This is an optimization exercise on Yosys and OpenROAD, whose aim is small area, a short achievable clock period and few clock cycles per item, not a production implementation.
Where RTL was checked, it was by simulation tests only, not by an equivalence proof against the original.
Some runs may be left out. An edit can pass the tests and still lose a function that they never use.
No functional check of the RTL was part of runs 2 to 4.
Power is estimated from default activity; no workload was simulated.

Run 1, the clock network:
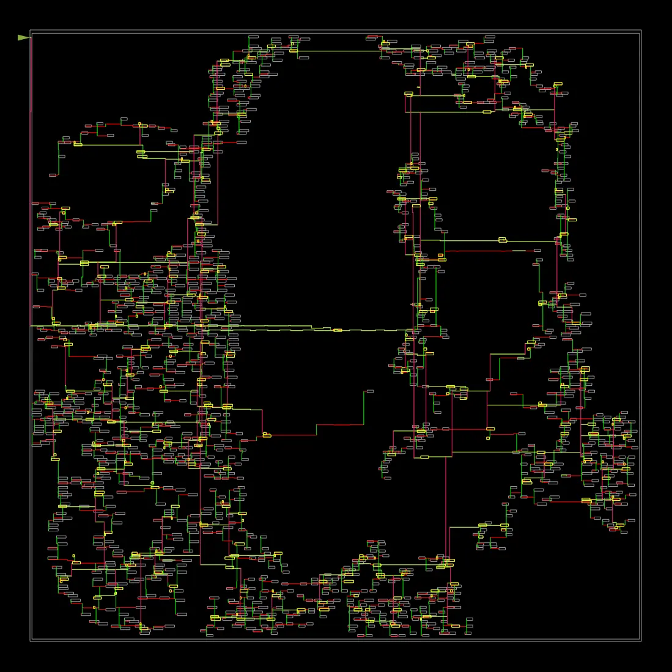
Run 1, register map, names as in the netlist:
Other sequential cells in the stronger gray, the rest of the logic in the fainter gray.
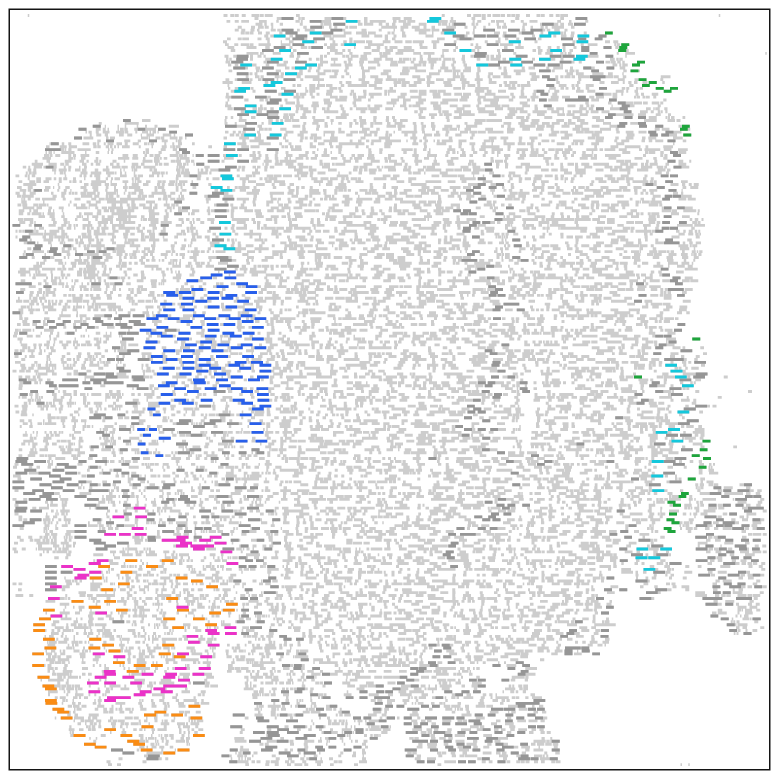
Run 1, wires after detailed routing:
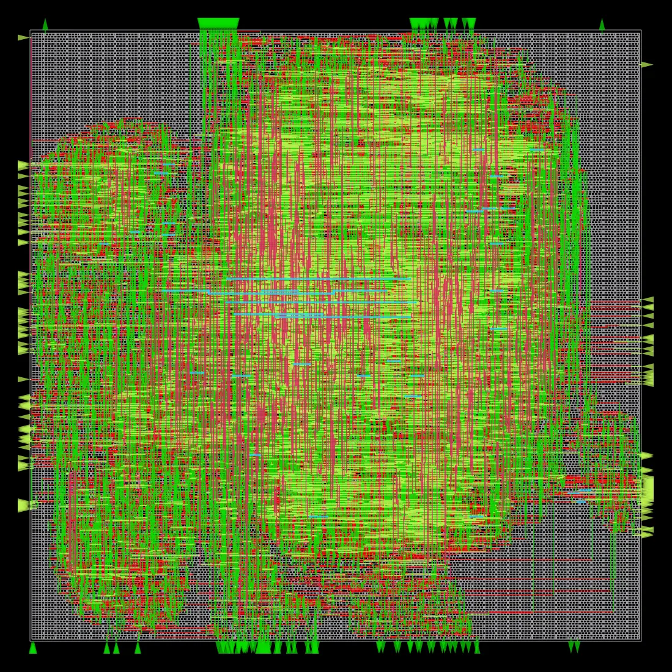
## flow/design.v in outline (module list and top-level ports)
// module DelayAndSum_dp: 11018 lines
// module DelayAndSum_fa: 3 lines
// module DelayAndSum_ha: 3 lines
// module DelayAndSum: 277 lines
// module DelayAndSum_ofifo: 29 lines
// module DelayAndSum_weights: 214 lines
module DelayAndSum (
        ap_clk,
        ap_rst_n,
        in1_real_TVALID,
        in1_imag_TVALID,
        in2_real_TVALID,
        in2_imag_TVALID,
        in3_real_TVALID,
        in3_imag_TVALID,
        in4_real_TVALID,
        in4_imag_TVALID,
        out_real_TREADY,
        out_imag_TREADY,
        in1_real_TDATA,
        in1_real_TREADY,
        in1_imag_TDATA,
        in1_imag_TREADY,
        in2_real_TDATA,
        in2_real_TREADY,
        in2_imag_TDATA,
        in2_imag_TREADY,
        in3_real_TDATA,
        in3_real_TREADY,
        in3_imag_TDATA,
        in3_imag_TREADY,
        in4_real_TDATA,
        in4_real_TREADY,
        in4_imag_TDATA,
        in4_imag_TREADY,
        out_real_TDATA,
        out_real_TVALID,
        out_real_TLAST,
        out_imag_TDATA,
        out_imag_TVALID,
        out_imag_TLAST,
        s_axi_control_AWVALID,
        s_axi_control_AWREADY,
        s_axi_control_AWADDR,
        s_axi_control_WVALID,
        s_axi_control_WREADY,
        s_axi_control_WDATA,
        s_axi_control_WSTRB,
        s_axi_control_ARVALID,
        s_axi_control_ARREADY,
        s_axi_control_ARADDR,
        s_axi_control_RVALID,
        s_axi_control_RREADY,
        s_axi_control_RDATA,
        s_axi_control_RRESP,
        s_axi_control_BVALID,
        s_axi_control_BREADY,
        s_axi_control_BRESP,
        interrupt
);
  // ...
==> flow/flow/run.sh <==
#!/bin/bash
set -uo pipefail
MARGIN=${MARGIN:-9.0}
bash standard.sh SETUP_SLACK_MARGIN=$MARGIN finish > standard_flow.log 2>&1
status=$?
exit $status
==> flow/standard.sh <==
#!/bin/bash
# synth_recipe.tcl (not shown) runs the flow's synth.tcl, then flattens the netlist and writes it again
# the make line also repeats each setting of config.mk as NAME=value (left out here)
make -C /OpenROAD-flow-scripts/flow DESIGN_CONFIG=/design/flow/config.mk WORK_HOME=/design/flow/orfs CLKGATE_MAP_FILE= SYNTH_SCRIPT=/design/flow/synth_recipe.tcl "${@:-finish}"
==> flow/config.mk <==
export PLATFORM = sky130hd
export DESIGN_NAME = DelayAndSum
export DESIGN_NICKNAME = DelayAndSum
export VERILOG_FILES = /design/flow/design.v
export SDC_FILE = /design/flow/constraint.sdc
export NUM_CORES = 8
export LEC_CHECK = 0
export CAP_MARGIN = 20
export CORE_MARGIN = 2
export CORE_UTILIZATION = 30
export PLACE_DENSITY = 0.4
export SLEW_MARGIN = 20
export SYNTH_HIERARCHICAL = 1
==> flow/constraint.sdc <==
create_clock -name core_clock -period 14.0 [get_ports {ap_clk}]
set_input_delay 2.8000 -clock core_clock [delete_from_list [all_inputs] [get_ports {ap_clk}]]
set_output_delay 2.8000 -clock core_clock [all_outputs]
set_load 0.01 [all_outputs]
==> results.txt, run 1 <==
* Die ar. at 502,000 um2
* Final TNS setup at 0 ns
* Clock period minus final worst setup slack at ~5.2 ns
* Final Skew at 0.139 ns
* Async set or reset register ratio after synthesis at 0%
* Syn_area_per_cell at about 10 um2
* Final slew viol count at 0
* Slew @ Worst Pin at about 1.2 ns
* Max cap viols at 0
* RD Place Congestion at 0.990
* Part of the power in registers at 15.3%
* Maximum clock rate at around 190 MHz
* DRC Markers at 0
* Worst Path Required at around 15 ns
* Num ports at around 280
* Hold-fix buffers, CTS at 0
* Post-layout util at between 30% and 40%
* Internal at 0.0178 W
* Max FO, Critical Path at 8
* Top FF cell, synth: dfxtp_1
* Fin Hold WS at approximately 0.33 ns
* Area of the core at between 400,000 and 500,000 um2
* Min-delay worst type: reg -> reg
* Largest register FFs at about 130
* Commonest non-fill, non-tap cell in the layout: xnor2_1
* GRT overflow at 0
* Die Span X at between 700 and 800 um
* Largest net degree at the start of global routing at 74
* Outcome: timing/DRC/antenna clean
* Synthesized area at about 150,000 um2
* Clock power share at around an eighth
* Register area share after synthesis at between 20% and 30%
* Crit end category: flop
* R2r setup slk at ~9 ns
* Initial antenna violation count at 90
* Cells on worst reg2reg path at 23
* Setup violators final at 0
* Logic pwr share at 71.9%
* # nets final at ~17,000
* Switching Fraction at between 50% and 60%
* Largest area contributor in the netlist: fa_1
* Ys Warns at 10
* Number of port buffers at approximately 270
* Vias/cell at slightly above 6
* Clock transition at the registers of the reported paths at 0.06 ns
* Synthesized flop and latch total at around 1,300
* CTS Root Cell: clkbuf_16
* First-pass GRT wire length at about 1,100,000 um
Testbench counts for the RTL of run 1, summed over its fixed seeds: cycles 9,344, items 8,192.
## Picture notes: 'the clock network'
clock buffers: 227
Clk Latency, worst-skew pair: 1.02 ns
CTS sink count: 1,310
TritonCTS Buffers: 179

## Picture notes: 'register map, names as in the netlist'
Cyan marks bneg, sequential cells 64. Green marks dp.tre, sequential cells 33, where a vertical strip on the right. Magenta marks eng.mc, sequential cells 67, where lower left. Blue marks xp, sequential cells 128, where middle left. Orange marks eng.acc, sequential cells 68, where lower left.
Another 950 sequential cells are not colored.

## Picture notes: 'wires after detailed routing'
vias: 128,000
Post-Route WL: 849,000 um
met1 wire length: 317,000 um
GRT Total Usage: 32.7%

[run 1: power by group through the flow]
| stage | combinational (W) | clock, W | sequential [W] |
|---|---|---|---|
| 2_1_floorplan | 0.0152 | 0 | 0.00542 |
| 3_3_place_gp | 0.0255 | 0 | 0.00577 |
| 3_5_place_dp | 0.0254 | 0 | 0.00578 |
| 4_1_cts | 0.0262 | 0.00491 | 0.00570 |
| 5_1_grt | 0.0287 | 0.00504 | 0.00576 |
| 6_report | 0.0269 | 0.00480 | 0.00570 |
[run 1: metal layers]
layer  up-vias  GRT usage [%]  share of wire [%]
li1      50400              -                  -
met1     65800           39.0                 37
met2      8542           48.1                 42
met3      2832           14.3                 13
met4        68           19.9                7.5
met5         -           1.18               0.16
[run 1: Yosys cell counts (all sizes together), types with 43 or more instances]
cell type / number
o22ai: 91
a211oi: 69
and2: 47
a21o: 104
dfxtp: 686
a22oi: 1852
clkbuf: 1230
nor2: 621
o21ai: 492
a31oi: 61
nand2b: 125
nor3: 136
fa: 2061
nand3: 139
nand3b: 67
nand2: 643
a22o: 127
o21bai: 43
edfxtp: 624
mux2: 238
a222oi: 59
buf: 185
nand4: 62
nor2b: 57
a221oi: 89
xor2: 352
nor4: 54
inv: 227
o221ai: 44
xnor2: 2262
a21oi: 532
ha: 346
mux2i: 149
[run 1: critical path: stages, from the launching register on]
cell,delay [ns]
dfxtp_4,0.38
clkinvlp_4,0.15
ha_4,0.21
buf_12,0.14
mux2_2,0.28
o21a_1,0.19
mux4_2,0.51
a221oi_4,0.33
mux2i_4,0.15
nor4b_4,0.33
buf_4,0.17
a31oi_1,0.09
xor2_1,0.21
ha_1,0.33
buf_4,0.16
nand3_2,0.09
nand3_2,0.12
o2111ai_4,0.26
a31oi_4,0.13
a211o_1,0.31
a21o_1,0.19
a21oi_1,0.17
xnor2_1,0.14
nor2_1,0.06
[run 1: metrics by stage]
stage | power (W) | instances | cell area, um2
3_5_place_dp | 0.0312 | 20200 | 158000
4_1_cts | 0.0368 | 20700 | 167000
2_1_floorplan | 0.0207 | 14400 | 149000
5_1_grt | 0.0395 | 20800 | 169000
3_3_place_gp | 0.0313 | 20200 | 158000
6_report | 0.0374 | 20800 | 170000
[run 1: cell type report]
cell class	instances	area (um2)
Tap cell	6500	8130
Timing Repair Buffer	971	9780
Sequential cell	1310	32500
Antenna cell	38	95.1
Clock inverter	102	1080
Clock buffer	227	4870
Inverter	232	991
Fill cell	50000	324000
Multi-Input combinational cell	11400	112000
[run 1: logic make-up after synthesis]
family                   count (synthesis)  share of synthesized area (%)
AND/OR/NAND/NOR                       2143                           6.91
other                                    2                        0.00505
buffers and inverters                 1647                           4.27
AO/OA/AOI/OAI                         3837                           18.0
XOR/XNOR                              2616                           15.4
adder cells (fa/ha/maj)               2407                           30.6
flip-flops                            1310                           21.8
multiplexers                           391                           2.91
[run 1: repair_timing]
| item | CTS | global route |
|---|---|---|
| endpoints found under the setup margin | 356 | 213 |
| setup buffers | 139 | 79 |
| pin swaps | 81 | 102 |
| gates resized for setup | 437 | 360 |
| gates cloned | 14 | 5 |
--- run 2: outline of the changes from run 1 ---
flow/design.v: 11545 -> 11525 lines; modules unchanged: 3
  DelayAndSum_dp: edited, 11018 -> 10968 lines
  DelayAndSum: edited, 277 -> 278 lines
  DelayAndSum_weights: edited, 214 -> 243 lines
==> module DelayAndSum as of run 2 <==
module DelayAndSum (
        ap_clk,
        ap_rst_n,
        in1_real_TVALID,
        in1_imag_TVALID,
        in2_real_TVALID,
        in2_imag_TVALID,
        in3_real_TVALID,
        in3_imag_TVALID,
        in4_real_TVALID,
        in4_imag_TVALID,
        out_real_TREADY,
        out_imag_TREADY,
        in1_real_TDATA,
        in1_real_TREADY,
        in1_imag_TDATA,
        in1_imag_TREADY,
        in2_real_TDATA,
        in2_real_TREADY,
        in2_imag_TDATA,
        in2_imag_TREADY,
        in3_real_TDATA,
        in3_real_TREADY,
        in3_imag_TDATA,
        in3_imag_TREADY,
        in4_real_TDATA,
        in4_real_TREADY,
        in4_imag_TDATA,
        in4_imag_TREADY,
        out_real_TDATA,
        out_real_TVALID,
        out_real_TLAST,
        out_imag_TDATA,
        out_imag_TVALID,
        out_imag_TLAST,
        s_axi_control_AWVALID,
        s_axi_control_AWREADY,
        s_axi_control_AWADDR,
        s_axi_control_WVALID,
        s_axi_control_WREADY,
        s_axi_control_WDATA,
        s_axi_control_WSTRB,
        s_axi_control_ARVALID,
        s_axi_control_ARREADY,
        s_axi_control_ARADDR,
        s_axi_control_RVALID,
        s_axi_control_RREADY,
        s_axi_control_RDATA,
        s_axi_control_RRESP,
        s_axi_control_BVALID,
        s_axi_control_BREADY,
        s_axi_control_BRESP,
        interrupt
);
input   ap_clk;
input   ap_rst_n;
input   in1_real_TVALID;
input   in1_imag_TVALID;
input   in2_real_TVALID;
input   in2_imag_TVALID;
input   in3_real_TVALID;
input   in3_imag_TVALID;
input   in4_real_TVALID;
input   in4_imag_TVALID;
input   out_real_TREADY;
input   out_imag_TREADY;
input  [15:0] in1_real_TDATA;
output   in1_real_TREADY;
input  [15:0] in1_imag_TDATA;
output   in1_imag_TREADY;
input  [15:0] in2_real_TDATA;
output   in2_real_TREADY;
input  [15:0] in2_imag_TDATA;
output   in2_imag_TREADY;
input  [15:0] in3_real_TDATA;
output   in3_real_TREADY;
input  [15:0] in3_imag_TDATA;
output   in3_imag_TREADY;
input  [15:0] in4_real_TDATA;
output   in4_real_TREADY;
input  [15:0] in4_imag_TDATA;
output   in4_imag_TREADY;
output  [15:0] out_real_TDATA;
output   out_real_TVALID;
output  [0:0] out_real_TLAST;
output  [15:0] out_imag_TDATA;
output   out_imag_TVALID;
output  [0:0] out_imag_TLAST;
input   s_axi_control_AWVALID;
output   s_axi_control_AWREADY;
input  [6:0] s_axi_control_AWADDR;
input   s_axi_control_WVALID;
output   s_axi_control_WREADY;
input  [31:0] s_axi_control_WDATA;
input  [3:0] s_axi_control_WSTRB;
input   s_axi_control_ARVALID;
output   s_axi_control_ARREADY;
input  [6:0] s_axi_control_ARADDR;
output   s_axi_control_RVALID;
input   s_axi_control_RREADY;
output  [31:0] s_axi_control_RDATA;
output  [1:0] s_axi_control_RRESP;
output   s_axi_control_BVALID;
input   s_axi_control_BREADY;
output  [1:0] s_axi_control_BRESP;
output   interrupt;
wire rst = ~ap_rst_n;
reg  [19:0] phi;
reg  [31:0] fc;
reg  [31:0] xp [0:3];       
reg  [25:0] pkt;
reg  [9:0]  inv;
reg         started;
reg         aw_full, w_full, bvalid, wr_go;
reg  [6:0]  aw_addr;
reg  [31:0] w_data;
reg         ar_full, rvalid;
reg  [6:0]  ar_addr;
reg  [31:0] rdata;
wire aw_hs = s_axi_control_AWVALID & ~aw_full & ~bvalid;
wire w_hs  = s_axi_control_WVALID & ~w_full & ~bvalid;
assign s_axi_control_AWREADY = ~aw_full & ~bvalid;
assign s_axi_control_WREADY  = ~w_full & ~bvalid;
assign s_axi_control_BVALID  = bvalid;
assign s_axi_control_BRESP   = 2'b00;
assign s_axi_control_ARREADY = ~ar_full & ~rvalid;
assign s_axi_control_RVALID  = rvalid;
assign s_axi_control_RDATA   = rdata;
assign s_axi_control_RRESP   = 2'b00;
assign interrupt = 1'b0;
wire        eng_wr;             
wire [1:0]  eng_k;
wire [29:0] eng_w;
always @(posedge ap_clk) begin
    if (rst) begin
        aw_full <= 1'b0; w_full <= 1'b0; bvalid <= 1'b0; wr_go <= 1'b0;
    end else begin
        if (aw_hs) begin aw_full <= 1'b1; aw_addr <= s_axi_control_AWADDR; end
        if (w_hs)  begin w_full <= 1'b1;  w_data <= s_axi_control_WDATA; end
        if (~bvalid & (aw_full | aw_hs) & (w_full | w_hs)) begin
            bvalid <= 1'b1; wr_go <= 1'b1;
        end
        if (wr_go) begin
            wr_go <= 1'b0; aw_full <= 1'b0; w_full <= 1'b0;
        end
        if (bvalid & s_axi_control_BREADY) bvalid <= 1'b0;
    end
end
always @(posedge ap_clk) begin
    if (rst) begin
        phi <= 20'd0; fc <= 32'd0; pkt <= 26'd0; inv <= 10'd0; started <= 1'b0;
        xp[0] <= 32'd0; xp[1] <= 32'd0; xp[2] <= 32'd0; xp[3] <= 32'd0;
    end else begin
        if (wr_go) begin
            case (aw_addr)
                7'h00: if (w_data[0]) started <= 1'b1;
                7'h14: phi <= w_data[19:0];
                7'h1c: fc <= w_data;
                7'h24: xp[0] <= w_data;
                7'h2c: xp[1] <= w_data;
                7'h34: xp[2] <= w_data;
                7'h3c: xp[3] <= w_data;
                7'h44: pkt <= w_data[25:0];
                7'h4c: inv <= w_data[9:0];
                default: ;
            endcase
        end
        if (eng_wr) xp[eng_k] <= {2'b00, eng_w};
    end
end
wire ar_hs = s_axi_control_ARVALID & ~ar_full & ~rvalid;
always @(posedge ap_clk) begin
    if (rst) begin
        ar_full <= 1'b0; rvalid <= 1'b0;
    end else begin
        if (ar_hs) begin ar_full <= 1'b1; ar_addr <= s_axi_control_ARADDR; end
        if (ar_full) begin
            ar_full <= 1'b0; rvalid <= 1'b1;
            case (ar_addr)
                7'h14: rdata <= {12'd0, phi};
                7'h1c: rdata <= fc;
                7'h24: rdata <= xp[0];
                7'h2c: rdata <= xp[1];
                7'h34: rdata <= xp[2];
                7'h3c: rdata <= xp[3];
                7'h44: rdata <= {6'd0, pkt};
                7'h4c: rdata <= {22'd0, inv};
                default: rdata <= 32'd0;
            endcase
        end
        if (rvalid & s_axi_control_RREADY) rvalid <= 1'b0;
    end
end
reg started_d;
always @(posedge ap_clk) started_d <= rst ? 1'b0 : started;
wire go = started & ~started_d;
wire wready;
DelayAndSum_weights eng (
    .clk(ap_clk), .rst(rst), .started(started),
    .wr_phi(wr_go & (aw_addr == 7'h14)), .wr_fc(wr_go & (aw_addr == 7'h1c)),
    .phi(phi), .fc(fc), .x0(xp[0]), .x1(xp[1]), .x2(xp[2]), .x3(xp[3]),
    .wr(eng_wr), .wk(eng_k), .w(eng_w), .ready(wready)
);
wire [7:0]   tvalid = {in4_imag_TVALID, in4_real_TVALID, in3_imag_TVALID, in3_real_TVALID,
                       in2_imag_TVALID, in2_real_TVALID, in1_imag_TVALID, in1_real_TVALID};
wire [127:0] tdata  = {in4_imag_TDATA, in4_real_TDATA, in3_imag_TDATA, in3_real_TDATA,
                       in2_imag_TDATA, in2_real_TDATA, in1_imag_TDATA, in1_real_TDATA};
reg  [7:0]   trdy;
reg  [7:0]   full;
reg  [63:0]  bone, btwo, bneg;
assign {in4_imag_TREADY, in4_real_TREADY, in3_imag_TREADY, in3_real_TREADY,
        in2_imag_TREADY, in2_real_TREADY, in1_imag_TREADY, in1_real_TREADY} = trdy;
localparam D = 3'd4;        
reg  [2:0] cnt_re, cnt_im;
wire pop_re, pop_im;
wire credit = (cnt_re < D) & (cnt_im < D);
wire fire = (&full) & wready & credit;
wire [7:0] hs_in = tvalid & trdy;
wire [7:0] full_n = hs_in | (full & {8{~fire}});
wire [2:0] cnt_re_n = cnt_re + {2'b0, fire} - {2'b0, pop_re};
wire [2:0] cnt_im_n = cnt_im + {2'b0, fire} - {2'b0, pop_im};
wire fire_ok_n = (&full_n) & wready & (cnt_re_n < D) & (cnt_im_n < D);
reg [63:0] b_one, b_two, b_neg;
reg [16:0] bx;
reg        be;
integer c, k;
always @(*) begin
    for (c = 0; c < 8; c = c + 1) begin
        bx = {tdata[16*c +: 16], 1'b0};
        be = inv[c] & (tdata[16*c +: 16] != 16'h8000);
        for (k = 0; k < 8; k = k + 1) begin
            b_one[8*c+k] = bx[2*k+1] ^ bx[2*k];
            b_two[8*c+k] = (bx[2*k+2] & ~bx[2*k+1] & ~bx[2*k]) | (~bx[2*k+2] & bx[2*k+1] & bx[2*k]);
            b_neg[8*c+k] = bx[2*k+2] ^ be;
        end
    end
end
always @(posedge ap_clk) begin
    if (rst) begin
        full <= 8'd0; trdy <= 8'd0; cnt_re <= 3'd0; cnt_im <= 3'd0;
    end else begin
        full <= full_n;
        cnt_re <= cnt_re_n; cnt_im <= cnt_im_n;
        trdy <= {8{started}} & (~full_n | {8{fire_ok_n}});
    end
    for (c = 0; c < 8; c = c + 1)
        if (hs_in[c]) begin
            bone[8*c +: 8] <= b_one[8*c +: 8];
            btwo[8*c +: 8] <= b_two[8*c +: 8];
            bneg[8*c +: 8] <= b_neg[8*c +: 8];
        end
end
reg [25:0] pcnt;
wire pk_zero = (pkt == 26'd0);
wire pk_more = ({1'b0, pcnt} < ({1'b0, pkt} - 27'd1));
wire last0 = ~pk_zero & ~pk_more;
always @(posedge ap_clk) begin
    if (rst) pcnt <= 26'd0;
    else if (fire) pcnt <= (pk_zero | ~pk_more) ? 26'd0 : pcnt + 26'd1;
end
wire [15:0] dre, dim;
DelayAndSum_dp dp (
    .clk(ap_clk), .bone(bone), .btwo(btwo), .bneg(bneg), .inv(inv),
    .wc({xp[3][14:0], xp[2][14:0], xp[1][14:0], xp[0][14:0]}),
    .ws({xp[3][29:15], xp[2][29:15], xp[1][29:15], xp[0][29:15]}),
    .ore(dre), .oim(dim)
);
reg v1, v2, l1, l2;
always @(posedge ap_clk) begin
    if (rst) begin v1 <= 1'b0; v2 <= 1'b0; end
    else begin v1 <= fire; v2 <= v1; end
    l1 <= last0; l2 <= l1;
end
DelayAndSum_ofifo fre (.clk(ap_clk), .rst(rst), .push(v2), .din({l2, dre}),
    .ready(out_real_TREADY), .valid(out_real_TVALID), .dout({out_real_TLAST, out_real_TDATA}), .pop(pop_re));
DelayAndSum_ofifo fim (.clk(ap_clk), .rst(rst), .push(v2), .din({l2, dim}),
    .ready(out_imag_TREADY), .valid(out_imag_TVALID), .dout({out_imag_TLAST, out_imag_TDATA}), .pop(pop_im));
endmodule
==> flow/flow/run.sh (replaced) <==
#!/bin/bash
set -uo pipefail
MARGIN=${MARGIN:-9.2}
bash standard.sh SETUP_SLACK_MARGIN=$MARGIN finish > standard_flow.log 2>&1
status=$?
exit $status
Run 2, wires after detailed routing:
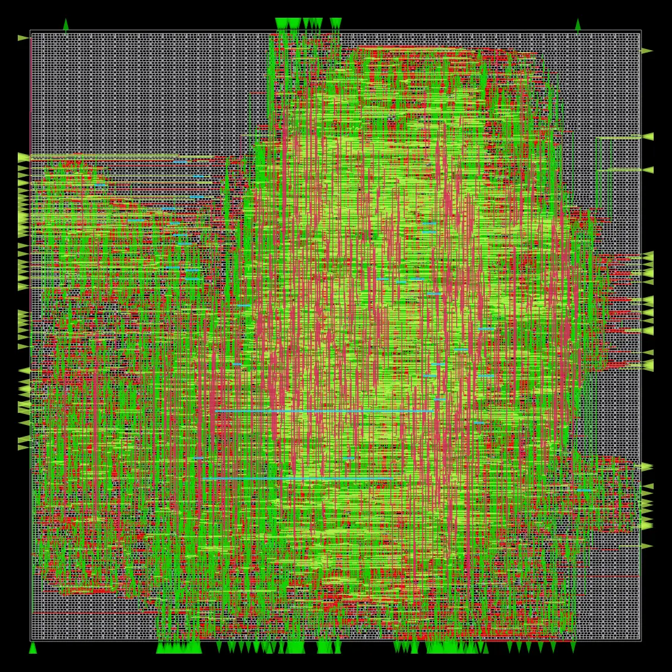
highest metal used: met5
vias: 125,000
met3 WL: 107,000 um
wire per inst: 40.1 um
Post-Route WL: 826,000 um

Run 2, nets reached from selected ports:
Scale bar: 200 um.
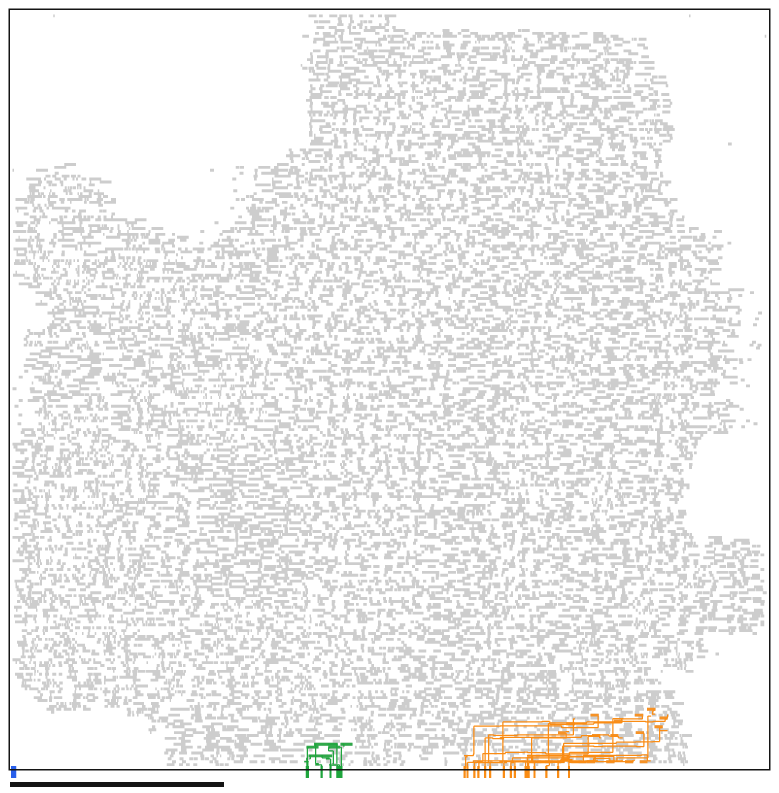
Blue marks s_axi_control_WSTRB, direction input, end cells 0, buffers 0. Orange marks out_imag_TDATA, direction output, end cells 16, buffers 16, wire 2,260 um. Green marks s_axi_control_ARADDR, direction input, end cells 7, buffers 7, wire 184 um.
number of port buffers: 271
num ports: 281

==> run 2 against run 1 <==
Against the previous run: critical endpoint is now dp.r4264; count of clock-buffer cells in the layout grew 2; fmax is 7.7% higher; combinational power shrank 3%; largest cell class unchanged; setup slack better by 0.37 ns.
==> results.txt, run 2 <==
* Clk Latency, worst-skew pair at between 0.9 and 1 ns
* Ratio of cells with drive above 1 in the final layout at about a tenth
* Largest net degree at the start of global routing at slightly above 70
* Syn Inst Count at 14,100
* Final slew viol count at 0
* Part of the power in registers at 16.0%
* Final ANT Viol Nets at 0
* Initial antenna violation count at ~110
* Final Skew at between 0.08 and 0.09 ns
* Synth unique cells at roughly 120
* GRT overflow at 0
* RD Place Congestion at 0.985
* Die height at about 710 um
* Synthesized flop and latch total at between 1,000 and 1,500
* Vias in the first global route at ~120k
* Cell Pwr Density at approximately 220 nW/um2
* Pre-Repair DR Iteration Count at 10
* Clock period minus final worst setup slack at 4.87 ns
* Final TNS setup at 0 ns
* Unrepaired setup endpoints after global routing: true
* Top FF cell, synth: dfxtp_1
* Clock transition at the registers of the reported paths at about 0.06 ns
* HPWL Detailed at between 500,000 and 600,000 um
* Area of the core at between 400,000 and 500,000 um2
* P_leak at between 50 and 60 nW
* CTS Root Cell: clkbuf_16
* Max FO, Critical Path at 35
* Slew @ Worst Pin at 1.11 ns
* Internal at ~0.018 W
* Initial Util at between 30% and 40%
* Syn_area_per_cell at roughly 11 um2
* Setup violators final at 0
* Row count at roughly 260
* H-tree depth at 4
* Placed Cells at roughly 20,000
* GRT Total Usage at about a third
* Most frequent cells in the layout: 2,330 x xnor2_1, 2,000 x fa_1, 1,943 x a22oi_1
* Tcrit/Tclk final at between 30% and 40%
* DRC Markers at 0
* Longest Clk Path Bufs at 4
* Maximum vdd drop at between 0.0006 and 0.0007 V
* Layout area overhead at 13.3%
* CTS sink count at 1,365
* Worst Path Required at 14.80 ns
* Hold-fix buffers, CTS at 0
* Main area contributors after synthesis: fa_1 28%, xnor2_1 14%, edfxtp_1 13%, a22oi_1 9.8%, dfxtp_1 9.5%
* Hold path depth at 0
* Count leader, synth: xnor2_1
* Outcome: timing/DRC/antenna clean
* Register area share after synthesis at between 20% and 30%
* R2r setup slk at 9.13 ns
* Largest register FFs at 128
* TritonCTS clock tree: yes
* Final Non-Filler Cells at about 21,000
* Largest area contributor in the netlist: fa_1
* Cells on worst reg2reg path at 9
* Synthesized area at around 150,000 um2
* Commonest non-fill, non-tap cell in the layout: xnor2_1
* Vias/cell at between 6 and 7
* Number of synthesized flops with an enable pin at 661
* Startpoint Class: flop
* Max cap viols at 0
* Psw at ~0.019 W
* Layout fillers at roughly 50,000
* Post-synth top cells: 2,342 x xnor2_1, 2,061 x fa_1, 1,949 x a22oi_1
* Min-delay worst type: reg -> reg
* Top cell type's share of synthesized area at between 20% and 30%
* DRT iter0 DRCs at ~16,000
* Crit Path Category: reg -> reg
* Crit end category: flop
* First-pass GRT wire length at 1,100,000 um
* Async set or reset register ratio after synthesis at 0%
* Clock power share at ~14%
* Switching Fraction at 51.2%
* Maximum clock rate at 205 MHz
* # nets final at roughly 16,000
* Logic pwr share at between 70% and 80%
* Rel. slew slack at roughly a quarter
* Die ar. at roughly 500,000 um2
* Fin. Hold Viols at 0
* TritonCTS Buffers at between 150 and 200
* Ys Warns at 10
* Worst Path Arrival at 5.68 ns
* Die Span X at approximately 700 um
run 2: power by group through the flow:
stage / Sequential, W / Clock [W] / Combinational, W
final: 0.00596 / 0.00516 / 0.0262
after global routing: 0.00603 / 0.00541 / 0.0279
after global placement: 0.00604 / 0 / 0.0250
after floorplan: 0.00570 / 0 / 0.0155
after CTS: 0.00595 / 0.00529 / 0.0254
after detailed placement: 0.00604 / 0 / 0.0250
run 2: layer usage:
layer	wire, um	share of wire [%]	vias up	GRT usage, %
li1	-	-	49200	-
met1	313000	38	64400	38.5
met2	344000	42	8037	46.8
met3	107000	13	2832	14.4
met4	61900	7.5	64	18.7
met5	851	0.10	-	0.490
run 2: kinds of logic (layout without fill, tap and decap cells):
kind of cell / count (synthesis) / count (layout) / share of synthesized area [%]
AO/OA/AOI/OAI: 3680 / 3680 / 17.6
multiplexers: 325 / 325 / 2.42
buffers and inverters: 1586 / 1364 / 4.13
AND/OR/NAND/NOR: 2065 / 2066 / 6.77
other: 1 / 66 / 0.00252
adder cells (fa/ha/maj): 2390 / 2390 / 30.5
XOR/XNOR: 2696 / 2696 / 15.9
flip-flops: 1365 / 1365 / 22.8
run 2: critical path, stage by stage, from the launching register on:
cell	delay, ns
edfxtp_1	0.37
clkbuf_8	0.28
a22oi_1	0.44
xnor2_1	0.14
fa_1	0.56
fa_2	0.52
fa_1	0.50
fa_1	0.54
fa_1	0.45
fa_1	0.66
run 2: final cells by class:
class | instances | area (um2) | area share, %
repair buffers | 826 | 9000 | 5.33
multi-input cells | 11200 | 110000 | 65.2
clock inverters | 113 | 1460 | 0.865
flip-flops and latches | 1365 | 34000 | 20.1
inverters | 196 | 856 | 0.507
diodes | 61 | 153 | 0.0905
clock buffers | 229 | 4950 | 2.94
well taps | 6630 | 8300 | 4.92
run 2: through the flow:
stage	hold slack, ns	util, %	total power [W]	instance area, um2	setup WS (ns)
after CTS	0.334	33.7	0.0366	167000	9.13
after detailed placement	0.319	32.0	0.0310	158000	7.26
final	0.333	34.1	0.0373	169000	9.13
after global routing	0.343	34.1	0.0394	169000	9.15
after global placement	0.312	32.0	0.0311	158000	7.25
after floorplan	0.310	-	0.0212	149000	8.42
run 2: what timing repair did:
item,in CTS,in global routing
resized for setup,423,402
cloned,2,4
setup buffers,47,49
hold endpoints to repair,0,0
endpoints found under the setup margin,382,269
pin swaps,12,46
==> run 3: too many edits to list; what changed since run 2 <==
flow/design.v: 11525 -> 11721 lines; modules unchanged: 3
  DelayAndSum_dp: edited, 10968 -> 11163 lines
  DelayAndSum: edited, 278 -> 280 lines
  DelayAndSum_weights: edited, 243 -> 242 lines
==> module DelayAndSum_weights as of run 3 <==
module DelayAndSum_weights (input clk, input rst, input started, input wr_phi, input wr_fc,
    input [19:0] phi, input [31:0] fc, input [31:0] x0, input [31:0] x1, input [31:0] x2, input [31:0] x3,
    output wr, output [1:0] wk, output [29:0] w, output reg ready);
reg signed [69:0] acc;
reg signed [66:0] mc;
reg        [31:0] d;
reg        [4:0]  mcnt;
reg        [2:0]  mst;
reg        [1:0]  mk;         
reg               fcv;        
reg               fcreq;      
reg               aseq;       
localparam M_IDLE = 3'd0, M_FC = 3'd1, M_A = 3'd3, M_P = 3'd4, M_WH = 3'd5;
reg b_one, b_two, b_neg;
function [2:0] booth_dig(input [2:0] t);    
    booth_dig = {t[1] ^ t[0], (t[2] & ~t[1] & ~t[0]) | (~t[2] & t[1] & t[0]), t[2]};
endfunction
wire [2:0] dg_step = booth_dig(d[3:1]);
wire signed [69:0] mcx = mc;
wire [69:0] ppm = b_one ? mcx : (b_two ? {mcx[68:0], 1'b0} : 70'd0);
wire [69:0] msum = acc + (ppm ^ {70{b_neg}}) + {69'd0, b_neg};
wire mlast = (mcnt == 5'd0);
reg signed [21:0] X, Y, Z;
reg        [4:0]  it;
reg        [1:0]  cst;        
reg               cmode;      
reg        [1:0]  kq;
reg               sg;
reg               ocv;        
reg        [18:0] oc_r;
reg               phreq, phreq_d;   
reg        [1:0]  ck;         
reg        [2:0]  ndone;
localparam C_IDLE = 2'd0, C_IT = 2'd1, C_FIX = 2'd2;
reg [21:0] at;
always @(*) begin
    case ({cmode, it})
        6'd0: at = 22'd411774;
        6'd1: at = 22'd243084;
        6'd2: at = 22'd128439;
        6'd3: at = 22'd65197;
        6'd4: at = 22'd32725;
        6'd5: at = 22'd16378;
        6'd6: at = 22'd8191;
        6'd7: at = 22'd4095;
        6'd8: at = 22'd2047;
        6'd9: at = 22'd1023;
        6'd10: at = 22'd511;
        6'd11: at = 22'd255;
        6'd12: at = 22'd127;
        6'd13: at = 22'd63;
        6'd14: at = 22'd31;
        6'd15: at = 22'd15;
        6'd16: at = 22'd7;
        6'd17: at = 22'd3;
        6'd18: at = 22'd1;
        6'd19: at = 22'd0;
        6'd32: at = 22'd102943;
        6'd33: at = 22'd60771;
        6'd34: at = 22'd32109;
        6'd35: at = 22'd16299;
        6'd36: at = 22'd8181;
        6'd37: at = 22'd4094;
        6'd38: at = 22'd2047;
        6'd39: at = 22'd1023;
        6'd40: at = 22'd511;
        6'd41: at = 22'd255;
        6'd42: at = 22'd127;
        6'd43: at = 22'd63;
        6'd44: at = 22'd31;
        6'd45: at = 22'd15;
        6'd46: at = 22'd7;
        6'd47: at = 22'd3;
        6'd48: at = 22'd1;
        default: at = 22'd0;
    endcase
end
wire zneg = Z[21];
reg [3:0] slo;
reg [4:0] shi;
reg signed [21:0] xq, yq, xs, ys;
integer sj, sl;
always @(*) begin
    for (sj = 0; sj < 22; sj = sj + 1) begin
        xq[sj] = 1'b0; yq[sj] = 1'b0;
        for (sl = 0; sl < 4; sl = sl + 1) begin
            xq[sj] = xq[sj] | (slo[sl] & X[(sj + sl > 21) ? 21 : sj + sl]);
            yq[sj] = yq[sj] | (slo[sl] & Y[(sj + sl > 21) ? 21 : sj + sl]);
        end
    end
    for (sj = 0; sj < 22; sj = sj + 1) begin
        xs[sj] = 1'b0; ys[sj] = 1'b0;
        for (sl = 0; sl < 5; sl = sl + 1) begin
            xs[sj] = xs[sj] | (shi[sl] & xq[(sj + 4*sl > 21) ? 21 : sj + 4*sl]);
            ys[sj] = ys[sj] | (shi[sl] & yq[(sj + 4*sl > 21) ? 21 : sj + 4*sl]);
        end
    end
end
wire clast = cmode ? (it == 5'd16) : (it == 5'd19);
wire signed [19:0] phs = phi;
wire        p_pos0 = phs > 0;
wire [19:0] p_abs0 = p_pos0 ? phi : (20'd0 - phi);
reg  [17:0] p_abs;            
reg  [1:0]  p_k;
always @(posedge clk) begin
    p_abs <= p_abs0[17:0];
    p_k   <= {1'b0, p_abs0 >= 20'd205888} + {1'b0, p_abs0 >= 20'd411775};
end
wire [21:0] p_p    = {p_abs, 4'd0} + (p_k[1] ? 22'd1800212 : (p_k[0] ? 22'd900106 : 22'd0));
wire [21:0] p_sub  = 22'd1647099 - {1'b0, p_p[21:1]};
wire [21:0] p_z    = p_k[0] ? {p_sub[21], p_sub[21:1]} : {2'b00, p_p[21:2]};
wire [17:0] t_th   = acc[52:35];
wire signed [17:0] ths = t_th;
wire        t_pos0 = ths > 0;
wire [17:0] t_abs0 = t_pos0 ? t_th : (18'd0 - t_th);
reg  [14:0] t_abs;            
reg  [2:0]  t_k;
reg         t_pos, trv;
reg  [19:0] t_kc;
always @(*) begin
    case (t_k)
        3'd1: t_kc = 20'd225027;
        3'd2: t_kc = 20'd450054;
        3'd3: t_kc = 20'd675081;
        3'd4: t_kc = 20'd900108;
        3'd5: t_kc = 20'd76559;    
        default: t_kc = 20'd0;
    endcase
end
wire [19:0] t_p    = {t_abs, 5'd0} + t_kc;
wire [19:0] t_sub  = 20'd411774 - {1'b0, t_p[19:1]};
wire [21:0] t_z    = t_k[0] ? {{3{t_sub[19]}}, t_sub[19:1]} : {4'b0000, t_p[19:2]};
wire       qc = (kq == 2'd1) | (kq == 2'd2);      
wire       qs = kq[1];                            
wire [18:0] oc = (X[20:2] ^ {19{qc}}) + {18'd0, qc & (X[1:0] == 2'd0)};
wire [14:0] cw = (X[17:3] ^ {15{qc}}) + {14'd0, qc & (X[2:0] == 3'd0)};
wire [14:0] sw = (Y[17:3] ^ {15{qs ^ ~sg}}) + {14'd0, (qs & (Y[2:0] == 3'd0)) ^ ~sg};
wire cfree = (cst == C_IDLE) | ((cst == C_FIX) & cmode);
wire hand  = (mst == M_WH) & trv & cfree & ~phreq_d;
wire phgo  = phreq_d;         
assign wr = (cst == C_FIX) & cmode;
assign wk = ck;
assign w  = {sw, cw};
reg [31:0] xsel;
always @(*) begin
    case (mk)
        2'd0: xsel = x1;
        2'd1: xsel = x2;
        2'd2: xsel = x3;
        default: xsel = x0;
    endcase
end
reg [17:0] t_abs1;
reg        trv1;
always @(posedge clk) begin
    trv1 <= 1'b0; trv <= 1'b0;
    if (mst == M_WH) begin
        t_abs1 <= t_abs0;
        t_pos  <= t_pos0;
        trv1   <= ~hand;
        t_abs  <= t_abs1[14:0];
        t_k    <= {2'b0, t_abs1 >= 18'd25736} + {2'b0, t_abs1 >= 18'd51472} + {2'b0, t_abs1 >= 18'd77208}
                + {2'b0, t_abs1 >= 18'd102944} + {2'b0, t_abs1 >= 18'd128680};
        trv    <= trv1 & ~hand;
    end
end
always @(posedge clk) begin
    if (rst) begin
        mst <= M_IDLE; cst <= C_IDLE; ocv <= 1'b0; fcv <= 1'b0; aseq <= 1'b0; ready <= 1'b0; ndone <= 3'd0;
        phreq <= 1'b1; phreq_d <= 1'b0; fcreq <= 1'b1;
    end else begin
        case (mst)
            M_FC, M_A, M_P: begin
                acc <= {msum[69], msum[69], msum[69:2]};
                d <= {msum[1:0], d[31:2]};
                {b_one, b_two, b_neg} <= dg_step;
                mcnt <= mcnt - 5'd1;
                if (mlast) begin
                    if (mst == M_FC) begin
                        mc <= {{17{msum[31]}}, msum[31:2], msum[1:0], d[31:14]};
                        fcv <= 1'b1; mst <= M_IDLE;
                    end else if (mst == M_A) begin
                        mc <= {msum[48:2], msum[1:0], d[31:14]};
                        acc <= 70'd0; d <= x0; {b_one, b_two, b_neg} <= booth_dig({x0[1:0], 1'b0}); mcnt <= 5'd15; mst <= M_P; mk <= 2'd0;
                    end else mst <= M_WH;
                end
            end
            M_IDLE: if (started & ocv & fcv & ~aseq & ~fcreq) begin
                aseq <= 1'b1;
                acc <= 70'd0; d <= {{13{oc_r[18]}}, oc_r}; {b_one, b_two, b_neg} <= booth_dig({oc_r[1:0], 1'b0}); mcnt <= 5'd9; mst <= M_A;
            end
            M_WH: if (hand) begin
                if (mk == 2'd3) mst <= M_IDLE;
                else begin
                    acc <= 70'd0; d <= xsel; {b_one, b_two, b_neg} <= booth_dig({xsel[1:0], 1'b0}); mcnt <= 5'd15; mst <= M_P; mk <= mk + 2'd1;
                end
            end
            default: ;
        endcase
        if (fcreq & ~aseq) begin
            fcreq <= 1'b0;
            mc <= {{35{fc[31]}}, fc}; d <= 32'd90015; acc <= 70'd0; {b_one, b_two, b_neg} <= booth_dig(3'b110); mcnt <= 5'd9; mst <= M_FC;
        end
        if (wr_fc) begin fcreq <= 1'b1; fcv <= 1'b0; end
        case (cst)
            C_IT: if (clast) cst <= C_FIX;
            C_FIX: begin
                cst <= C_IDLE;
                if (~cmode) begin
                    if (~phreq & ~phreq_d) begin ocv <= 1'b1; oc_r <= oc; end
                end else begin
                    ndone <= ndone + 3'd1;
                    if (ndone == 3'd3) ready <= 1'b1;
                end
            end
            default: ;
        endcase
        if (hand) begin
            cmode <= 1'b1; kq <= t_k[1:0]; sg <= t_pos; ck <= mk; cst <= C_IT;
        end
        phreq_d <= phreq;
        phreq <= 1'b0;
        if (phgo) begin
            cmode <= 1'b0; kq <= p_k; sg <= 1'b1; cst <= C_IT;
        end
        if (wr_phi) begin phreq <= 1'b1; phreq_d <= 1'b0; ocv <= 1'b0; end
    end
end
always @(posedge clk) begin
    if (hand) begin
        X <= 22'sd79593; Y <= 22'sd0; Z <= t_z; it <= 5'd0; slo <= 4'b0001; shi <= 5'b00001;
    end else if (phgo) begin
        X <= 22'sd318375; Y <= 22'sd0; Z <= p_z; it <= 5'd0; slo <= 4'b0001; shi <= 5'b00001;
    end else begin
        if (zneg) begin X <= X + ys; Y <= Y - xs; Z <= Z + $signed(at); end
        else      begin X <= X - ys; Y <= Y + xs; Z <= Z - $signed(at); end
        it <= it + 5'd1;
        slo <= {slo[2:0], slo[3]};
        if (slo[3]) shi <= {shi[3:0], shi[4]};
    end
end
endmodule
==> flow/flow/run.sh (replaced) <==
#!/bin/bash
set -uo pipefail
MARGIN=${MARGIN:-9.6}
bash standard.sh SETUP_SLACK_MARGIN=$MARGIN finish > standard_flow.log 2>&1
status=$?
exit $status
Run 3, cell classes on the final placement:
Fill, decap, tap and diode cells in gray.
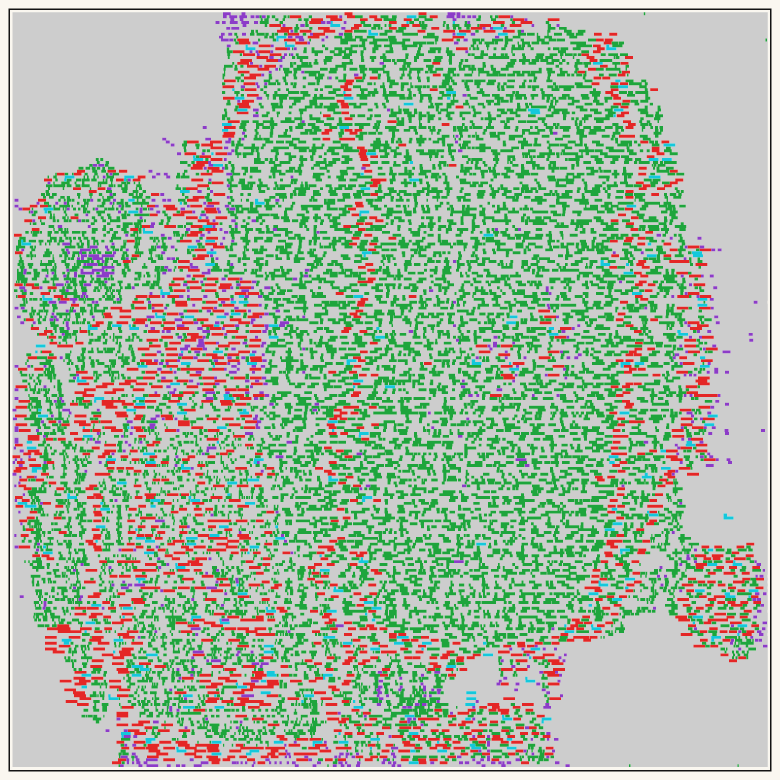
Green marks combinational and other logic, cells 11,248, share of their area 68%. Purple marks remaining buffers and delay cells, cells 971, share of their area 5.7%. Cyan marks clock drivers and dummy loads, cells 366, share of their area 4.1%. Red marks sequential cells, cells 1,461, share of their area 22%.
fin area: 171,000 um2
post-layout util: 34.5%
area of the core: 496,000 um2

Run 3, nets reached from selected ports:
Scale bar: 200 um.
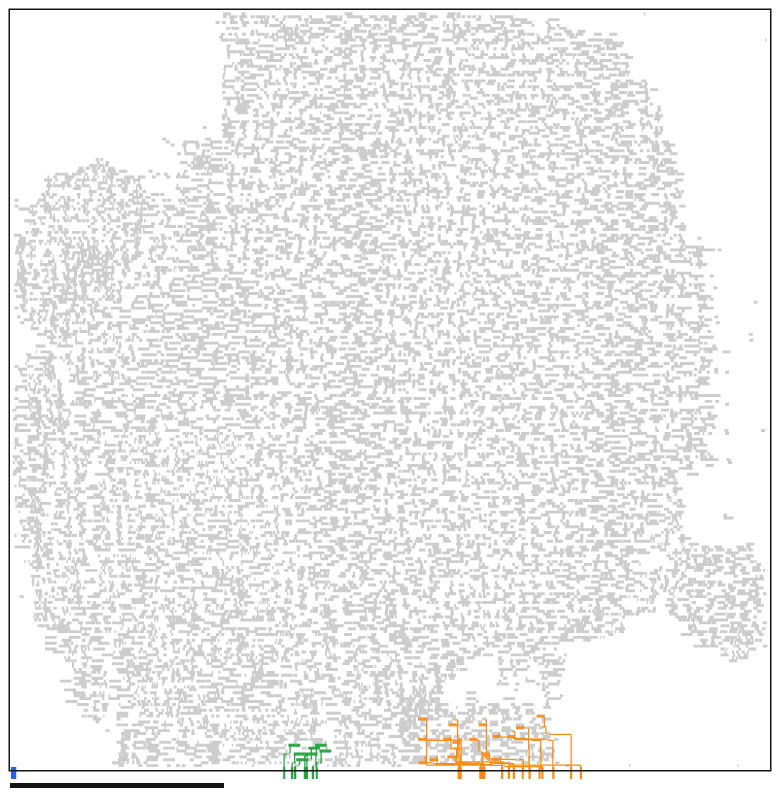
Blue marks s_axi_control_WSTRB, direction input, end cells 0, buffers 0. Green marks s_axi_control_ARADDR, direction input, end cells 7, buffers 7, wire 133 um. Orange marks out_imag_TDATA, direction output, end cells 16, buffers 16, wire 1,050 um.

==> run 3 against run 2 <==
Against the previous run: still clean on timing, DRC and antenna; area after synthesis rose by 0.23%; synthesized cell count fell by 0.30%; via count rose by 2.9%; first-iteration DRC count rose by 12%; setup slack got worse by 0.056 ns; worst hold slack improved by 0.094 ns; non-clock buffer count rose by 145; power fell by 15%; combinational power fell by 24%; largest power group unchanged.
==> results.txt, run 3 <==
* R2r setup slk at ~9 ns
* Final worst slack at between 9 and 10 ns
* Hold path depth at 2
* Syn_area_per_cell at 10.6 um2
* Die height at 709 um
* Largest register FFs at between 100 and 150
* Total power at around 0.032 W
* Ratio of cells with drive above 1 in the final layout at 13.1%
* TritonCTS clock tree: yes
* Clock period minus final worst setup slack at 4.93 ns
* P_leak at 60.5 nW
* Max cap viols at 0
* Pre-Repair DR Iteration Count at 7
* Psw at 0.0145 W
* Initial antenna violation count at 150
* Layout fillers at slightly above 50,000
* DRC Markers at 0
* Crit Path Category: reg -> reg
* Final Skew at about 0.13 ns
* Count leader, synth: xnor2_1
* Clk Latency, worst-skew pair at a little over 1 ns
* Post-Route WL at 831,000 um
* Tcrit/Tclk final at 35.2%
* Switching Fraction at a little under half
* Logic pwr share at 63.1%
* Synthesized area at around 150,000 um2
* Fin. Hold Viols at 0
* Main area contributors after synthesis: fa_1 28%, xnor2_1 14%, edfxtp_1 13%, dfxtp_1 11%, a22oi_1 9.9%
* Die ar. at 503,000 um2
* Worst Path Required at 14.81 ns
* # nets final at ~17,000
* Vias at 128,000
* Synth unique cells at between 100 and 150
* Startpoint Class: flop
* Clock transition at the registers of the reported paths at about 0.070 ns
* Maximum clock rate at about 200 MHz
* Outcome: timing/DRC/antenna clean
* Post-place setup slack at roughly 7.3 ns
* CTS Root Cell: clkbuf_16
* Maximum vdd drop at around 0.00060 V
* H-tree depth at 4
* Number of synthesized flops with an enable pin at 629
* Initial Util at 30.1%
* Top cell type's share of synthesized area at 27.7%
* Num ports at around 280
* Post-synth top cells: 2,324 x xnor2_1, 2,063 x fa_1, 1,974 x a22oi_1
* Final ANT Viol Nets at 0
* Wire per inst at 39.9 um
* Vias/cell at about 6
* Number of port buffers at 271
* Die Span X at between 700 and 800 um
[run 3: area by class of cell]
cell class | count | area [um2] | area share, %
multi-input cells | 11000 | 110000 | 64.2
flip-flops and latches | 1461 | 35600 | 20.8
repair buffers | 971 | 9220 | 5.38
well taps | 6655 | 8330 | 4.86
clock buffers | 275 | 5780 | 3.37
inverters | 257 | 1100 | 0.640
clock inverters | 91 | 903 | 0.527
diodes | 117 | 293 | 0.171
repair inverters | 4 | 32.5 | 0.0190
[run 3: logic make-up after synthesis]
| family | Yosys count | synth area share, % |
|---|---|---|
| buf+inv | 1624 | 4.21 |
| compound gates | 3594 | 17.0 |
| xor+xnor | 2667 | 15.6 |
| simple gates | 1997 | 6.38 |
| fa+ha+maj | 2425 | 30.7 |
| flops | 1461 | 23.8 |
| mux | 297 | 2.24 |
| other cells | 1 | 0.00251 |
[run 3: per-layer routing]
layer / global-route usage (%) / wire (um) / vias to the layer above
li1: - / - / 49200
met1: 38.4 / 311000 / 66000
met2: 48.1 / 358000 / 9486
met3: 11.6 / 93500 / 3520
met4: 21.2 / 67300 / 52
met5: 0.375 / 878 / -
[run 3: critical path, cell delays in order (launching register included)]
cell,delay (ns)
dfxtp_4,0.37
fa_2,0.54
ha_4,0.26
fa_2,0.37
a211oi_4,0.26
o211ai_1,0.16
nand2_1,0.15
o21ai_2,0.10
a21o_1,0.17
a21o_1,0.19
a2111o_1,0.36
nand3_1,0.08
ha_2,0.19
nand2b_1,0.08
or4_4,0.53
o21ai_4,0.12
and4_1,0.25
o22ai_2,0.10
xnor2_2,0.20
mux2_4,0.28
[run 3: what timing repair did]
action	in CTS	in global routing
cloned	15	9
pin swaps	120	160
endpoints found under the setup margin	940	475
resized for setup	694	363
setup buffers	131	99
[run 3: power groups by stage]
stage	sequential, W	combinational, W	clock [W]
2_1_floorplan	0.00603	0.0112	0
3_3_place_gp	0.00635	0.0181	0
3_5_place_dp	0.00635	0.0181	0
4_1_cts	0.00628	0.0191	0.00546
5_1_grt	0.00637	0.0217	0.00561
6_report	0.00628	0.0199	0.00534
[run 3: metrics by stage]
stage          area, um2  std cells  util [%]
6_report          171000      20800      34.5
4_1_cts           169000      20600      33.9
5_1_grt           171000      20700      34.5
3_5_place_dp      159000      20100      32.0
3_3_place_gp      159000      20100      32.0
2_1_floorplan     150000      14100         -
--- run 4: outline of the changes from run 3 ---
flow/design.v: 11721 -> 11783 lines; modules unchanged: 4
  DelayAndSum_dp: edited, 11163 -> 11221 lines
  DelayAndSum: edited, 280 -> 284 lines
==> module DelayAndSum as of run 4 <==
module DelayAndSum (
        ap_clk,
        ap_rst_n,
        in1_real_TVALID,
        in1_imag_TVALID,
        in2_real_TVALID,
        in2_imag_TVALID,
        in3_real_TVALID,
        in3_imag_TVALID,
        in4_real_TVALID,
        in4_imag_TVALID,
        out_real_TREADY,
        out_imag_TREADY,
        in1_real_TDATA,
        in1_real_TREADY,
        in1_imag_TDATA,
        in1_imag_TREADY,
        in2_real_TDATA,
        in2_real_TREADY,
        in2_imag_TDATA,
        in2_imag_TREADY,
        in3_real_TDATA,
        in3_real_TREADY,
        in3_imag_TDATA,
        in3_imag_TREADY,
        in4_real_TDATA,
        in4_real_TREADY,
        in4_imag_TDATA,
        in4_imag_TREADY,
        out_real_TDATA,
        out_real_TVALID,
        out_real_TLAST,
        out_imag_TDATA,
        out_imag_TVALID,
        out_imag_TLAST,
        s_axi_control_AWVALID,
        s_axi_control_AWREADY,
        s_axi_control_AWADDR,
        s_axi_control_WVALID,
        s_axi_control_WREADY,
        s_axi_control_WDATA,
        s_axi_control_WSTRB,
        s_axi_control_ARVALID,
        s_axi_control_ARREADY,
        s_axi_control_ARADDR,
        s_axi_control_RVALID,
        s_axi_control_RREADY,
        s_axi_control_RDATA,
        s_axi_control_RRESP,
        s_axi_control_BVALID,
        s_axi_control_BREADY,
        s_axi_control_BRESP,
        interrupt
);
input   ap_clk;
input   ap_rst_n;
input   in1_real_TVALID;
input   in1_imag_TVALID;
input   in2_real_TVALID;
input   in2_imag_TVALID;
input   in3_real_TVALID;
input   in3_imag_TVALID;
input   in4_real_TVALID;
input   in4_imag_TVALID;
input   out_real_TREADY;
input   out_imag_TREADY;
input  [15:0] in1_real_TDATA;
output   in1_real_TREADY;
input  [15:0] in1_imag_TDATA;
output   in1_imag_TREADY;
input  [15:0] in2_real_TDATA;
output   in2_real_TREADY;
input  [15:0] in2_imag_TDATA;
output   in2_imag_TREADY;
input  [15:0] in3_real_TDATA;
output   in3_real_TREADY;
input  [15:0] in3_imag_TDATA;
output   in3_imag_TREADY;
input  [15:0] in4_real_TDATA;
output   in4_real_TREADY;
input  [15:0] in4_imag_TDATA;
output   in4_imag_TREADY;
output  [15:0] out_real_TDATA;
output   out_real_TVALID;
output  [0:0] out_real_TLAST;
output  [15:0] out_imag_TDATA;
output   out_imag_TVALID;
output  [0:0] out_imag_TLAST;
input   s_axi_control_AWVALID;
output   s_axi_control_AWREADY;
input  [6:0] s_axi_control_AWADDR;
input   s_axi_control_WVALID;
output   s_axi_control_WREADY;
input  [31:0] s_axi_control_WDATA;
input  [3:0] s_axi_control_WSTRB;
input   s_axi_control_ARVALID;
output   s_axi_control_ARREADY;
input  [6:0] s_axi_control_ARADDR;
output   s_axi_control_RVALID;
input   s_axi_control_RREADY;
output  [31:0] s_axi_control_RDATA;
output  [1:0] s_axi_control_RRESP;
output   s_axi_control_BVALID;
input   s_axi_control_BREADY;
output  [1:0] s_axi_control_BRESP;
output   interrupt;
wire rst = ~ap_rst_n;
reg  [19:0] phi;
reg  [31:0] fc;
reg  [31:0] xp [0:3];       
reg  [25:0] pkt;
reg  [9:0]  inv;
reg         started;
reg         aw_full, w_full, bvalid, wr_go;
reg  [6:0]  aw_addr;
reg  [31:0] w_data;
reg         ar_full, rvalid;
reg  [6:0]  ar_addr;
reg  [31:0] rdata;
wire aw_hs = s_axi_control_AWVALID & ~aw_full & ~bvalid;
wire w_hs  = s_axi_control_WVALID & ~w_full & ~bvalid;
assign s_axi_control_AWREADY = ~aw_full & ~bvalid;
assign s_axi_control_WREADY  = ~w_full & ~bvalid;
assign s_axi_control_BVALID  = bvalid;
assign s_axi_control_BRESP   = 2'b00;
assign s_axi_control_ARREADY = ~ar_full & ~rvalid;
assign s_axi_control_RVALID  = rvalid;
assign s_axi_control_RDATA   = rdata;
assign s_axi_control_RRESP   = 2'b00;
assign interrupt = 1'b0;
wire        eng_wr;             
wire [1:0]  eng_k;
wire [29:0] eng_w;
always @(posedge ap_clk) begin
    if (rst) begin
        aw_full <= 1'b0; w_full <= 1'b0; bvalid <= 1'b0; wr_go <= 1'b0;
    end else begin
        if (aw_hs) begin aw_full <= 1'b1; aw_addr <= s_axi_control_AWADDR; end
        if (w_hs)  begin w_full <= 1'b1;  w_data <= s_axi_control_WDATA; end
        if (~bvalid & (aw_full | aw_hs) & (w_full | w_hs)) begin
            bvalid <= 1'b1; wr_go <= 1'b1;
        end
        if (wr_go) begin
            wr_go <= 1'b0; aw_full <= 1'b0; w_full <= 1'b0;
        end
        if (bvalid & s_axi_control_BREADY) bvalid <= 1'b0;
    end
end
always @(posedge ap_clk) begin
    if (rst) begin
        phi <= 20'd0; fc <= 32'd0; pkt <= 26'd0; inv <= 10'd0; started <= 1'b0;
        xp[0] <= 32'd0; xp[1] <= 32'd0; xp[2] <= 32'd0; xp[3] <= 32'd0;
    end else begin
        if (wr_go) begin
            case (aw_addr)
                7'h00: if (w_data[0]) started <= 1'b1;
                7'h14: phi <= w_data[19:0];
                7'h1c: fc <= w_data;
                7'h24: xp[0] <= w_data;
                7'h2c: xp[1] <= w_data;
                7'h34: xp[2] <= w_data;
                7'h3c: xp[3] <= w_data;
                7'h44: pkt <= w_data[25:0];
                7'h4c: inv <= w_data[9:0];
                default: ;
            endcase
        end
        if (eng_wr) xp[eng_k] <= {2'b00, eng_w};
    end
end
wire ar_hs = s_axi_control_ARVALID & ~ar_full & ~rvalid;
always @(posedge ap_clk) begin
    case (ar_addr)
        7'h14: rdata <= {12'd0, phi};
        7'h1c: rdata <= fc;
        7'h24: rdata <= xp[0];
        7'h2c: rdata <= xp[1];
        7'h34: rdata <= xp[2];
        7'h3c: rdata <= xp[3];
        7'h44: rdata <= {6'd0, pkt};
        7'h4c: rdata <= {22'd0, inv};
        default: rdata <= 32'd0;
    endcase
end
always @(posedge ap_clk) begin
    if (rst) begin
        ar_full <= 1'b0; rvalid <= 1'b0;
    end else begin
        if (ar_hs) begin ar_full <= 1'b1; ar_addr <= s_axi_control_ARADDR; end
        if (ar_full) begin
            ar_full <= 1'b0; rvalid <= 1'b1;
        end
        if (rvalid & s_axi_control_RREADY) rvalid <= 1'b0;
    end
end
reg started_d;
always @(posedge ap_clk) started_d <= rst ? 1'b0 : started;
wire go = started & ~started_d;
wire wready;
DelayAndSum_weights eng (
    .clk(ap_clk), .rst(rst), .started(started),
    .wr_phi(wr_go & (aw_addr == 7'h14)), .wr_fc(wr_go & (aw_addr == 7'h1c)),
    .phi(phi), .fc(fc), .x0(xp[0]), .x1(xp[1]), .x2(xp[2]), .x3(xp[3]),
    .wr(eng_wr), .wk(eng_k), .w(eng_w), .ready(wready)
);
wire [7:0]   tvalid = {in4_imag_TVALID, in4_real_TVALID, in3_imag_TVALID, in3_real_TVALID,
                       in2_imag_TVALID, in2_real_TVALID, in1_imag_TVALID, in1_real_TVALID};
wire [127:0] tdata  = {in4_imag_TDATA, in4_real_TDATA, in3_imag_TDATA, in3_real_TDATA,
                       in2_imag_TDATA, in2_real_TDATA, in1_imag_TDATA, in1_real_TDATA};
reg  [7:0]   trdy;
reg  [7:0]   full;
reg  [63:0]  bone, btwo, bneg;
assign {in4_imag_TREADY, in4_real_TREADY, in3_imag_TREADY, in3_real_TREADY,
        in2_imag_TREADY, in2_real_TREADY, in1_imag_TREADY, in1_real_TREADY} = trdy;
localparam D = 3'd4;        
reg  [2:0] cnt_re, cnt_im;
wire pop_re, pop_im;
wire credit = (cnt_re < D) & (cnt_im < D);
wire fire = (&full) & wready & credit;
wire [7:0] hs_in = tvalid & trdy;
wire [7:0] full_n = hs_in | (full & {8{~fire}});
wire [2:0] cnt_re_n = cnt_re + {2'b0, fire} - {2'b0, pop_re};
wire [2:0] cnt_im_n = cnt_im + {2'b0, fire} - {2'b0, pop_im};
wire [2:0] cnt_re_f = cnt_re + {2'b0, fire};
wire [2:0] cnt_im_f = cnt_im + {2'b0, fire};
wire ok_re = pop_re ? (cnt_re_f <= D) : (cnt_re_f < D);
wire ok_im = pop_im ? (cnt_im_f <= D) : (cnt_im_f < D);
wire fire_ok_n = (&full_n) & wready & ok_re & ok_im;
reg [63:0] b_one, b_two, b_neg;
reg [16:0] bx;
reg        be;
integer c, k;
always @(*) begin
    for (c = 0; c < 8; c = c + 1) begin
        bx = {tdata[16*c +: 16], 1'b0};
        be = inv[c] & (tdata[16*c +: 16] != 16'h8000);
        for (k = 0; k < 8; k = k + 1) begin
            b_one[8*c+k] = bx[2*k+1] ^ bx[2*k];
            b_two[8*c+k] = (bx[2*k+2] & ~bx[2*k+1] & ~bx[2*k]) | (~bx[2*k+2] & bx[2*k+1] & bx[2*k]);
            b_neg[8*c+k] = bx[2*k+2] ^ be;
        end
    end
end
always @(posedge ap_clk) begin
    if (rst) begin
        full <= 8'd0; trdy <= 8'd0; cnt_re <= 3'd0; cnt_im <= 3'd0;
    end else begin
        full <= full_n;
        cnt_re <= cnt_re_n; cnt_im <= cnt_im_n;
        trdy <= {8{started}} & (~full_n | {8{fire_ok_n}});
    end
    for (c = 0; c < 8; c = c + 1)
        if (hs_in[c]) begin
            bone[8*c +: 8] <= b_one[8*c +: 8];
            btwo[8*c +: 8] <= b_two[8*c +: 8];
            bneg[8*c +: 8] <= b_neg[8*c +: 8];
        end
end
reg [25:0] pcnt;
wire pk_zero = (pkt == 26'd0);
wire pk_more = ({1'b0, pcnt} < ({1'b0, pkt} - 27'd1));
wire last0 = ~pk_zero & ~pk_more;
always @(posedge ap_clk) begin
    if (rst) pcnt <= 26'd0;
    else if (fire) pcnt <= (pk_zero | ~pk_more) ? 26'd0 : pcnt + 26'd1;
end
wire [15:0] dre, dim;
DelayAndSum_dp dp (
    .clk(ap_clk), .bone(bone), .btwo(btwo), .bneg(bneg), .inv(inv),
    .wc({xp[3][14:0], xp[2][14:0], xp[1][14:0], xp[0][14:0]}),
    .ws({xp[3][29:15], xp[2][29:15], xp[1][29:15], xp[0][29:15]}),
    .ore(dre), .oim(dim)
);
reg v1, v2, l1, l2;
always @(posedge ap_clk) begin
    if (rst) begin v1 <= 1'b0; v2 <= 1'b0; end
    else begin v1 <= fire; v2 <= v1; end
    l1 <= last0; l2 <= l1;
end
DelayAndSum_ofifo fre (.clk(ap_clk), .rst(rst), .push(v2), .din({l2, dre}),
    .ready(out_real_TREADY), .valid(out_real_TVALID), .dout({out_real_TLAST, out_real_TDATA}), .pop(pop_re));
DelayAndSum_ofifo fim (.clk(ap_clk), .rst(rst), .push(v2), .din({l2, dim}),
    .ready(out_imag_TREADY), .valid(out_imag_TVALID), .dout({out_imag_TLAST, out_imag_TDATA}), .pop(pop_im));
endmodule
Run 4, wires after detailed routing:
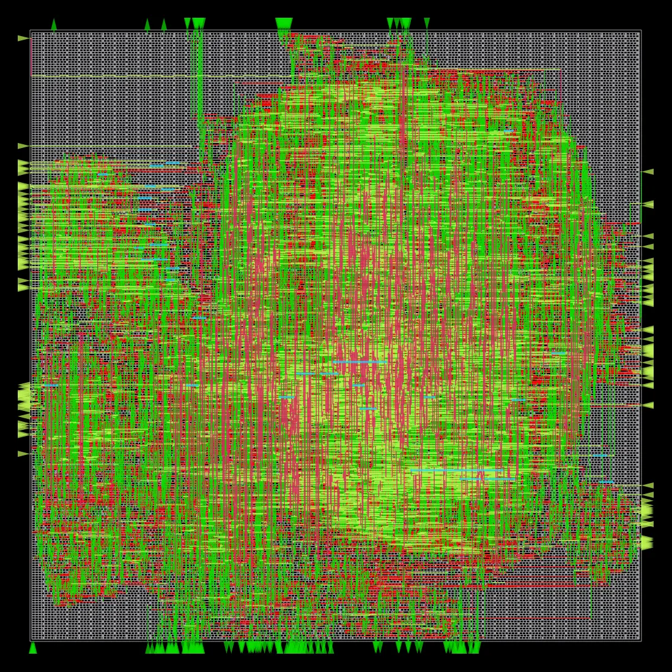
Post-Route WL: 805,000 um
met3 WL: 88,300 um
vias: 125,000
wire per inst: 38.7 um
met2 WL: 349,000 um

Run 4, nets reached from selected ports:
Scale bar: 200 um.
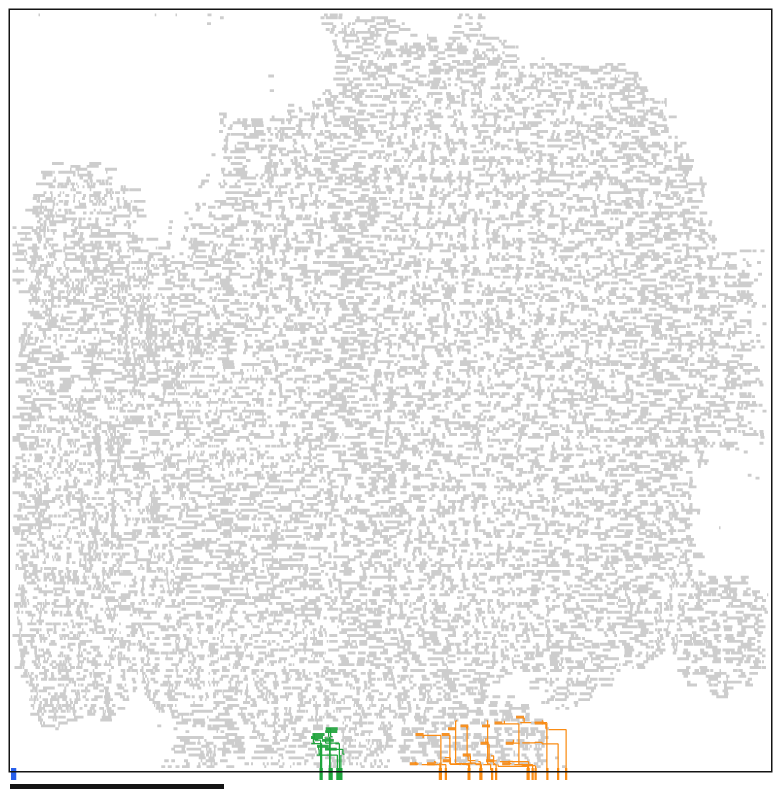
Orange marks out_imag_TDATA, direction output, end cells 16, buffers 16, wire 799 um. Blue marks s_axi_control_WSTRB, direction input, end cells 0, buffers 0. Green marks s_axi_control_ARADDR, direction input, end cells 7, buffers 7, wire 293 um.

==> run 4 against run 3 <==
Against the previous run: still clean; combinational power down 7%; worst hold slack worse by 0.096 ns; die area up 0.28%; area after synthesis up 0.28%; largest power group unchanged.
==> results.txt, run 4 <==
* Post-synth top cells: 2,323 x xnor2_1, 2,059 x fa_1, 1,987 x a22oi_1
* Syn_area_per_cell at between 10 and 15 um2
* TritonCTS clock tree: yes
* Commonest non-fill, non-tap cell in the layout: xnor2_1
* Cell breakdown of the critical path: clkbuf_16 -> a22oi_2 -> nand2_1 -> a221o_1 -> a221oi_4 -> ha_4 -> nor2_2 -> a21oi_2 -> fa_2 -> a21oi_4 -> o21bai_4 -> a2111o_1 -> and3_4 -> or4_4 -> a21o_1 -> a41o_1 -> o41ai_2 -> xor2_1 -> nor2_1
* Pre-Repair DR Iteration Count at 10
* Min-delay worst type: reg -> reg
* Synthesized area at roughly 150,000 um2
* First-pass GRT wire length at between 1,000,000 and 1,500,000 um
* Ratio of cells with drive above 1 in the final layout at about an eighth
* Vias/cell at 6.01
* DRC Markers at 0
* Largest net degree at the start of global routing at between 100 and 150
* Syn Inst Count at between 10,000 and 15,000
* Ys Warns at 10
* DRT iter0 DRCs at 15,500
* Register area share after synthesis at between 20% and 30%
* Most frequent cells in the layout: 2,295 x xnor2_1, 2,051 x fa_1, 1,968 x a22oi_1
* Cell Pwr Density at between 150 and 200 nW/um2
* Number of port buffers at 271
* Clock period minus final worst setup slack at 4.64 ns
* Longest Clk Path Bufs at 4
* Maximum clock rate at 216 MHz
* Fin Hold WS at between 0.3 and 0.4 ns
* Rel. slew slack at roughly a fifth
* Die height at a little over 700 um
* CTS sink count at ~1,500
* Post-layout util at between 30% and 40%
* Count leader, synth: xnor2_1
* Clock transition at the registers of the reported paths at 0.06 ns
* Final TNS setup at 0 ns
* Final Skew at about 0.10 ns
* HPWL Detailed at about 530,000 um
* RD Place Congestion at 0.944
* Largest area contributor in the netlist: fa_1
* Cells on worst reg2reg path at 19
* Vias in the first global route at 126,000
* Area of the core at 497,000 um2
* Main area contributors after synthesis: fa_1 28%, xnor2_1 14%, edfxtp_1 13%, dfxtp_1 11%, a22oi_1 10%
* Fin. Hold Viols at 0
* Worst Path Required at around 15 ns
* Startpoint Class: flop
* Initial antenna violation count at around 120
* Final slew viol count at 0
* Slew @ Worst Pin at 1.22 ns
* Layout area overhead at 14.4%
* Top cell type's share of synthesized area at between 20% and 30%
* Worst path slowest cell: or4_4
* Initial Util at between 30% and 40%
* Max FO, Critical Path at 4
* Final ANT Viol Nets at 0
* Setup violators final at 0
* Number of synthesized flops with an enable pin at 629
* R2r setup slk at ~9.4 ns
* Top FF cell, synth: dfxtp_1
* TritonCTS Buffers at 197
* Final Non-Filler Cells at roughly 21,000
* Outcome: timing/DRC/antenna clean
* Worst Path Arrival at ~5.5 ns
* Max cap viols at 0
* P_leak at slightly above 60 nW
* Placed Cells at approximately 20,000
* Maximum vdd drop at roughly 0.00045 V
* Num ports at about 280
* Row count at around 260
* Largest register FFs at ~130
* Worst path max stage delay at 0.48 ns
* Unrepaired setup endpoints after global routing: true
* Tcrit/Tclk final at between 30 and 40%
* Synthesized flop and latch total at around 1,500
* Synth unique cells at between 100 and 150
* Die Span X at about 710 um
* H-tree depth at 4
* Crit Path Category: reg -> reg
* CTS Root Cell: clkbuf_16
* Async set or reset register ratio after synthesis at 0%
* Hold path depth at 0
* Die ar. at slightly above 500,000 um2
* GRT overflow at 0
* # nets final at around 17,000
* GRT Total Usage at slightly above 30%
* Crit end category: flop
* Clk Latency, worst-skew pair at 1.00 ns
[run 4: cell count changes in the layout (fill, tap and decap cells not counted), sizes merged, moves of 14 or more]
cell,before,now
nor3,137,119
buf,726,710
nand2,717,782
mux2i,76,57
nor4,68,51
nor2,474,437
a221oi,44,25
a22oi,1974,1988
mux2,221,205
[run 4: report_power, final]
part           switching [W]  internal (W)  leakage (nW)  total (W)
Sequential          0.000666       0.00561          12.9    0.00628
Clock                0.00225       0.00312          3.29    0.00537
Combinational         0.0109       0.00776          44.3     0.0186
Total                 0.0138        0.0165          60.5     0.0303
[run 4: critical path, delay by kind of cell, from the launching register on]
family,cells,cell delay (ns)
AO/OA/AOI/OAI,10,2.23
AND/OR/NAND/NOR,5,0.89
adder cells (fa/ha/maj),2,0.65
flip-flops,1,0.40
XOR/XNOR,1,0.18
buffers and inverters,1,0.17
[run 4: final cells by class]
type / count / area (um2)
sequential: 1463 / 35700
clock buffer: 264 / 5520
clock inverter: 101 / 1190
tap: 6655 / 8330
fill: 50300 / 326000
inverter: 245 / 1020
timing repair buffer: 969 / 9280
multi-input combinational: 11000 / 110000
antenna: 110 / 275
timing repair inverter: 1 / 6.26
[run 4: timing repair]
| action | in CTS | in global routing |
|---|---|---|
| setup endpoints to repair | 971 | 538 |
| resized for setup | 542 | 485 |
| buffers inserted | 105 | 145 |
| hold buffers | 0 | 0 |
| pin swaps | 69 | 172 |
| gates cloned | 6 | 8 |
[run 4: through the flow]
step / setup WS (ns) / total power (W) / cell area, um2
after detailed placement: 8.08 / 0.0237 / 159000
final: 9.36 / 0.0303 / 171000
after global placement: 8.10 / 0.0238 / 159000
after CTS: 9.34 / 0.0297 / 168000
after floorplan: 8.39 / 0.0167 / 150000
after global routing: 9.16 / 0.0323 / 171000
[run 4: layer usage]
metal,global-route usage (%),vias to the layer above,part of all wire [%]
met2,47.2,8371,43
met1,37.2,64300,38
li1,-,49300,-
met4,19.9,64,7.9
met3,11.0,3157,11
met5,0.438,-,0.074
[run 4: logic make-up after synthesis]
family | share of synthesized area, %
DFF | 23.8
AOI/OAI and AO/OA | 17.2
adders and majority gates | 30.5
xor gates and xnor gates | 15.7
muxes | 2.05
buffers and inverters | 4.26
and+or+nand+nor | 6.57
other | 0.00251
==> run 5, diff against run 4 <==
--- a/flow/design.v
+++ b/flow/design.v
@@ -11619,24 +11619,14 @@
 wire zneg = Z[21];
 reg [3:0] slo;
 reg [4:0] shi;
-reg signed [21:0] xq, yq, xs, ys;
-integer sj, sl;
-always @(*) begin
-    for (sj = 0; sj < 22; sj = sj + 1) begin
-        xq[sj] = 1'b0; yq[sj] = 1'b0;
-        for (sl = 0; sl < 4; sl = sl + 1) begin
-            xq[sj] = xq[sj] | (slo[sl] & X[(sj + sl > 21) ? 21 : sj + sl]);
-            yq[sj] = yq[sj] | (slo[sl] & Y[(sj + sl > 21) ? 21 : sj + sl]);
-        end
-    end
-    for (sj = 0; sj < 22; sj = sj + 1) begin
-        xs[sj] = 1'b0; ys[sj] = 1'b0;
-        for (sl = 0; sl < 5; sl = sl + 1) begin
-            xs[sj] = xs[sj] | (shi[sl] & xq[(sj + 4*sl > 21) ? 21 : sj + 4*sl]);
-            ys[sj] = ys[sj] | (shi[sl] & yq[(sj + 4*sl > 21) ? 21 : sj + 4*sl]);
-        end
-    end
-end
+wire signed [21:0] xq, yq, xs, ys;
+genvar gj;
+generate for (gj = 0; gj < 22; gj = gj + 1) begin : g_shift
+    DelayAndSum_ao4 uxq (.s(slo), .d({X[(gj+3 > 21) ? 21 : gj+3], X[(gj+2 > 21) ? 21 : gj+2], X[(gj+1 > 21) ? 21 : gj+1], X[gj]}), .y(xq[gj]));
+    DelayAndSum_ao4 uyq (.s(slo), .d({Y[(gj+3 > 21) ? 21 : gj+3], Y[(gj+2 > 21) ? 21 : gj+2], Y[(gj+1 > 21) ? 21 : gj+1], Y[gj]}), .y(yq[gj]));
+    DelayAndSum_ao5 uxs (.s(shi), .d({xq[(gj+16 > 21) ? 21 : gj+16], xq[(gj+12 > 21) ? 21 : gj+12], xq[(gj+8 > 21) ? 21 : gj+8], xq[(gj+4 > 21) ? 21 : gj+4], xq[gj]}), .y(xs[gj]));
+    DelayAndSum_ao5 uys (.s(shi), .d({yq[(gj+16 > 21) ? 21 : gj+16], yq[(gj+12 > 21) ? 21 : gj+12], yq[(gj+8 > 21) ? 21 : gj+8], yq[(gj+4 > 21) ? 21 : gj+4], yq[gj]}), .y(ys[gj]));
+end endgenerate
 wire clast = cmode ? (it == 5'd16) : (it == 5'd19);
 wire signed [19:0] phs = phi;
 wire        p_pos0 = phs > 0;
@@ -11767,17 +11757,52 @@
         if (wr_phi) begin phreq <= 1'b1; phreq_d <= 1'b0; ocv <= 1'b0; end
     end
 end
+wire [21:0] xn, yn, zn;
+DelayAndSum_add22 axn (.a(X), .b(ys ^ {22{~zneg}}), .ci(~zneg), .s(xn));
+DelayAndSum_add22 ayn (.a(Y), .b(xs ^ {22{zneg}}), .ci(zneg), .s(yn));
+DelayAndSum_add22 azn (.a(Z), .b(at ^ {22{~zneg}}), .ci(~zneg), .s(zn));
 always @(posedge clk) begin
     if (hand) begin
         X <= 22'sd79593; Y <= 22'sd0; Z <= t_z; it <= 5'd0; slo <= 4'b0001; shi <= 5'b00001;
     end else if (phgo) begin
         X <= 22'sd318375; Y <= 22'sd0; Z <= p_z; it <= 5'd0; slo <= 4'b0001; shi <= 5'b00001;
     end else begin
-        if (zneg) begin X <= X + ys; Y <= Y - xs; Z <= Z + $signed(at); end
-        else      begin X <= X - ys; Y <= Y + xs; Z <= Z - $signed(at); end
+        X <= xn; Y <= yn; Z <= zn;
         it <= it + 5'd1;
         slo <= {slo[2:0], slo[3]};
         if (slo[3]) shi <= {shi[3:0], shi[4]};
     end
 end
 endmodule
+module DelayAndSum_ao4 (input [3:0] s, input [3:0] d, output y);
+    assign y = (s[0] & d[0]) | (s[1] & d[1]) | (s[2] & d[2]) | (s[3] & d[3]);
+endmodule
+module DelayAndSum_ao5 (input [4:0] s, input [4:0] d, output y);
+    assign y = (s[0] & d[0]) | (s[1] & d[1]) | (s[2] & d[2]) | (s[3] & d[3]) | (s[4] & d[4]);
+endmodule
+module DelayAndSum_add22 (input [21:0] a, input [21:0] b, input ci, output [21:0] s);
+    wire [21:0] p0 = a ^ b;
+    wire [21:0] g0 = (a & b) | {21'd0, p0[0] & ci};    
+    wire [21:0] g1, p1, g2, p2, g3, p3, g4, p4, g5;
+    genvar i;
+    generate for (i = 0; i < 22; i = i + 1) begin : lv
+        if (i >= 1)  begin : a1 DelayAndSum_pg c (.gh(g0[i]), .ph(p0[i]), .gl(g0[i-1]),  .pl(p0[i-1]),  .g(g1[i]), .p(p1[i])); end
+        else         begin : b1 assign g1[i] = g0[i]; assign p1[i] = p0[i]; end
+        if (i >= 2)  begin : a2 DelayAndSum_pg c (.gh(g1[i]), .ph(p1[i]), .gl(g1[i-2]),  .pl(p1[i-2]),  .g(g2[i]), .p(p2[i])); end
+        else         begin : b2 assign g2[i] = g1[i]; assign p2[i] = p1[i]; end
+        if (i >= 4)  begin : a3 DelayAndSum_pg c (.gh(g2[i]), .ph(p2[i]), .gl(g2[i-4]),  .pl(p2[i-4]),  .g(g3[i]), .p(p3[i])); end
+        else         begin : b3 assign g3[i] = g2[i]; assign p3[i] = p2[i]; end
+        if (i >= 8)  begin : a4 DelayAndSum_pg c (.gh(g3[i]), .ph(p3[i]), .gl(g3[i-8]),  .pl(p3[i-8]),  .g(g4[i]), .p(p4[i])); end
+        else         begin : b4 assign g4[i] = g3[i]; assign p4[i] = p3[i]; end
+        if (i >= 16) begin : a5 DelayAndSum_g  c (.gh(g4[i]), .ph(p4[i]), .gl(g4[i-16]), .g(g5[i])); end
+        else         begin : b5 assign g5[i] = g4[i]; end
+    end endgenerate
+    assign s = p0 ^ {g5[20:0], ci};
+endmodule
+module DelayAndSum_pg (input gh, input ph, input gl, input pl, output g, output p);
+    assign g = gh | (ph & gl);
+    assign p = ph & pl;
+endmodule
+module DelayAndSum_g (input gh, input ph, input gl, output g);
+    assign g = gh | (ph & gl);
+endmodule
Run 5, clock network drawn from the DEF:
Scale bar: 200 um.
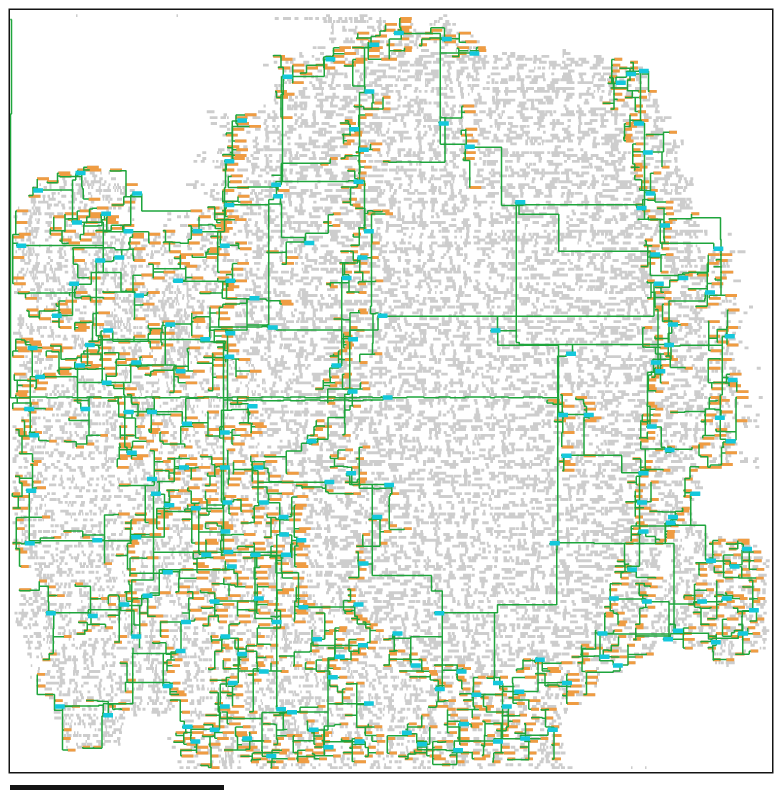
Orange marks flip-flops, count 1,463. Cyan marks clock drivers, count 199. Green marks clock wires, length 27.7 mm.
There are 200 routed clock nets. Position of the flops: spread over the die.

Run 5, nets reached from selected ports:
Scale bar: 200 um.
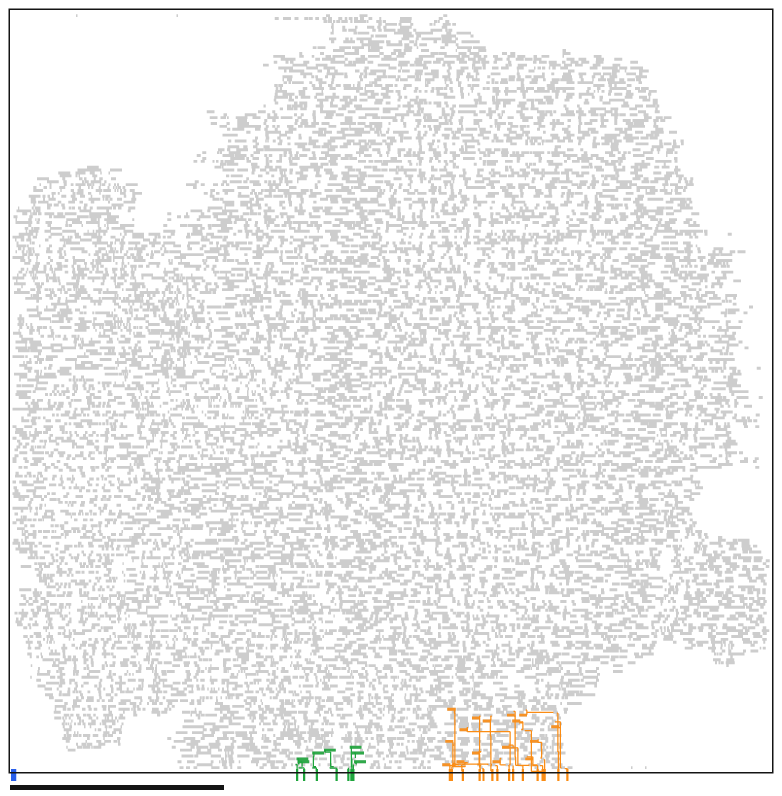
Orange marks out_imag_TDATA, direction output, end cells 16, buffers 16, wire 778 um. Green marks s_axi_control_ARADDR, direction input, end cells 7, buffers 7, wire 137 um. Blue marks s_axi_control_WSTRB, direction input, end cells 0, buffers 0.

==> run 5 against run 4 <==
Against the previous run: combinational power about the same; final area decreased by 1.1%; synthesized cell count increased by 0.13%; clock skew increased by 0.019 ns; highest routed layer unchanged; critical path type unchanged; fmax increased by 3.9%; via count about the same; area after synthesis increased by 0.19%.
==> results.txt, run 5 <==
* Outcome: timing/DRC/antenna clean
* Final Skew at approximately 0.12 ns
* TritonCTS clock tree: yes
* Syn_area_per_cell at approximately 11 um2
* Buf+Inv Stages, Crit Path at 1
* Wire per inst at roughly 38 um
* Fin. Hold Viols at 0
* Max FO, Critical Path at 32
* Area of the core at ~500,000 um2
* Clock transition at the registers of the reported paths at 0.06 ns
* Initial antenna violation count at ~110
* Vias in the first global route at 126,000
* CP Depth at 8
* Synthesized area at between 100,000 and 150,000 um2
* Clock period minus final worst setup slack at 4.46 ns
* Worst path max stage delay at ~0.67 ns
* Final TNS setup at 0 ns
* Worst Path Arrival at around 5.2 ns
* Maximum clock rate at 224 MHz
* Min-delay worst type: reg -> reg
* P_leak at 61.0 nW
* Rel. slew slack at approximately a fifth
* Crit end category: flop
* Post-Route WL at roughly 800,000 um
* Largest register FFs at approximately 130
* Clk Latency, worst-skew pair at ~0.99 ns
* Die ar. at between 500,000 and 600,000 um2
* CTS sink count at between 1,000 and 1,500
* Number of port buffers at 271
* HPWL Detailed at 532,000 um
* Ratio of cells with drive above 1 in the final layout at ~9.9%
* Most frequent cells in the layout: 2,284 x xnor2_1, 2,055 x a22oi_1, 2,055 x fa_1
* DRT iter0 DRCs at 15,600
* Fin Hold WS at approximately 0.35 ns
* RD Place Congestion at between 0.9 and 1
* Maximum vdd drop at between 0.0005 and 0.0006 V
* R2r setup slk at about 9.5 ns
* Vias/cell at 6.02
* Final slew viol count at 0
* Max cap viols at 0
* Crit-path most repeated cell: fa_1
* Row count at ~260
* Tcrit/Tclk final at a little under a third
* Die height at around 710 um
* Setup violators final at 0
* Die Span X at 711 um
* Layout fillers at 50,700
* Crit Path Category: reg -> reg
* Hold path depth at 0
* Worst Path Required at 14.75 ns
* Cell breakdown of the critical path: buf_8 -> a22oi_1 -> xnor2_1 -> fa_1 -> fa_1 -> fa_1 -> fa_1 -> fa_1
* Longest Clk Path Bufs at 4
* GRT Total Usage at 30.7%
* Worst path top cell family by delay: adder cells
* H-tree depth at 4
* Largest net degree at the start of global routing at 68
* Hold-fix buffers, CTS at 0
* Cell Pwr Density at roughly 180 nW/um2
* Pre-Repair DR Iteration Count at 10
* Startpoint Class: flop
* Unrepaired setup endpoints after global routing: true
* Final ANT Viol Nets at 0
* TritonCTS Buffers at about 200
* GRT overflow at 0
* Initial Util at a little under a third
* Layout area overhead at 13.0%
* Slew @ Worst Pin at between 1 and 1.5 ns
* CTS Root Cell: clkbuf_16
* # nets final at ~16,000
* Commonest non-fill, non-tap cell in the layout: xnor2_1
* Cells on worst reg2reg path at 8
* Num ports at between 200 and 300
* Worst path slowest cell: edfxtp_1
* Syn Inst Count at approximately 14,000
* Ys Warns at 10
* First-pass GRT wire length at roughly 1,100,000 um
* DRC Markers at 0
* Vias at 125,000
Testbench counts for the RTL of run 5, summed over its fixed seeds: cycles 9,316, items 8,192.
[run 5: metrics by stage]
stage	total power, W	util (%)	instances	setup slack, ns	area, um2
2_1_floorplan	0.0171	-	14100	8.44	150000
3_3_place_gp	0.0245	32.1	20200	7.83	160000
3_5_place_dp	0.0244	32.1	20200	7.90	160000
4_1_cts	0.0301	33.7	20600	9.57	168000
5_1_grt	0.0321	34.0	20700	9.41	169000
6_report	0.0303	34.0	20800	9.54	169000
[run 5: metal layers]
metal | vias up | global-route usage, % | part of all wire (%)
met1 | 64500 | 37.1 | 38
met4 | 52 | 18.7 | 7.5
li1 | 49300 | - | -
met3 | 3063 | 9.73 | 10
met5 | - | 0.0660 | 0.073
met2 | 8177 | 47.8 | 44
[run 5: area by class of cell]
class	count	area, um2	area share (%)
Multi-Input combinational cell	11100	110000	64.7
Sequential cell	1463	35600	21.0
Tap cell	6655	8330	4.91
Timing Repair Buffer	824	7930	4.68
Clock buffer	267	5700	3.36
Clock inverter	99	1030	0.609
Inverter	230	942	0.556
Antenna cell	122	305	0.180
[run 5: timing repair]
| action | in CTS | in global routing |
|---|---|---|
| endpoints found under the setup margin | 687 | 343 |
| cloned | 4 | 2 |
| buffers inserted | 67 | 35 |
| resized for setup | 407 | 268 |
| pin swaps | 22 | 53 |
[run 5: where the power goes]
group | internal, W | switching, W | total [W] | leakage, nW
clock network | 0.00311 | 0.00227 | 0.00538 | 3.29
logic | 0.00765 | 0.0110 | 0.0186 | 44.8
registers | 0.00560 | 0.000653 | 0.00625 | 12.9
total | 0.0164 | 0.0139 | 0.0303 | 61.0
==> run 6, diff against run 5 <==
--- a/flow/design.v
+++ b/flow/design.v
@@ -11667,8 +11667,10 @@
 wire [14:0] cw = (X[17:3] ^ {15{qc}}) + {14'd0, qc & (X[2:0] == 3'd0)};
 wire [14:0] sw = (Y[17:3] ^ {15{qs ^ ~sg}}) + {14'd0, (qs & (Y[2:0] == 3'd0)) ^ ~sg};
 wire cfree = (cst == C_IDLE) | ((cst == C_FIX) & cmode);
-wire hand  = (mst == M_WH) & trv & cfree & ~phreq_d;
+wire hand  = rr_full & trv & cfree & ~phreq_d;
 wire phgo  = phreq_d;         
+wire oc_fix = (cst == C_FIX) & ~cmode & ~phreq & ~phreq_d;    
+wire [18:0] oc_a = ocv ? oc_r : oc;
 assign wr = (cst == C_FIX) & cmode;
 assign wk = ck;
 assign w  = {sw, cw};
@@ -11682,18 +11684,22 @@
     endcase
 end
 reg [17:0] t_abs1;
-reg        trv1;
+reg        rr_full;
+reg  [1:0] rk;                
+wire       rr_cap = (mst == M_WH) & ~rr_full;
 always @(posedge clk) begin
-    trv1 <= 1'b0; trv <= 1'b0;
-    if (mst == M_WH) begin
+    if (rr_cap) begin
         t_abs1 <= t_abs0;
         t_pos  <= t_pos0;
-        trv1   <= ~hand;
-        t_abs  <= t_abs1[14:0];
-        t_k    <= {2'b0, t_abs1 >= 18'd25736} + {2'b0, t_abs1 >= 18'd51472} + {2'b0, t_abs1 >= 18'd77208}
-                + {2'b0, t_abs1 >= 18'd102944} + {2'b0, t_abs1 >= 18'd128680};
-        trv    <= trv1 & ~hand;
+        rk     <= mk;
     end
+    t_abs  <= t_abs1[14:0];
+    t_k    <= {2'b0, t_abs1 >= 18'd25736} + {2'b0, t_abs1 >= 18'd51472} + {2'b0, t_abs1 >= 18'd77208}
+            + {2'b0, t_abs1 >= 18'd102944} + {2'b0, t_abs1 >= 18'd128680};
+    trv    <= rr_full;
+    if (rst) rr_full <= 1'b0;
+    else if (rr_cap) rr_full <= 1'b1;
+    else if (hand) rr_full <= 1'b0;
 end
 always @(posedge clk) begin
     if (rst) begin
@@ -11716,11 +11722,11 @@
                     end else mst <= M_WH;
                 end
             end
-            M_IDLE: if (started & ocv & fcv & ~aseq & ~fcreq) begin
+            M_IDLE: if (started & (ocv | oc_fix) & fcv & ~aseq & ~fcreq) begin
                 aseq <= 1'b1;
-                acc <= 70'd0; d <= {{13{oc_r[18]}}, oc_r}; {b_one, b_two, b_neg} <= booth_dig({oc_r[1:0], 1'b0}); mcnt <= 5'd9; mst <= M_A;
+                acc <= 70'd0; d <= {{13{oc_a[18]}}, oc_a}; {b_one, b_two, b_neg} <= booth_dig({oc_a[1:0], 1'b0}); mcnt <= 5'd9; mst <= M_A;
             end
-            M_WH: if (hand) begin
+            M_WH: if (rr_cap) begin
                 if (mk == 2'd3) mst <= M_IDLE;
                 else begin
                     acc <= 70'd0; d <= xsel; {b_one, b_two, b_neg} <= booth_dig({xsel[1:0], 1'b0}); mcnt <= 5'd15; mst <= M_P; mk <= mk + 2'd1;
@@ -11747,7 +11753,7 @@
             default: ;
         endcase
         if (hand) begin
-            cmode <= 1'b1; kq <= t_k[1:0]; sg <= t_pos; ck <= mk; cst <= C_IT;
+            cmode <= 1'b1; kq <= t_k[1:0]; sg <= t_pos; ck <= rk; cst <= C_IT;
         end
         phreq_d <= phreq;
         phreq <= 1'b0;
--- a/flow/config.mk
+++ b/flow/config.mk
@@ -7,7 +7,7 @@
 export LEC_CHECK = 0
 export CAP_MARGIN = 20
 export CORE_MARGIN = 2
-export CORE_UTILIZATION = 30
-export PLACE_DENSITY = 0.4
+export CORE_UTILIZATION = 40
+export PLACE_DENSITY = 0.45
 export SLEW_MARGIN = 20
 export SYNTH_HIERARCHICAL = 1
Run 6, clock network drawn from the DEF:
Scale bar: 200 um.
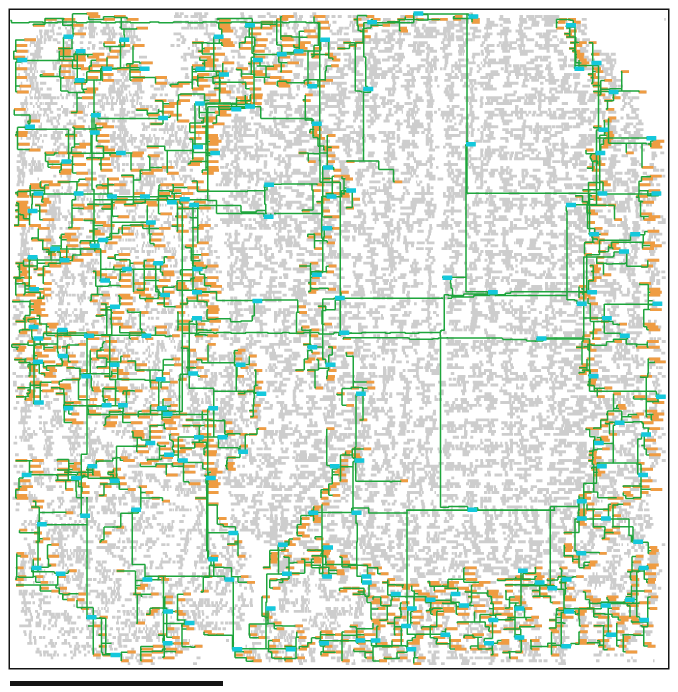
Orange marks flip-flops, count 1,465. Green marks clock wires, length 25.4 mm. Cyan marks clock drivers, count 187.
There are 188 routed clock nets. Position of the flops: spread over the die.

Run 6, wires after detailed routing:
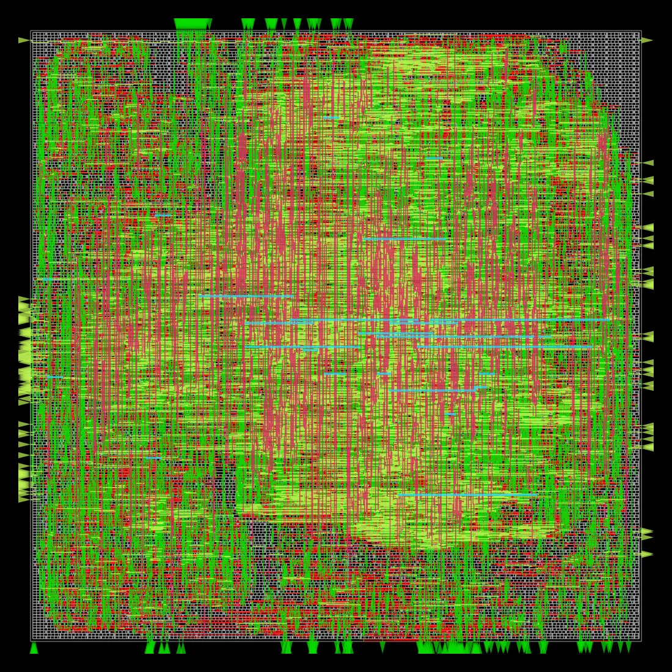
wire per inst: 41.6 um
GRT Total Usage: 40.9%

==> run 6 against run 5 <==
Against the previous run: core utilization increased by 10 points; largest cell class unchanged; clock skew decreased by 0.011 ns; power is 0.87% higher; sequential share of layout area rose by 0.26 points; setup slack worse by 0.024 ns; critical path depth up 1; still clean on timing, DRC and antenna; area after synthesis is 0.13% higher; clock power decreased by 7.4%; global-route usage rose by 10 points; highest routed layer unchanged; sequential power up 1%.
==> results.txt, run 6 <==
* Vias in the first global route at about 130k
* Vias at 130,000
* Setup violators final at 0
* Longest Clk Path Bufs at 4
* CP Depth at 9
* Synthesized area at 150,000 um2
* Hold-fix buffers, CTS at 0
* R2r setup slk at 9.52 ns
* GRT overflow at 0
* Area of the core at about 370,000 um2
* Tcrit/Tclk final at between 30% and 40%
* Worst path max stage delay at about 0.64 ns
* Largest register FFs at roughly 130
* Layout area overhead at 11.1%
* TritonCTS Buffers at between 150 and 200
* HPWL Detailed at about 530,000 um
* Most frequent cells in the layout: 2,281 x xnor2_1, 2,055 x fa_1, 2,052 x a22oi_1
* Final slew viol count at 0
* CTS Root Cell: clkbuf_16
* Total power at a little over 0.03 W
* Crit end category: flop
* TritonCTS clock tree: yes
* DRT iter0 DRCs at about 19,000
* Final Skew at 0.111 ns
* Die height at around 620 um
* Syn_area_per_cell at about 11 um2
* Maximum clock rate at 223 MHz
* P_leak at between 60 and 70 nW
* DRC Markers at 0
* Commonest non-fill, non-tap cell in the layout: xnor2_1
* Initial antenna violation count at 90
* Crit-path most repeated cell: fa_1
* First-pass GRT wire length at around 1,100,000 um
* Num ports at between 200 and 300
* Cells on worst reg2reg path at 9
* Max cap viols at 0
* Post-layout util at between 40% and 50%
* Clock period minus final worst setup slack at 4.48 ns
* Register area at between 30,000 and 40,000 um2
* Post-Route WL at 795,000 um
* Vias/cell at roughly 6.8
* Initial Util at 40.1%
* Clock transition at the registers of the reported paths at 0.06 ns
* Largest net degree at the start of global routing at around 70
* Buf+Inv Stages, Crit Path at 2
* Worst path slowest cell: fa_1
* Min-delay worst type: reg -> reg
* Pre-Repair DR Iteration Count at 14
* Unrepaired setup endpoints after global routing: true
* H-tree depth at 4
* Maximum vdd drop at 0.000434 V
* CTS sink count at roughly 1,500
* Max FO, Critical Path at 13
* Outcome: timing/DRC/antenna clean
* Cell Pwr Density at 183 nW/um2
* Startpoint Class: flop
* Fin Hold WS at about 0.33 ns
* Ys Warns at 10
* RD Place Congestion at about 1
* Crit Path Category: reg -> reg
* Final ANT Viol Nets at 0
* Ratio of cells with drive above 1 in the final layout at a little under a tenth
* Hold path depth at 0
* Die Span X at approximately 600 um
* Fin area at between 150,000 and 200,000 um2
* Final TNS setup at 0 ns
* Worst Path Required at 14.80 ns
* Cell breakdown of the critical path: buf_12 -> buf_8 -> o21ai_1 -> xnor2_4 -> fa_1 -> fa_1 -> fa_1 -> fa_1 -> fa_1
* Number of port buffers at 271
* Worst path top cell family by delay: adder cells
* # nets final at roughly 16,000
* Die ar. at between 300,000 and 400,000 um2
* Worst Path Arrival at between 5 and 6 ns
* Layout fillers at around 35,000
* Syn Inst Count at around 14,000
* Slew @ Worst Pin at roughly 1.2 ns
* DP Area at about 160,000 um2
* Fin. Hold Viols at 0
* Row count at approximately 230
* Area occupied by multi-input gates at roughly 110,000 um2
* Clk Latency, worst-skew pair at roughly 0.98 ns
* Rel. slew slack at 19.7%
Testbench counts for the RTL of run 6, summed over its fixed seeds: cycles 9,284, items 8,192.
==> run 6: cell count changes in the layout (fill, tap and decap cells not counted), sizes merged, moves of 11 or more <==
cell,change
dfxtp,+18
clkbuf,-17
edfxtp,-16
nor3,+11
mux2i,+13
buf,-26
clkinv,+12
inv,-20
a21oi,+31
==> run 6: cell type report <==
type / count / share of cell area (%)
multi-input combinational: 11200 / 65.9
sequential: 1465 / 21.3
timing repair buffer: 811 / 4.68
tap: 4994 / 3.75
clock buffer: 253 / 3.14
inverter: 222 / 0.557
clock inverter: 91 / 0.537
antenna: 113 / 0.170
==> run 6: per-stage QoR <==
stage	std cells	worst slack, ns
2_1_floorplan	14200	8.44
3_3_place_gp	18600	7.97
3_5_place_dp	18600	7.99
4_1_cts	19000	9.58
5_1_grt	19000	9.48
6_report	19100	9.52
==> run 6: power by group <==
| group | internal, W | switching, W | total (W) |
|---|---|---|---|
| clock | 0.00281 | 0.00217 | 0.00498 |
| combinational | 0.00788 | 0.0113 | 0.0192 |
| sequential | 0.00564 | 0.000684 | 0.00633 |
| total | 0.0163 | 0.0142 | 0.0305 |
==> run 6: per-layer routing <==
metal  GRT usage (%)  wire, um
met1            47.3    282000
met2            60.5    336000
met3            17.4    104000
met4            28.9     71300
met5            2.29      1530
==> run 6: what timing repair did <==
item | CTS | global route
endpoints found under the setup margin | 788 | 375
buffers inserted | 54 | 35
pin swaps | 15 | 44
gates resized for setup | 357 | 289
gates cloned | 1 | 5
==> run 7, diff against run 6 <==
--- a/flow/config.mk
+++ b/flow/config.mk
@@ -7,7 +7,9 @@
 export LEC_CHECK = 0
 export CAP_MARGIN = 20
 export CORE_MARGIN = 2
-export CORE_UTILIZATION = 40
-export PLACE_DENSITY = 0.45
+export CORE_UTILIZATION = 30
+export CTS_CLUSTER_DIAMETER = 100
+export CTS_CLUSTER_SIZE = 16
+export PLACE_DENSITY = 0.4
 export SLEW_MARGIN = 20
 export SYNTH_HIERARCHICAL = 1
Run 7, the clock network:
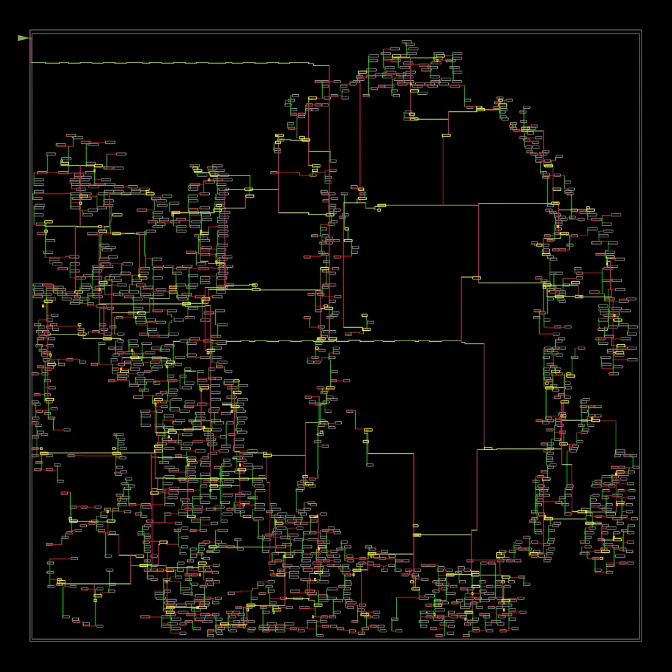
Seq cells: 1,465
clock buffers: 191
Clk Latency, worst-skew pair: 0.95 ns
Final Skew: 0.0922 ns
CTS sink count: 1,465

Run 7, clock network drawn from the DEF:
Scale bar: 200 um.
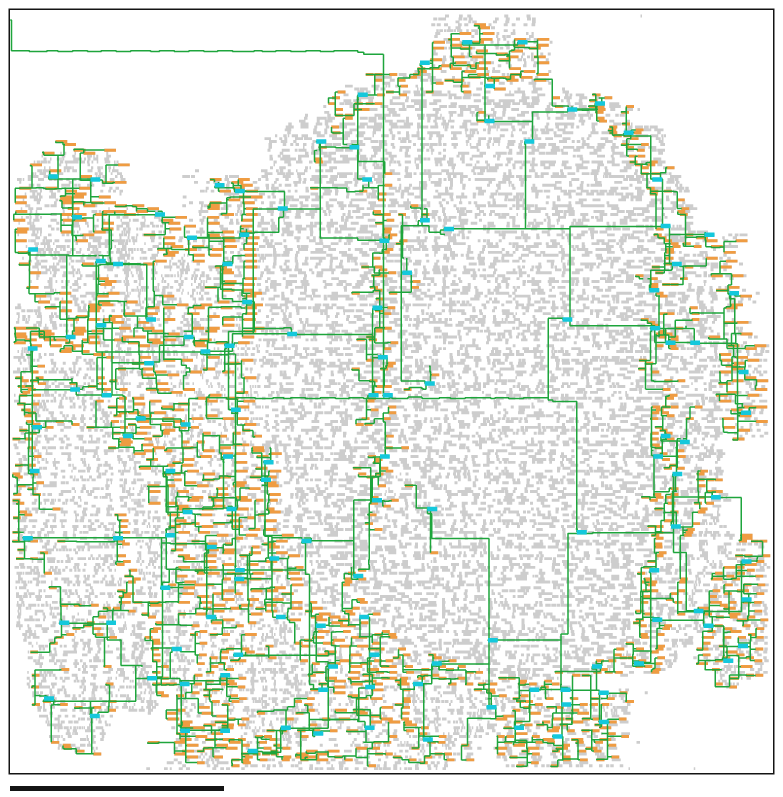
Green marks clock wires, length 26.4 mm. Orange marks flip-flops, count 1,465. Cyan marks clock drivers, count 136.
Position of the flops: spread over the die. There are 137 routed clock nets.

==> run 7 against run 6 <==
Against the previous run: global-route usage shrank 10 points; clock power is 19% lower; critical path type unchanged; sequential cell count unchanged; non-clock buffer count fell by 10; count of clock-buffer cells in the layout down 62; clock skew shrank 0.019 ns; via count shrank 3.4%; still clean; combinational power about the same; power shrank 3.8%; core utilization is 11 points lower; area after synthesis is the same.
==> results.txt, run 7 <==
* Outcome: timing/DRC/antenna clean
* Worst path slowest cell: fa_1
* Rel. slew slack at roughly a fifth
* Vias in the first global route at about 130k
* Post-layout util at between 30% and 40%
* Vias/cell at 6.06
* # nets final at around 16,000
* Initial Util at between 30 and 40%
* Final slew viol count at 0
* GR Util met2 at between 40% and 50%
* Ratio of cells with drive above 1 in the final layout at between 8 and 9%
* Largest register FFs at about 130
* R2r setup slk at ~9.5 ns
* Tcrit/Tclk final at 32.0%
* Maximum clock rate at 224 MHz
* TritonCTS clock tree: yes
* Hold path depth at 0
* Num ports at 281
* Most frequent cells in the layout: 2,283 x xnor2_1, 2,056 x fa_1, 2,052 x a22oi_1
* GR Layer Usage met3 at 11.4%
* Worst Path Required at around 15 ns
* Maximum vdd drop at 0.000602 V
* Number of port buffers at 271
* Layout area overhead at 11.1%
* Final ANT Viol Nets at 0
* Vias at roughly 130k
* Syn_area_per_cell at between 10 and 15 um2
* Max FO, Critical Path at 32
* Cell Pwr Density at around 180 nW/um2
* Crit-path most repeated cell: fa_1
* Die Span X at approximately 710 um
* Slew @ Worst Pin at roughly 1.2 ns
* DRC Markers at 0
* Row count at 259
* Worst path max stage delay at slightly above 0.7 ns
* Post-place setup slack at 8.08 ns
* Min-delay worst type: reg -> reg
* Commonest non-fill, non-tap cell in the layout: xnor2_1
* Final worst slack at ~9.5 ns
* Final TNS setup at 0 ns
* TritonCTS Buffers at 136
* Top Usage Layer GRT: met2
* Syn Inst Count at 14,200
* Cells on worst reg2reg path at 8
* GRT Total Usage at 30.9%
* DRT iter0 DRCs at between 15,000 and 20,000
* Fin Hold WS at around 0.34 ns
* M1 GR Usage at a little over a third
* Setup violators final at 0
* Ys Warns at 10
* Initial antenna violation count at 133
* Longest Clk Path Bufs at 4
* Placed Cells at 20,200
==> run 7: changes by cell type in the layout (fill, tap and decap cells not counted), moves of 9 or more <==
cell / previous run / this run
clkdlybuf4s15_2: 19 / 4
clkinv_1: 16 / 3
nor3_1: 98 / 116
clkinv_8: 2 / 13
clkbuf_8: 25 / 6
clkdlybuf4s15_1: 20 / 11
clkbuf_16: 196 / 147
buf_6: 124 / 150
dlygate4sd2_1: 39 / 62
buf_4: 356 / 327
nor3_2: 27 / 8
clkinv_2: 39 / 7
==> run 7: layout make-up <==
type	instances	area (um2)
antenna	120	300
clock buffer	191	3800
clock inverter	49	559
fill	50800	331000
inverter	222	915
multi-input combinational	11200	110000
sequential	1465	35500
tap	6655	8330
timing repair buffer	801	7730
==> run 7: what timing repair did <==
item                       CTS  global route
buffers inserted            39            35
gates cloned                 5             1
pin swaps                   14            30
gates resized for setup    317           280
hold endpoints to repair     0             0
setup endpoints to repair  711           481
==> run 7: power breakdown <==
part,switching (W),internal [W]
registers,0.000657,0.00563
logic,0.0112,0.00784
clock network,0.00204,0.00198
total,0.0139,0.0155
==> run 7: metrics by stage <==
step	total power, W	instance area (um2)
finish	0.0294	167000
global route	0.0315	167000
CTS	0.0294	165000
detailed placement	0.0251	160000
global placement	0.0251	160000
floorplan	0.0177	150000
==> run 7: metal layers <==
layer | part of all wire (%) | routed length (um)
met3 | 11 | 90100
met5 | 0.072 | 577
met1 | 37 | 299000
met4 | 7.9 | 63500
met2 | 44 | 350000
==> run 7: critical path: cells and delay by family, from the launching register on <==
family          cells  cell delay, ns
fa+ha+maj           5            2.80
compound gates      1            0.18
buf+inv             1            0.41
flops               1            0.59
xor+xnor            1            0.20
==> run 8, diff against run 7 <==
--- a/flow/config.mk
+++ b/flow/config.mk
@@ -8,8 +8,9 @@
 export CAP_MARGIN = 20
 export CORE_MARGIN = 2
 export CORE_UTILIZATION = 30
-export CTS_CLUSTER_DIAMETER = 100
+export CTS_CLUSTER_DIAMETER = 150
 export CTS_CLUSTER_SIZE = 16
 export PLACE_DENSITY = 0.4
 export SLEW_MARGIN = 20
 export SYNTH_HIERARCHICAL = 1
+export TNS_END_PERCENT = 10
Run 8, wires after detailed routing:
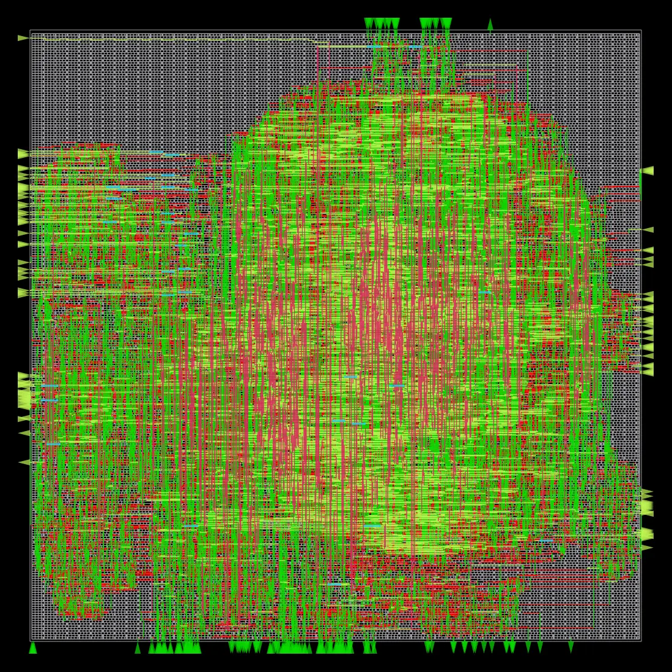
GRT Total Usage: 30.7%
vias: 125,000
Post-Route WL: 800,000 um
met3 WL: 86,100 um
met1 wire length: 301,000 um

Run 8, cell classes on the final placement:
Fill, decap, tap and diode cells in gray.
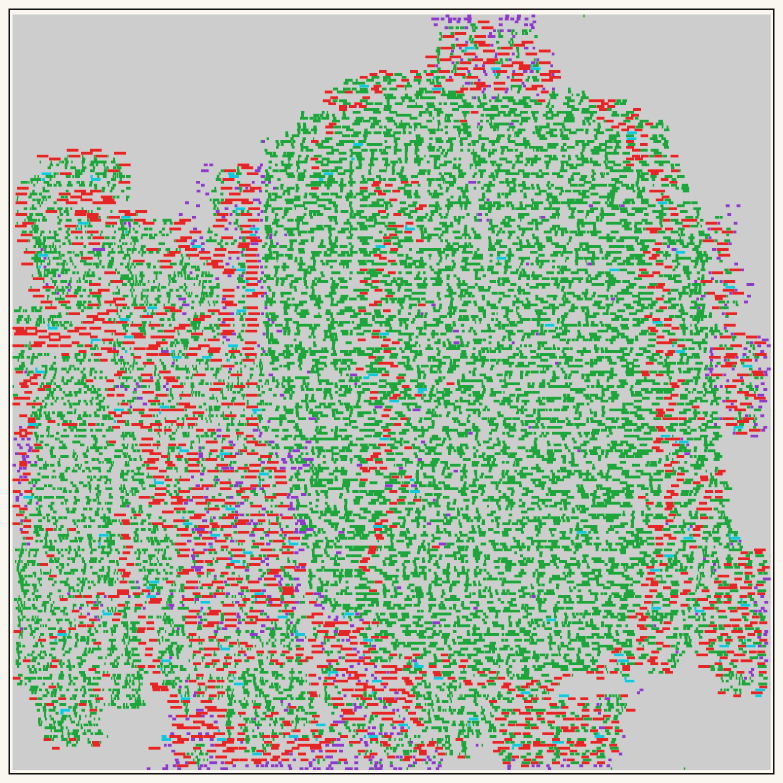
Red marks sequential cells, cells 1,465, share of their area 23%. Green marks combinational and other logic, cells 11,379, share of their area 70%. Purple marks remaining buffers and delay cells, cells 782, share of their area 4.8%. Cyan marks clock drivers and dummy loads, cells 197, share of their area 2.1%.

==> run 8 against run 7 <==
Against the previous run: sequential power about the same; non-clock buffer count decreased by 19; worst hold slack got worse by 0.013 ns; synthesized cell count unchanged; critical endpoint is now dp.r1983; via count about the same; still clean on timing, DRC and antenna; power decreased by 1.7%; clock skew increased by 0.084 ns; clock power decreased by 16%; register-to-register slack got worse by 0.19 ns; final area decreased by 0.88%; critical path type unchanged; sequential cell count unchanged; die area unchanged.
==> results.txt, run 8 <==
* CTS Root Cell: clkbuf_16
* Crit end category: flop
* GRT overflow at 0
* Die ar. at 506,000 um2
* Ratio of cells with drive above 1 in the final layout at roughly 7.7%
* Clk Latency, worst-skew pair at 1.02 ns
* Cell Pwr Density at between 150 and 200 nW/um2
* Row count at around 260
* Placed Cells at around 20,000
* Largest register FFs at 128
* Clock power share at 11.8%
* Tcrit/Tclk final at 33.3%
* Part of the power in registers at a little over a fifth
* Final slew viol count at 0
* Unrepaired setup endpoints after global routing: true
* R2r setup slk at approximately 9.3 ns
* DRT iter0 DRCs at roughly 17,000
* Num ports at ~280
* Largest net degree at the start of global routing at approximately 70
* Layout fillers at just over 50,000
* Slew @ Worst Pin at between 1 and 1.5 ns
* Hold-fix buffers, CTS at 0
* Max FO, Critical Path at 33
* Die height at ~700 um
* Area occupied by multi-input gates at roughly 110,000 um2
* Met2 WL at around 350,000 um
* Clock period minus final worst setup slack at approximately 4.7 ns
* Syn Inst Count at around 14,000
* Fin area at 165,000 um2
* Final Non-Filler Cells at just over 20,000
* First-pass GRT wire length at around 1,100,000 um
* Initial antenna violation count at 147
* TritonCTS clock tree: yes
* Vias in the first global route at approximately 130k
* Cells on worst reg2reg path at 8
* P_leak at a little under 60 nW
* Most frequent cells in the layout: 2,283 x xnor2_1, 2,056 x fa_1, 2,052 x a22oi_1
* TritonCTS Buffers at between 100 and 150
* Vias/cell at ~6.1
* Outcome: timing/DRC/antenna clean
* Logic pwr share at between 60 and 70%
* Worst Path Required at 14.73 ns
* Ys Warns at 10
* Final Skew at ~0.18 ns
* Wire per inst at roughly 40 um
* Switching Fraction at between 40% and 50%
* Initial Util at a little under a third
* Syn_area_per_cell at ~11 um2
* Synthesized area at approximately 150,000 um2
[run 8: cell types whose count changed in the layout (fill, tap and decap cells not counted), moves of 6 or more]
cell	before	now
buf_6	150	116
clkbuf_16	147	115
clkdlybuf4s50_1	188	210
clkbuf_1	45	65
buf_4	327	338
clkdlybuf4s15_1	11	0
clkinv_8	13	2
inv_6	13	7
[run 8: stage by stage]
step	power, W	worst slack, ns	util [%]
floorplan	0.0177	8.44	-
global placement	0.0252	8.24	32.1
detailed placement	0.0253	8.31	32.1
CTS	0.0289	9.33	32.9
global route	0.0310	9.30	33.2
finish	0.0289	9.34	33.2
[run 8: worst max-delay path: stages, from the launching register on]
cell	delay [ns]
edfxtp_1	0.51
clkbuf_8	0.53
a22oi_1	0.21
xnor2_1	0.27
fa_1	0.48
fa_1	0.71
fa_1	0.50
fa_1	0.58
fa_1	0.46
[run 8: cell type report]
cell class                      count  area share (%)
Multi-Input combinational cell  11200            66.3
Sequential cell                  1465            21.5
Tap cell                         6655            5.03
Timing Repair Buffer              782            4.53
Clock buffer                      179            1.87
Inverter                          222           0.548
Antenna cell                      121           0.183
Clock inverter                     18           0.129
[run 8: what timing repair did]
action,CTS,global route
resized for setup,232,236
cloned,1,4
endpoints found under the hold margin,0,0
endpoints found under the setup margin,662,632
buffers inserted,38,20
pin swaps,21,7
[run 8: power by group through the flow]
stage / clock network (W) / registers, W / logic, W
floorplan: 0 / 0.00611 / 0.0115
global placement: 0 / 0.00639 / 0.0189
detailed placement: 0 / 0.00639 / 0.0189
CTS: 0.00352 / 0.00629 / 0.0191
global route: 0.00363 / 0.00637 / 0.0210
finish: 0.00339 / 0.00629 / 0.0192
[run 8: metal layers]
layer / up-vias / global-route usage (%)
met3: 2968 / 10.1
met4: 64 / 19.6
met2: 8581 / 47.0
met5: - / 0.283
met1: 64500 / 37.1
li1: 49100 / -
==> run 9, diff against run 8 <==
--- a/flow/config.mk
+++ b/flow/config.mk
@@ -13,4 +13,3 @@
 export PLACE_DENSITY = 0.4
 export SLEW_MARGIN = 20
 export SYNTH_HIERARCHICAL = 1
-export TNS_END_PERCENT = 10
Run 9, cell classes on the final placement:
Fill, decap, tap and diode cells in gray.
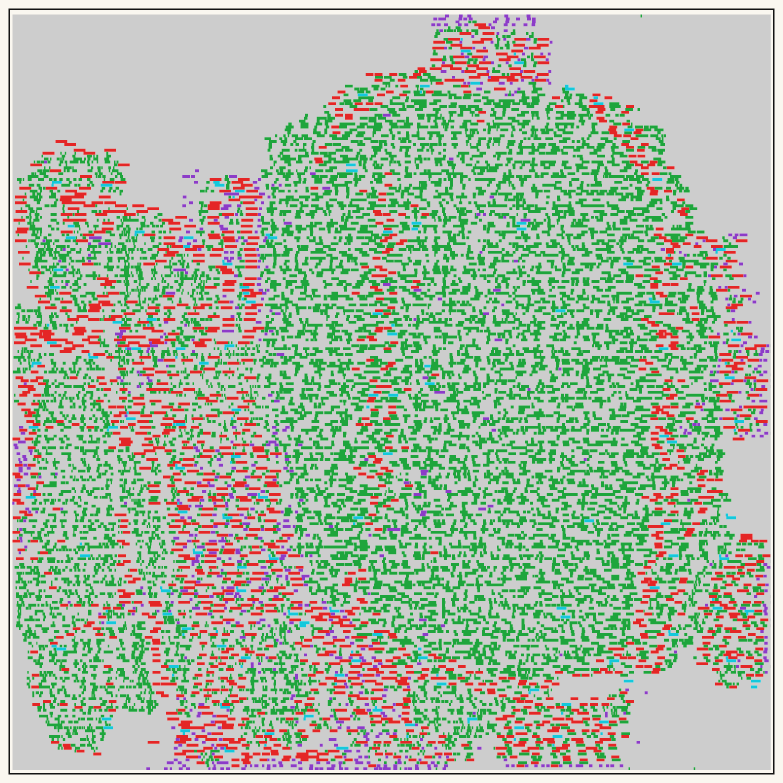
Red marks sequential cells, cells 1,465, share of their area 23%. Green marks combinational and other logic, cells 11,379, share of their area 70%. Cyan marks clock drivers and dummy loads, cells 201, share of their area 2.2%. Purple marks remaining buffers and delay cells, cells 797, share of their area 5.0%.

Run 9, the clock network:
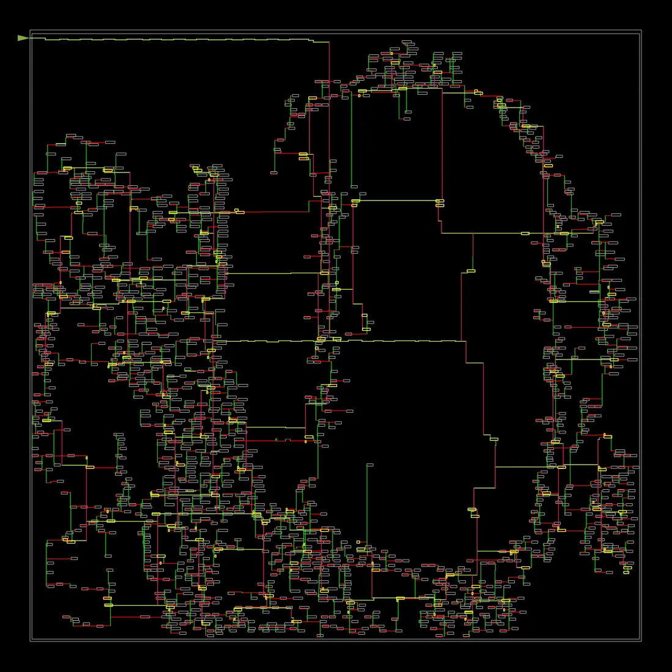
Final Skew: 0.141 ns
Clk Latency, worst-skew pair: 1.00 ns
TritonCTS Buffers: 113
clock group power: 0.00346 W
clock buffers: 182

==> run 9 against run 8 <==
Against the previous run: still clean; final cell count is essentially flat; power shrank 0.30%; clock power grew 2%; combinational power is essentially flat; register-to-register slack gained 0.18 ns; fmax grew 4.0%; synthesized cell count is the same; largest cell class unchanged; largest power group unchanged; highest routed layer unchanged.
==> results.txt, run 9 <==
* H-tree depth at 3
* Clock period minus final worst setup slack at roughly 4.5 ns
* Row count at 259
* RD Place Congestion at between 0.9 and 1
* First-pass GRT wire length at about 1,100,000 um
* Cell Pwr Density at 173 nW/um2
* Vias/cell at 6.05
* Min-delay worst type: reg -> reg
* CTS sink count at 1,465
* TritonCTS clock tree: yes
* R2r setup slk at between 9 and 10 ns
* CTS Root Cell: clkbuf_16
* Post-layout util at 33.4%
* Number of port buffers at 271
* Outcome: timing/DRC/antenna clean
* Most frequent cells in the layout: 2,284 x xnor2_1, 2,055 x fa_1, 2,051 x a22oi_1
* Final ANT Viol Nets at 0
* Placed Cells at slightly above 20,000
* HPWL Detailed at about 530,000 um
* Hold-fix buffers, CTS at 0
* Largest net degree at the start of global routing at between 70 and 80
* Commonest non-fill, non-tap cell in the layout: xnor2_1
* DRT iter0 DRCs at roughly 16,000
* Maximum clock rate at between 200 and 250 MHz
* Fin. Hold Viols at 0
* Pre-Repair DR Iteration Count at 9
* DRC Markers at 0
* Crit Path Category: reg -> reg
* Area of the core at around 500,000 um2
* Unrepaired setup endpoints after global routing: true
* Vias in the first global route at approximately 130k
* Initial antenna violation count at 137
* Largest register FFs at 128
* Vias at 125,000
* Setup violators final at 0
* Synthesized area at ~150,000 um2
* # nets final at ~16,000
* Cells on worst reg2reg path at 8
* Num ports at ~280
* Layout area overhead at 10.6%
* Startpoint Class: flop
* Rel. slew slack at 20.5%
* Slew @ Worst Pin at 1.19 ns
* P_leak at about 59 nW
* Total power at between 0.02 and 0.03 W
* Die ar. at 506,000 um2
* Max FO, Critical Path at 23
* Ratio of cells with drive above 1 in the final layout at under 10%
* Clock transition at the registers of the reported paths at 0.08 ns
* Worst Path Required at approximately 15 ns
* Die height at between 700 and 800 um
* Longest Clk Path Bufs at 4
* Wire per inst at 39.0 um
## run 9: through the flow
| step | instance area, um2 | hold WS (ns) | setup WS (ns) |
|---|---|---|---|
| finish | 166000 | 0.339 | 9.52 |
| global route | 166000 | 0.356 | 9.52 |
| CTS | 165000 | 0.346 | 9.53 |
| detailed placement | 160000 | 0.329 | 8.08 |
| global placement | 160000 | 0.318 | 8.08 |
| floorplan | 150000 | 0.310 | 8.44 |
## run 9: power breakdown
part / leakage [nW] / switching, W / total [W] / internal, W
Combinational: 44.8 / 0.0112 / 0.0191 / 0.00785
Sequential: 12.9 / 0.000656 / 0.00629 / 0.00563
Clock: 1.65 / 0.00185 / 0.00346 / 0.00161
Total: 59.3 / 0.0137 / 0.0288 / 0.0151
## run 9: area by class of cell
class	count	area (um2)
fill	50900	332000
multi-input combinational	11200	110000
sequential	1465	35500
tap	6655	8330
timing repair buffer	797	7900
clock buffer	182	3180
inverter	222	911
antenna	106	265
clock inverter	19	244
## run 9: what timing repair did
item,4_1_cts,5_1_grt
endpoints found under the setup margin,678,401
buffers inserted,43,25
cloned,6,2
resized for setup,431,282
pin swaps,13,43
## run 9: worst max-delay path: stages (launching register included)
cell and delay (ns):
edfxtp_1 0.34, buf_4 0.45, buf_6 0.46, xnor2_1 0.19, fa_1 0.65, fa_1 0.48
fa_1 0.58, fa_1 0.47, fa_1 0.54
## run 9: metal layers
metal | wire, um | global-route usage, % | vias to the layer above | part of all wire (%)
li1 | - | - | 49100 | -
met2 | 348000 | 47.2 | 8383 | 43
met3 | 89600 | 11.0 | 3059 | 11
met4 | 64400 | 19.5 | 60 | 8.0
met1 | 300000 | 36.8 | 64100 | 37
met5 | 589 | 0.113 | - | 0.073

==> layout pictures side by side <==
Nets reached from selected ports.
Scale bar: 200 um.
image #1
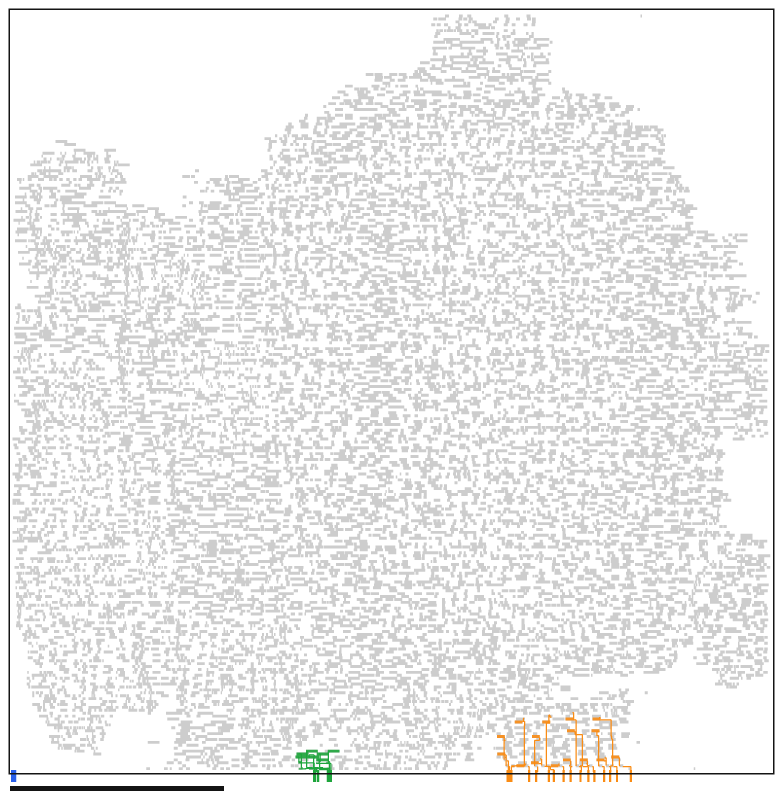
image #2
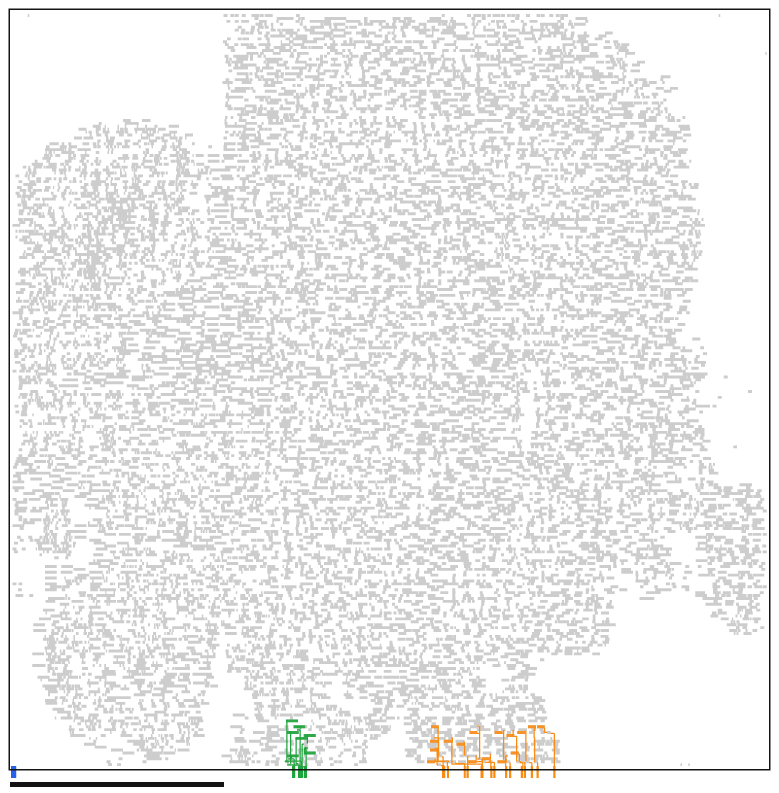
image #3
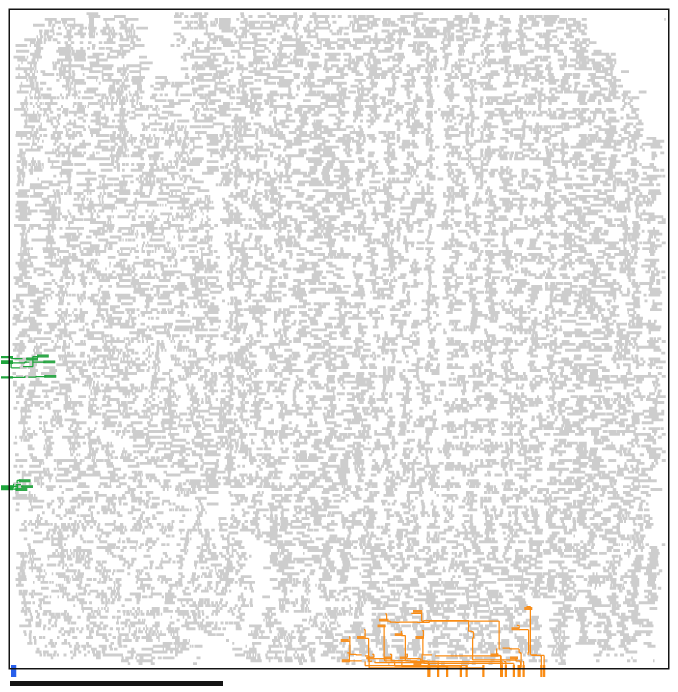
Image #1 comes from run 7.
Image #2 comes from run 1.
Image #3 comes from run 6.
Of these, smallest die: image #3


## Gallery

Clock network drawn from the DEF.
Scale bar: 200 um.
shot_01.png
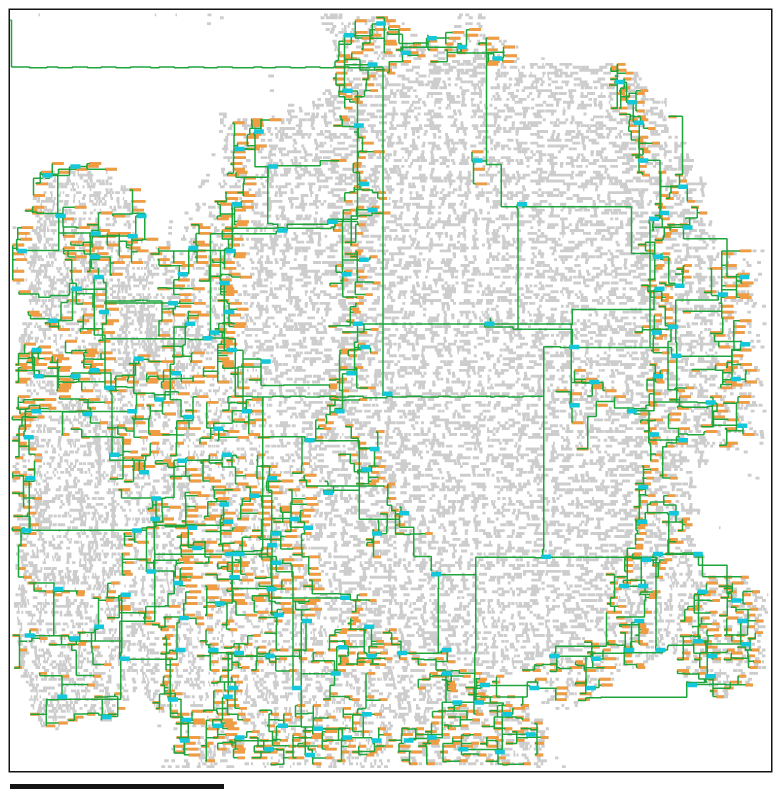
shot_02.png
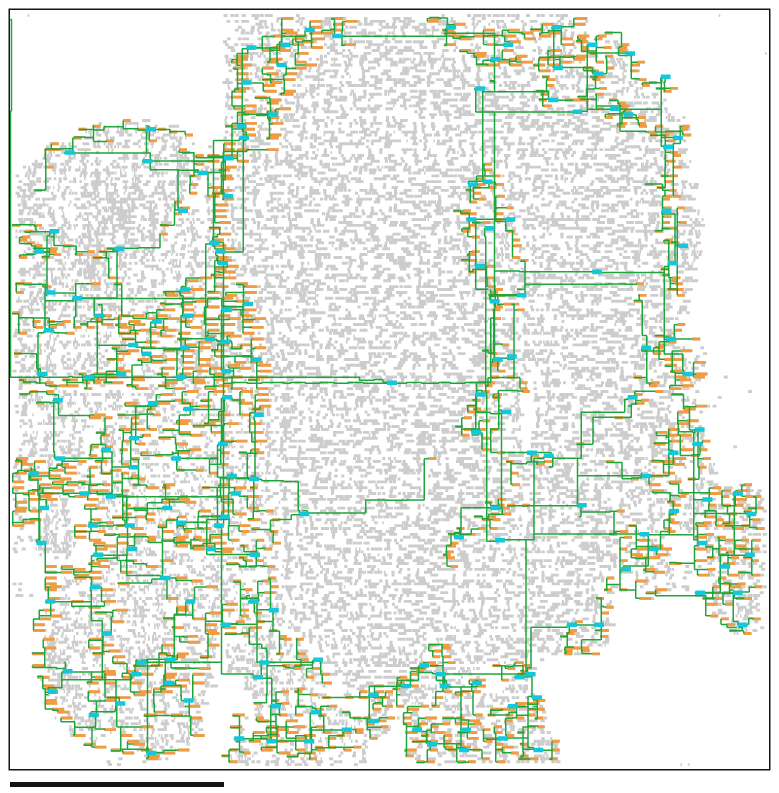
shot_02.png: run 1
shot_01.png: run 4

Key to shot_02.png:
Green marks clock wires, length 25.3 mm. Orange marks flip-flops, count 1,310. Cyan marks clock drivers, count 179.
There are 180 routed clock nets. Position of the flops: spread over the die.

[afterwards: timing with drivers on the ports]
How much do the figures lean on ideal ports? The routed layouts below were timed once more, with nothing changed but the port constraints.
Step 1 (the two cells are an assumption about what drives the block):
set clk [get_ports {ap_clk}]
set_driving_cell -lib_cell sky130_fd_sc_hd__clkbuf_16 $clk
set_driving_cell -lib_cell sky130_fd_sc_hd__buf_2 [delete_from_list [all_inputs] $clk]
Step 2 also shifts input and output timing later by t, the mid clock arrival at the registers, as if the neighbouring blocks saw the same clock.
Slacks: ideal / step 1 / step 2; pairs: ideal / step 1.
run	t, ns	slack for setup (ns)	worst setup path after step 2	worst register clock-pin slew, ns	worst slew at a driven data input, ns
run 1	1.069	8.751 / 8.751 / 8.427	input to register	0.09 / 0.09	0.25
run 2	1.045	9.126 / 9.122 / 8.385	input to register	0.07 / 0.07	0.27
run 3	1.091	9.070 / 9.070 / 8.513	input to register	0.08 / 0.08	0.33
run 4	1.083	9.364 / 9.364 / 8.596	input to register	0.07 / 0.07	0.21
run 5	1.056	9.539 / 9.521 / 8.541	input to register	0.07 / 0.07	0.22
run 6	1.044	9.515 / 9.496 / 8.760	input to register	0.09 / 0.09	0.09
run 7	1.032	9.526 / 9.526 / 8.747	input to register	0.09 / 0.09	0.21
run 8	1.057	9.340 / 9.262 / 8.444	input to register	0.10 / 0.10	0.22
run 9	1.053	9.520 / 9.514 / 8.679	input to register	0.11 / 0.11	0.22
After both steps every run listed still meets setup and hold. The setup slack of run 5, which loses most, moves by -0.018 ns with the drivers and by -0.998 ns with both steps.
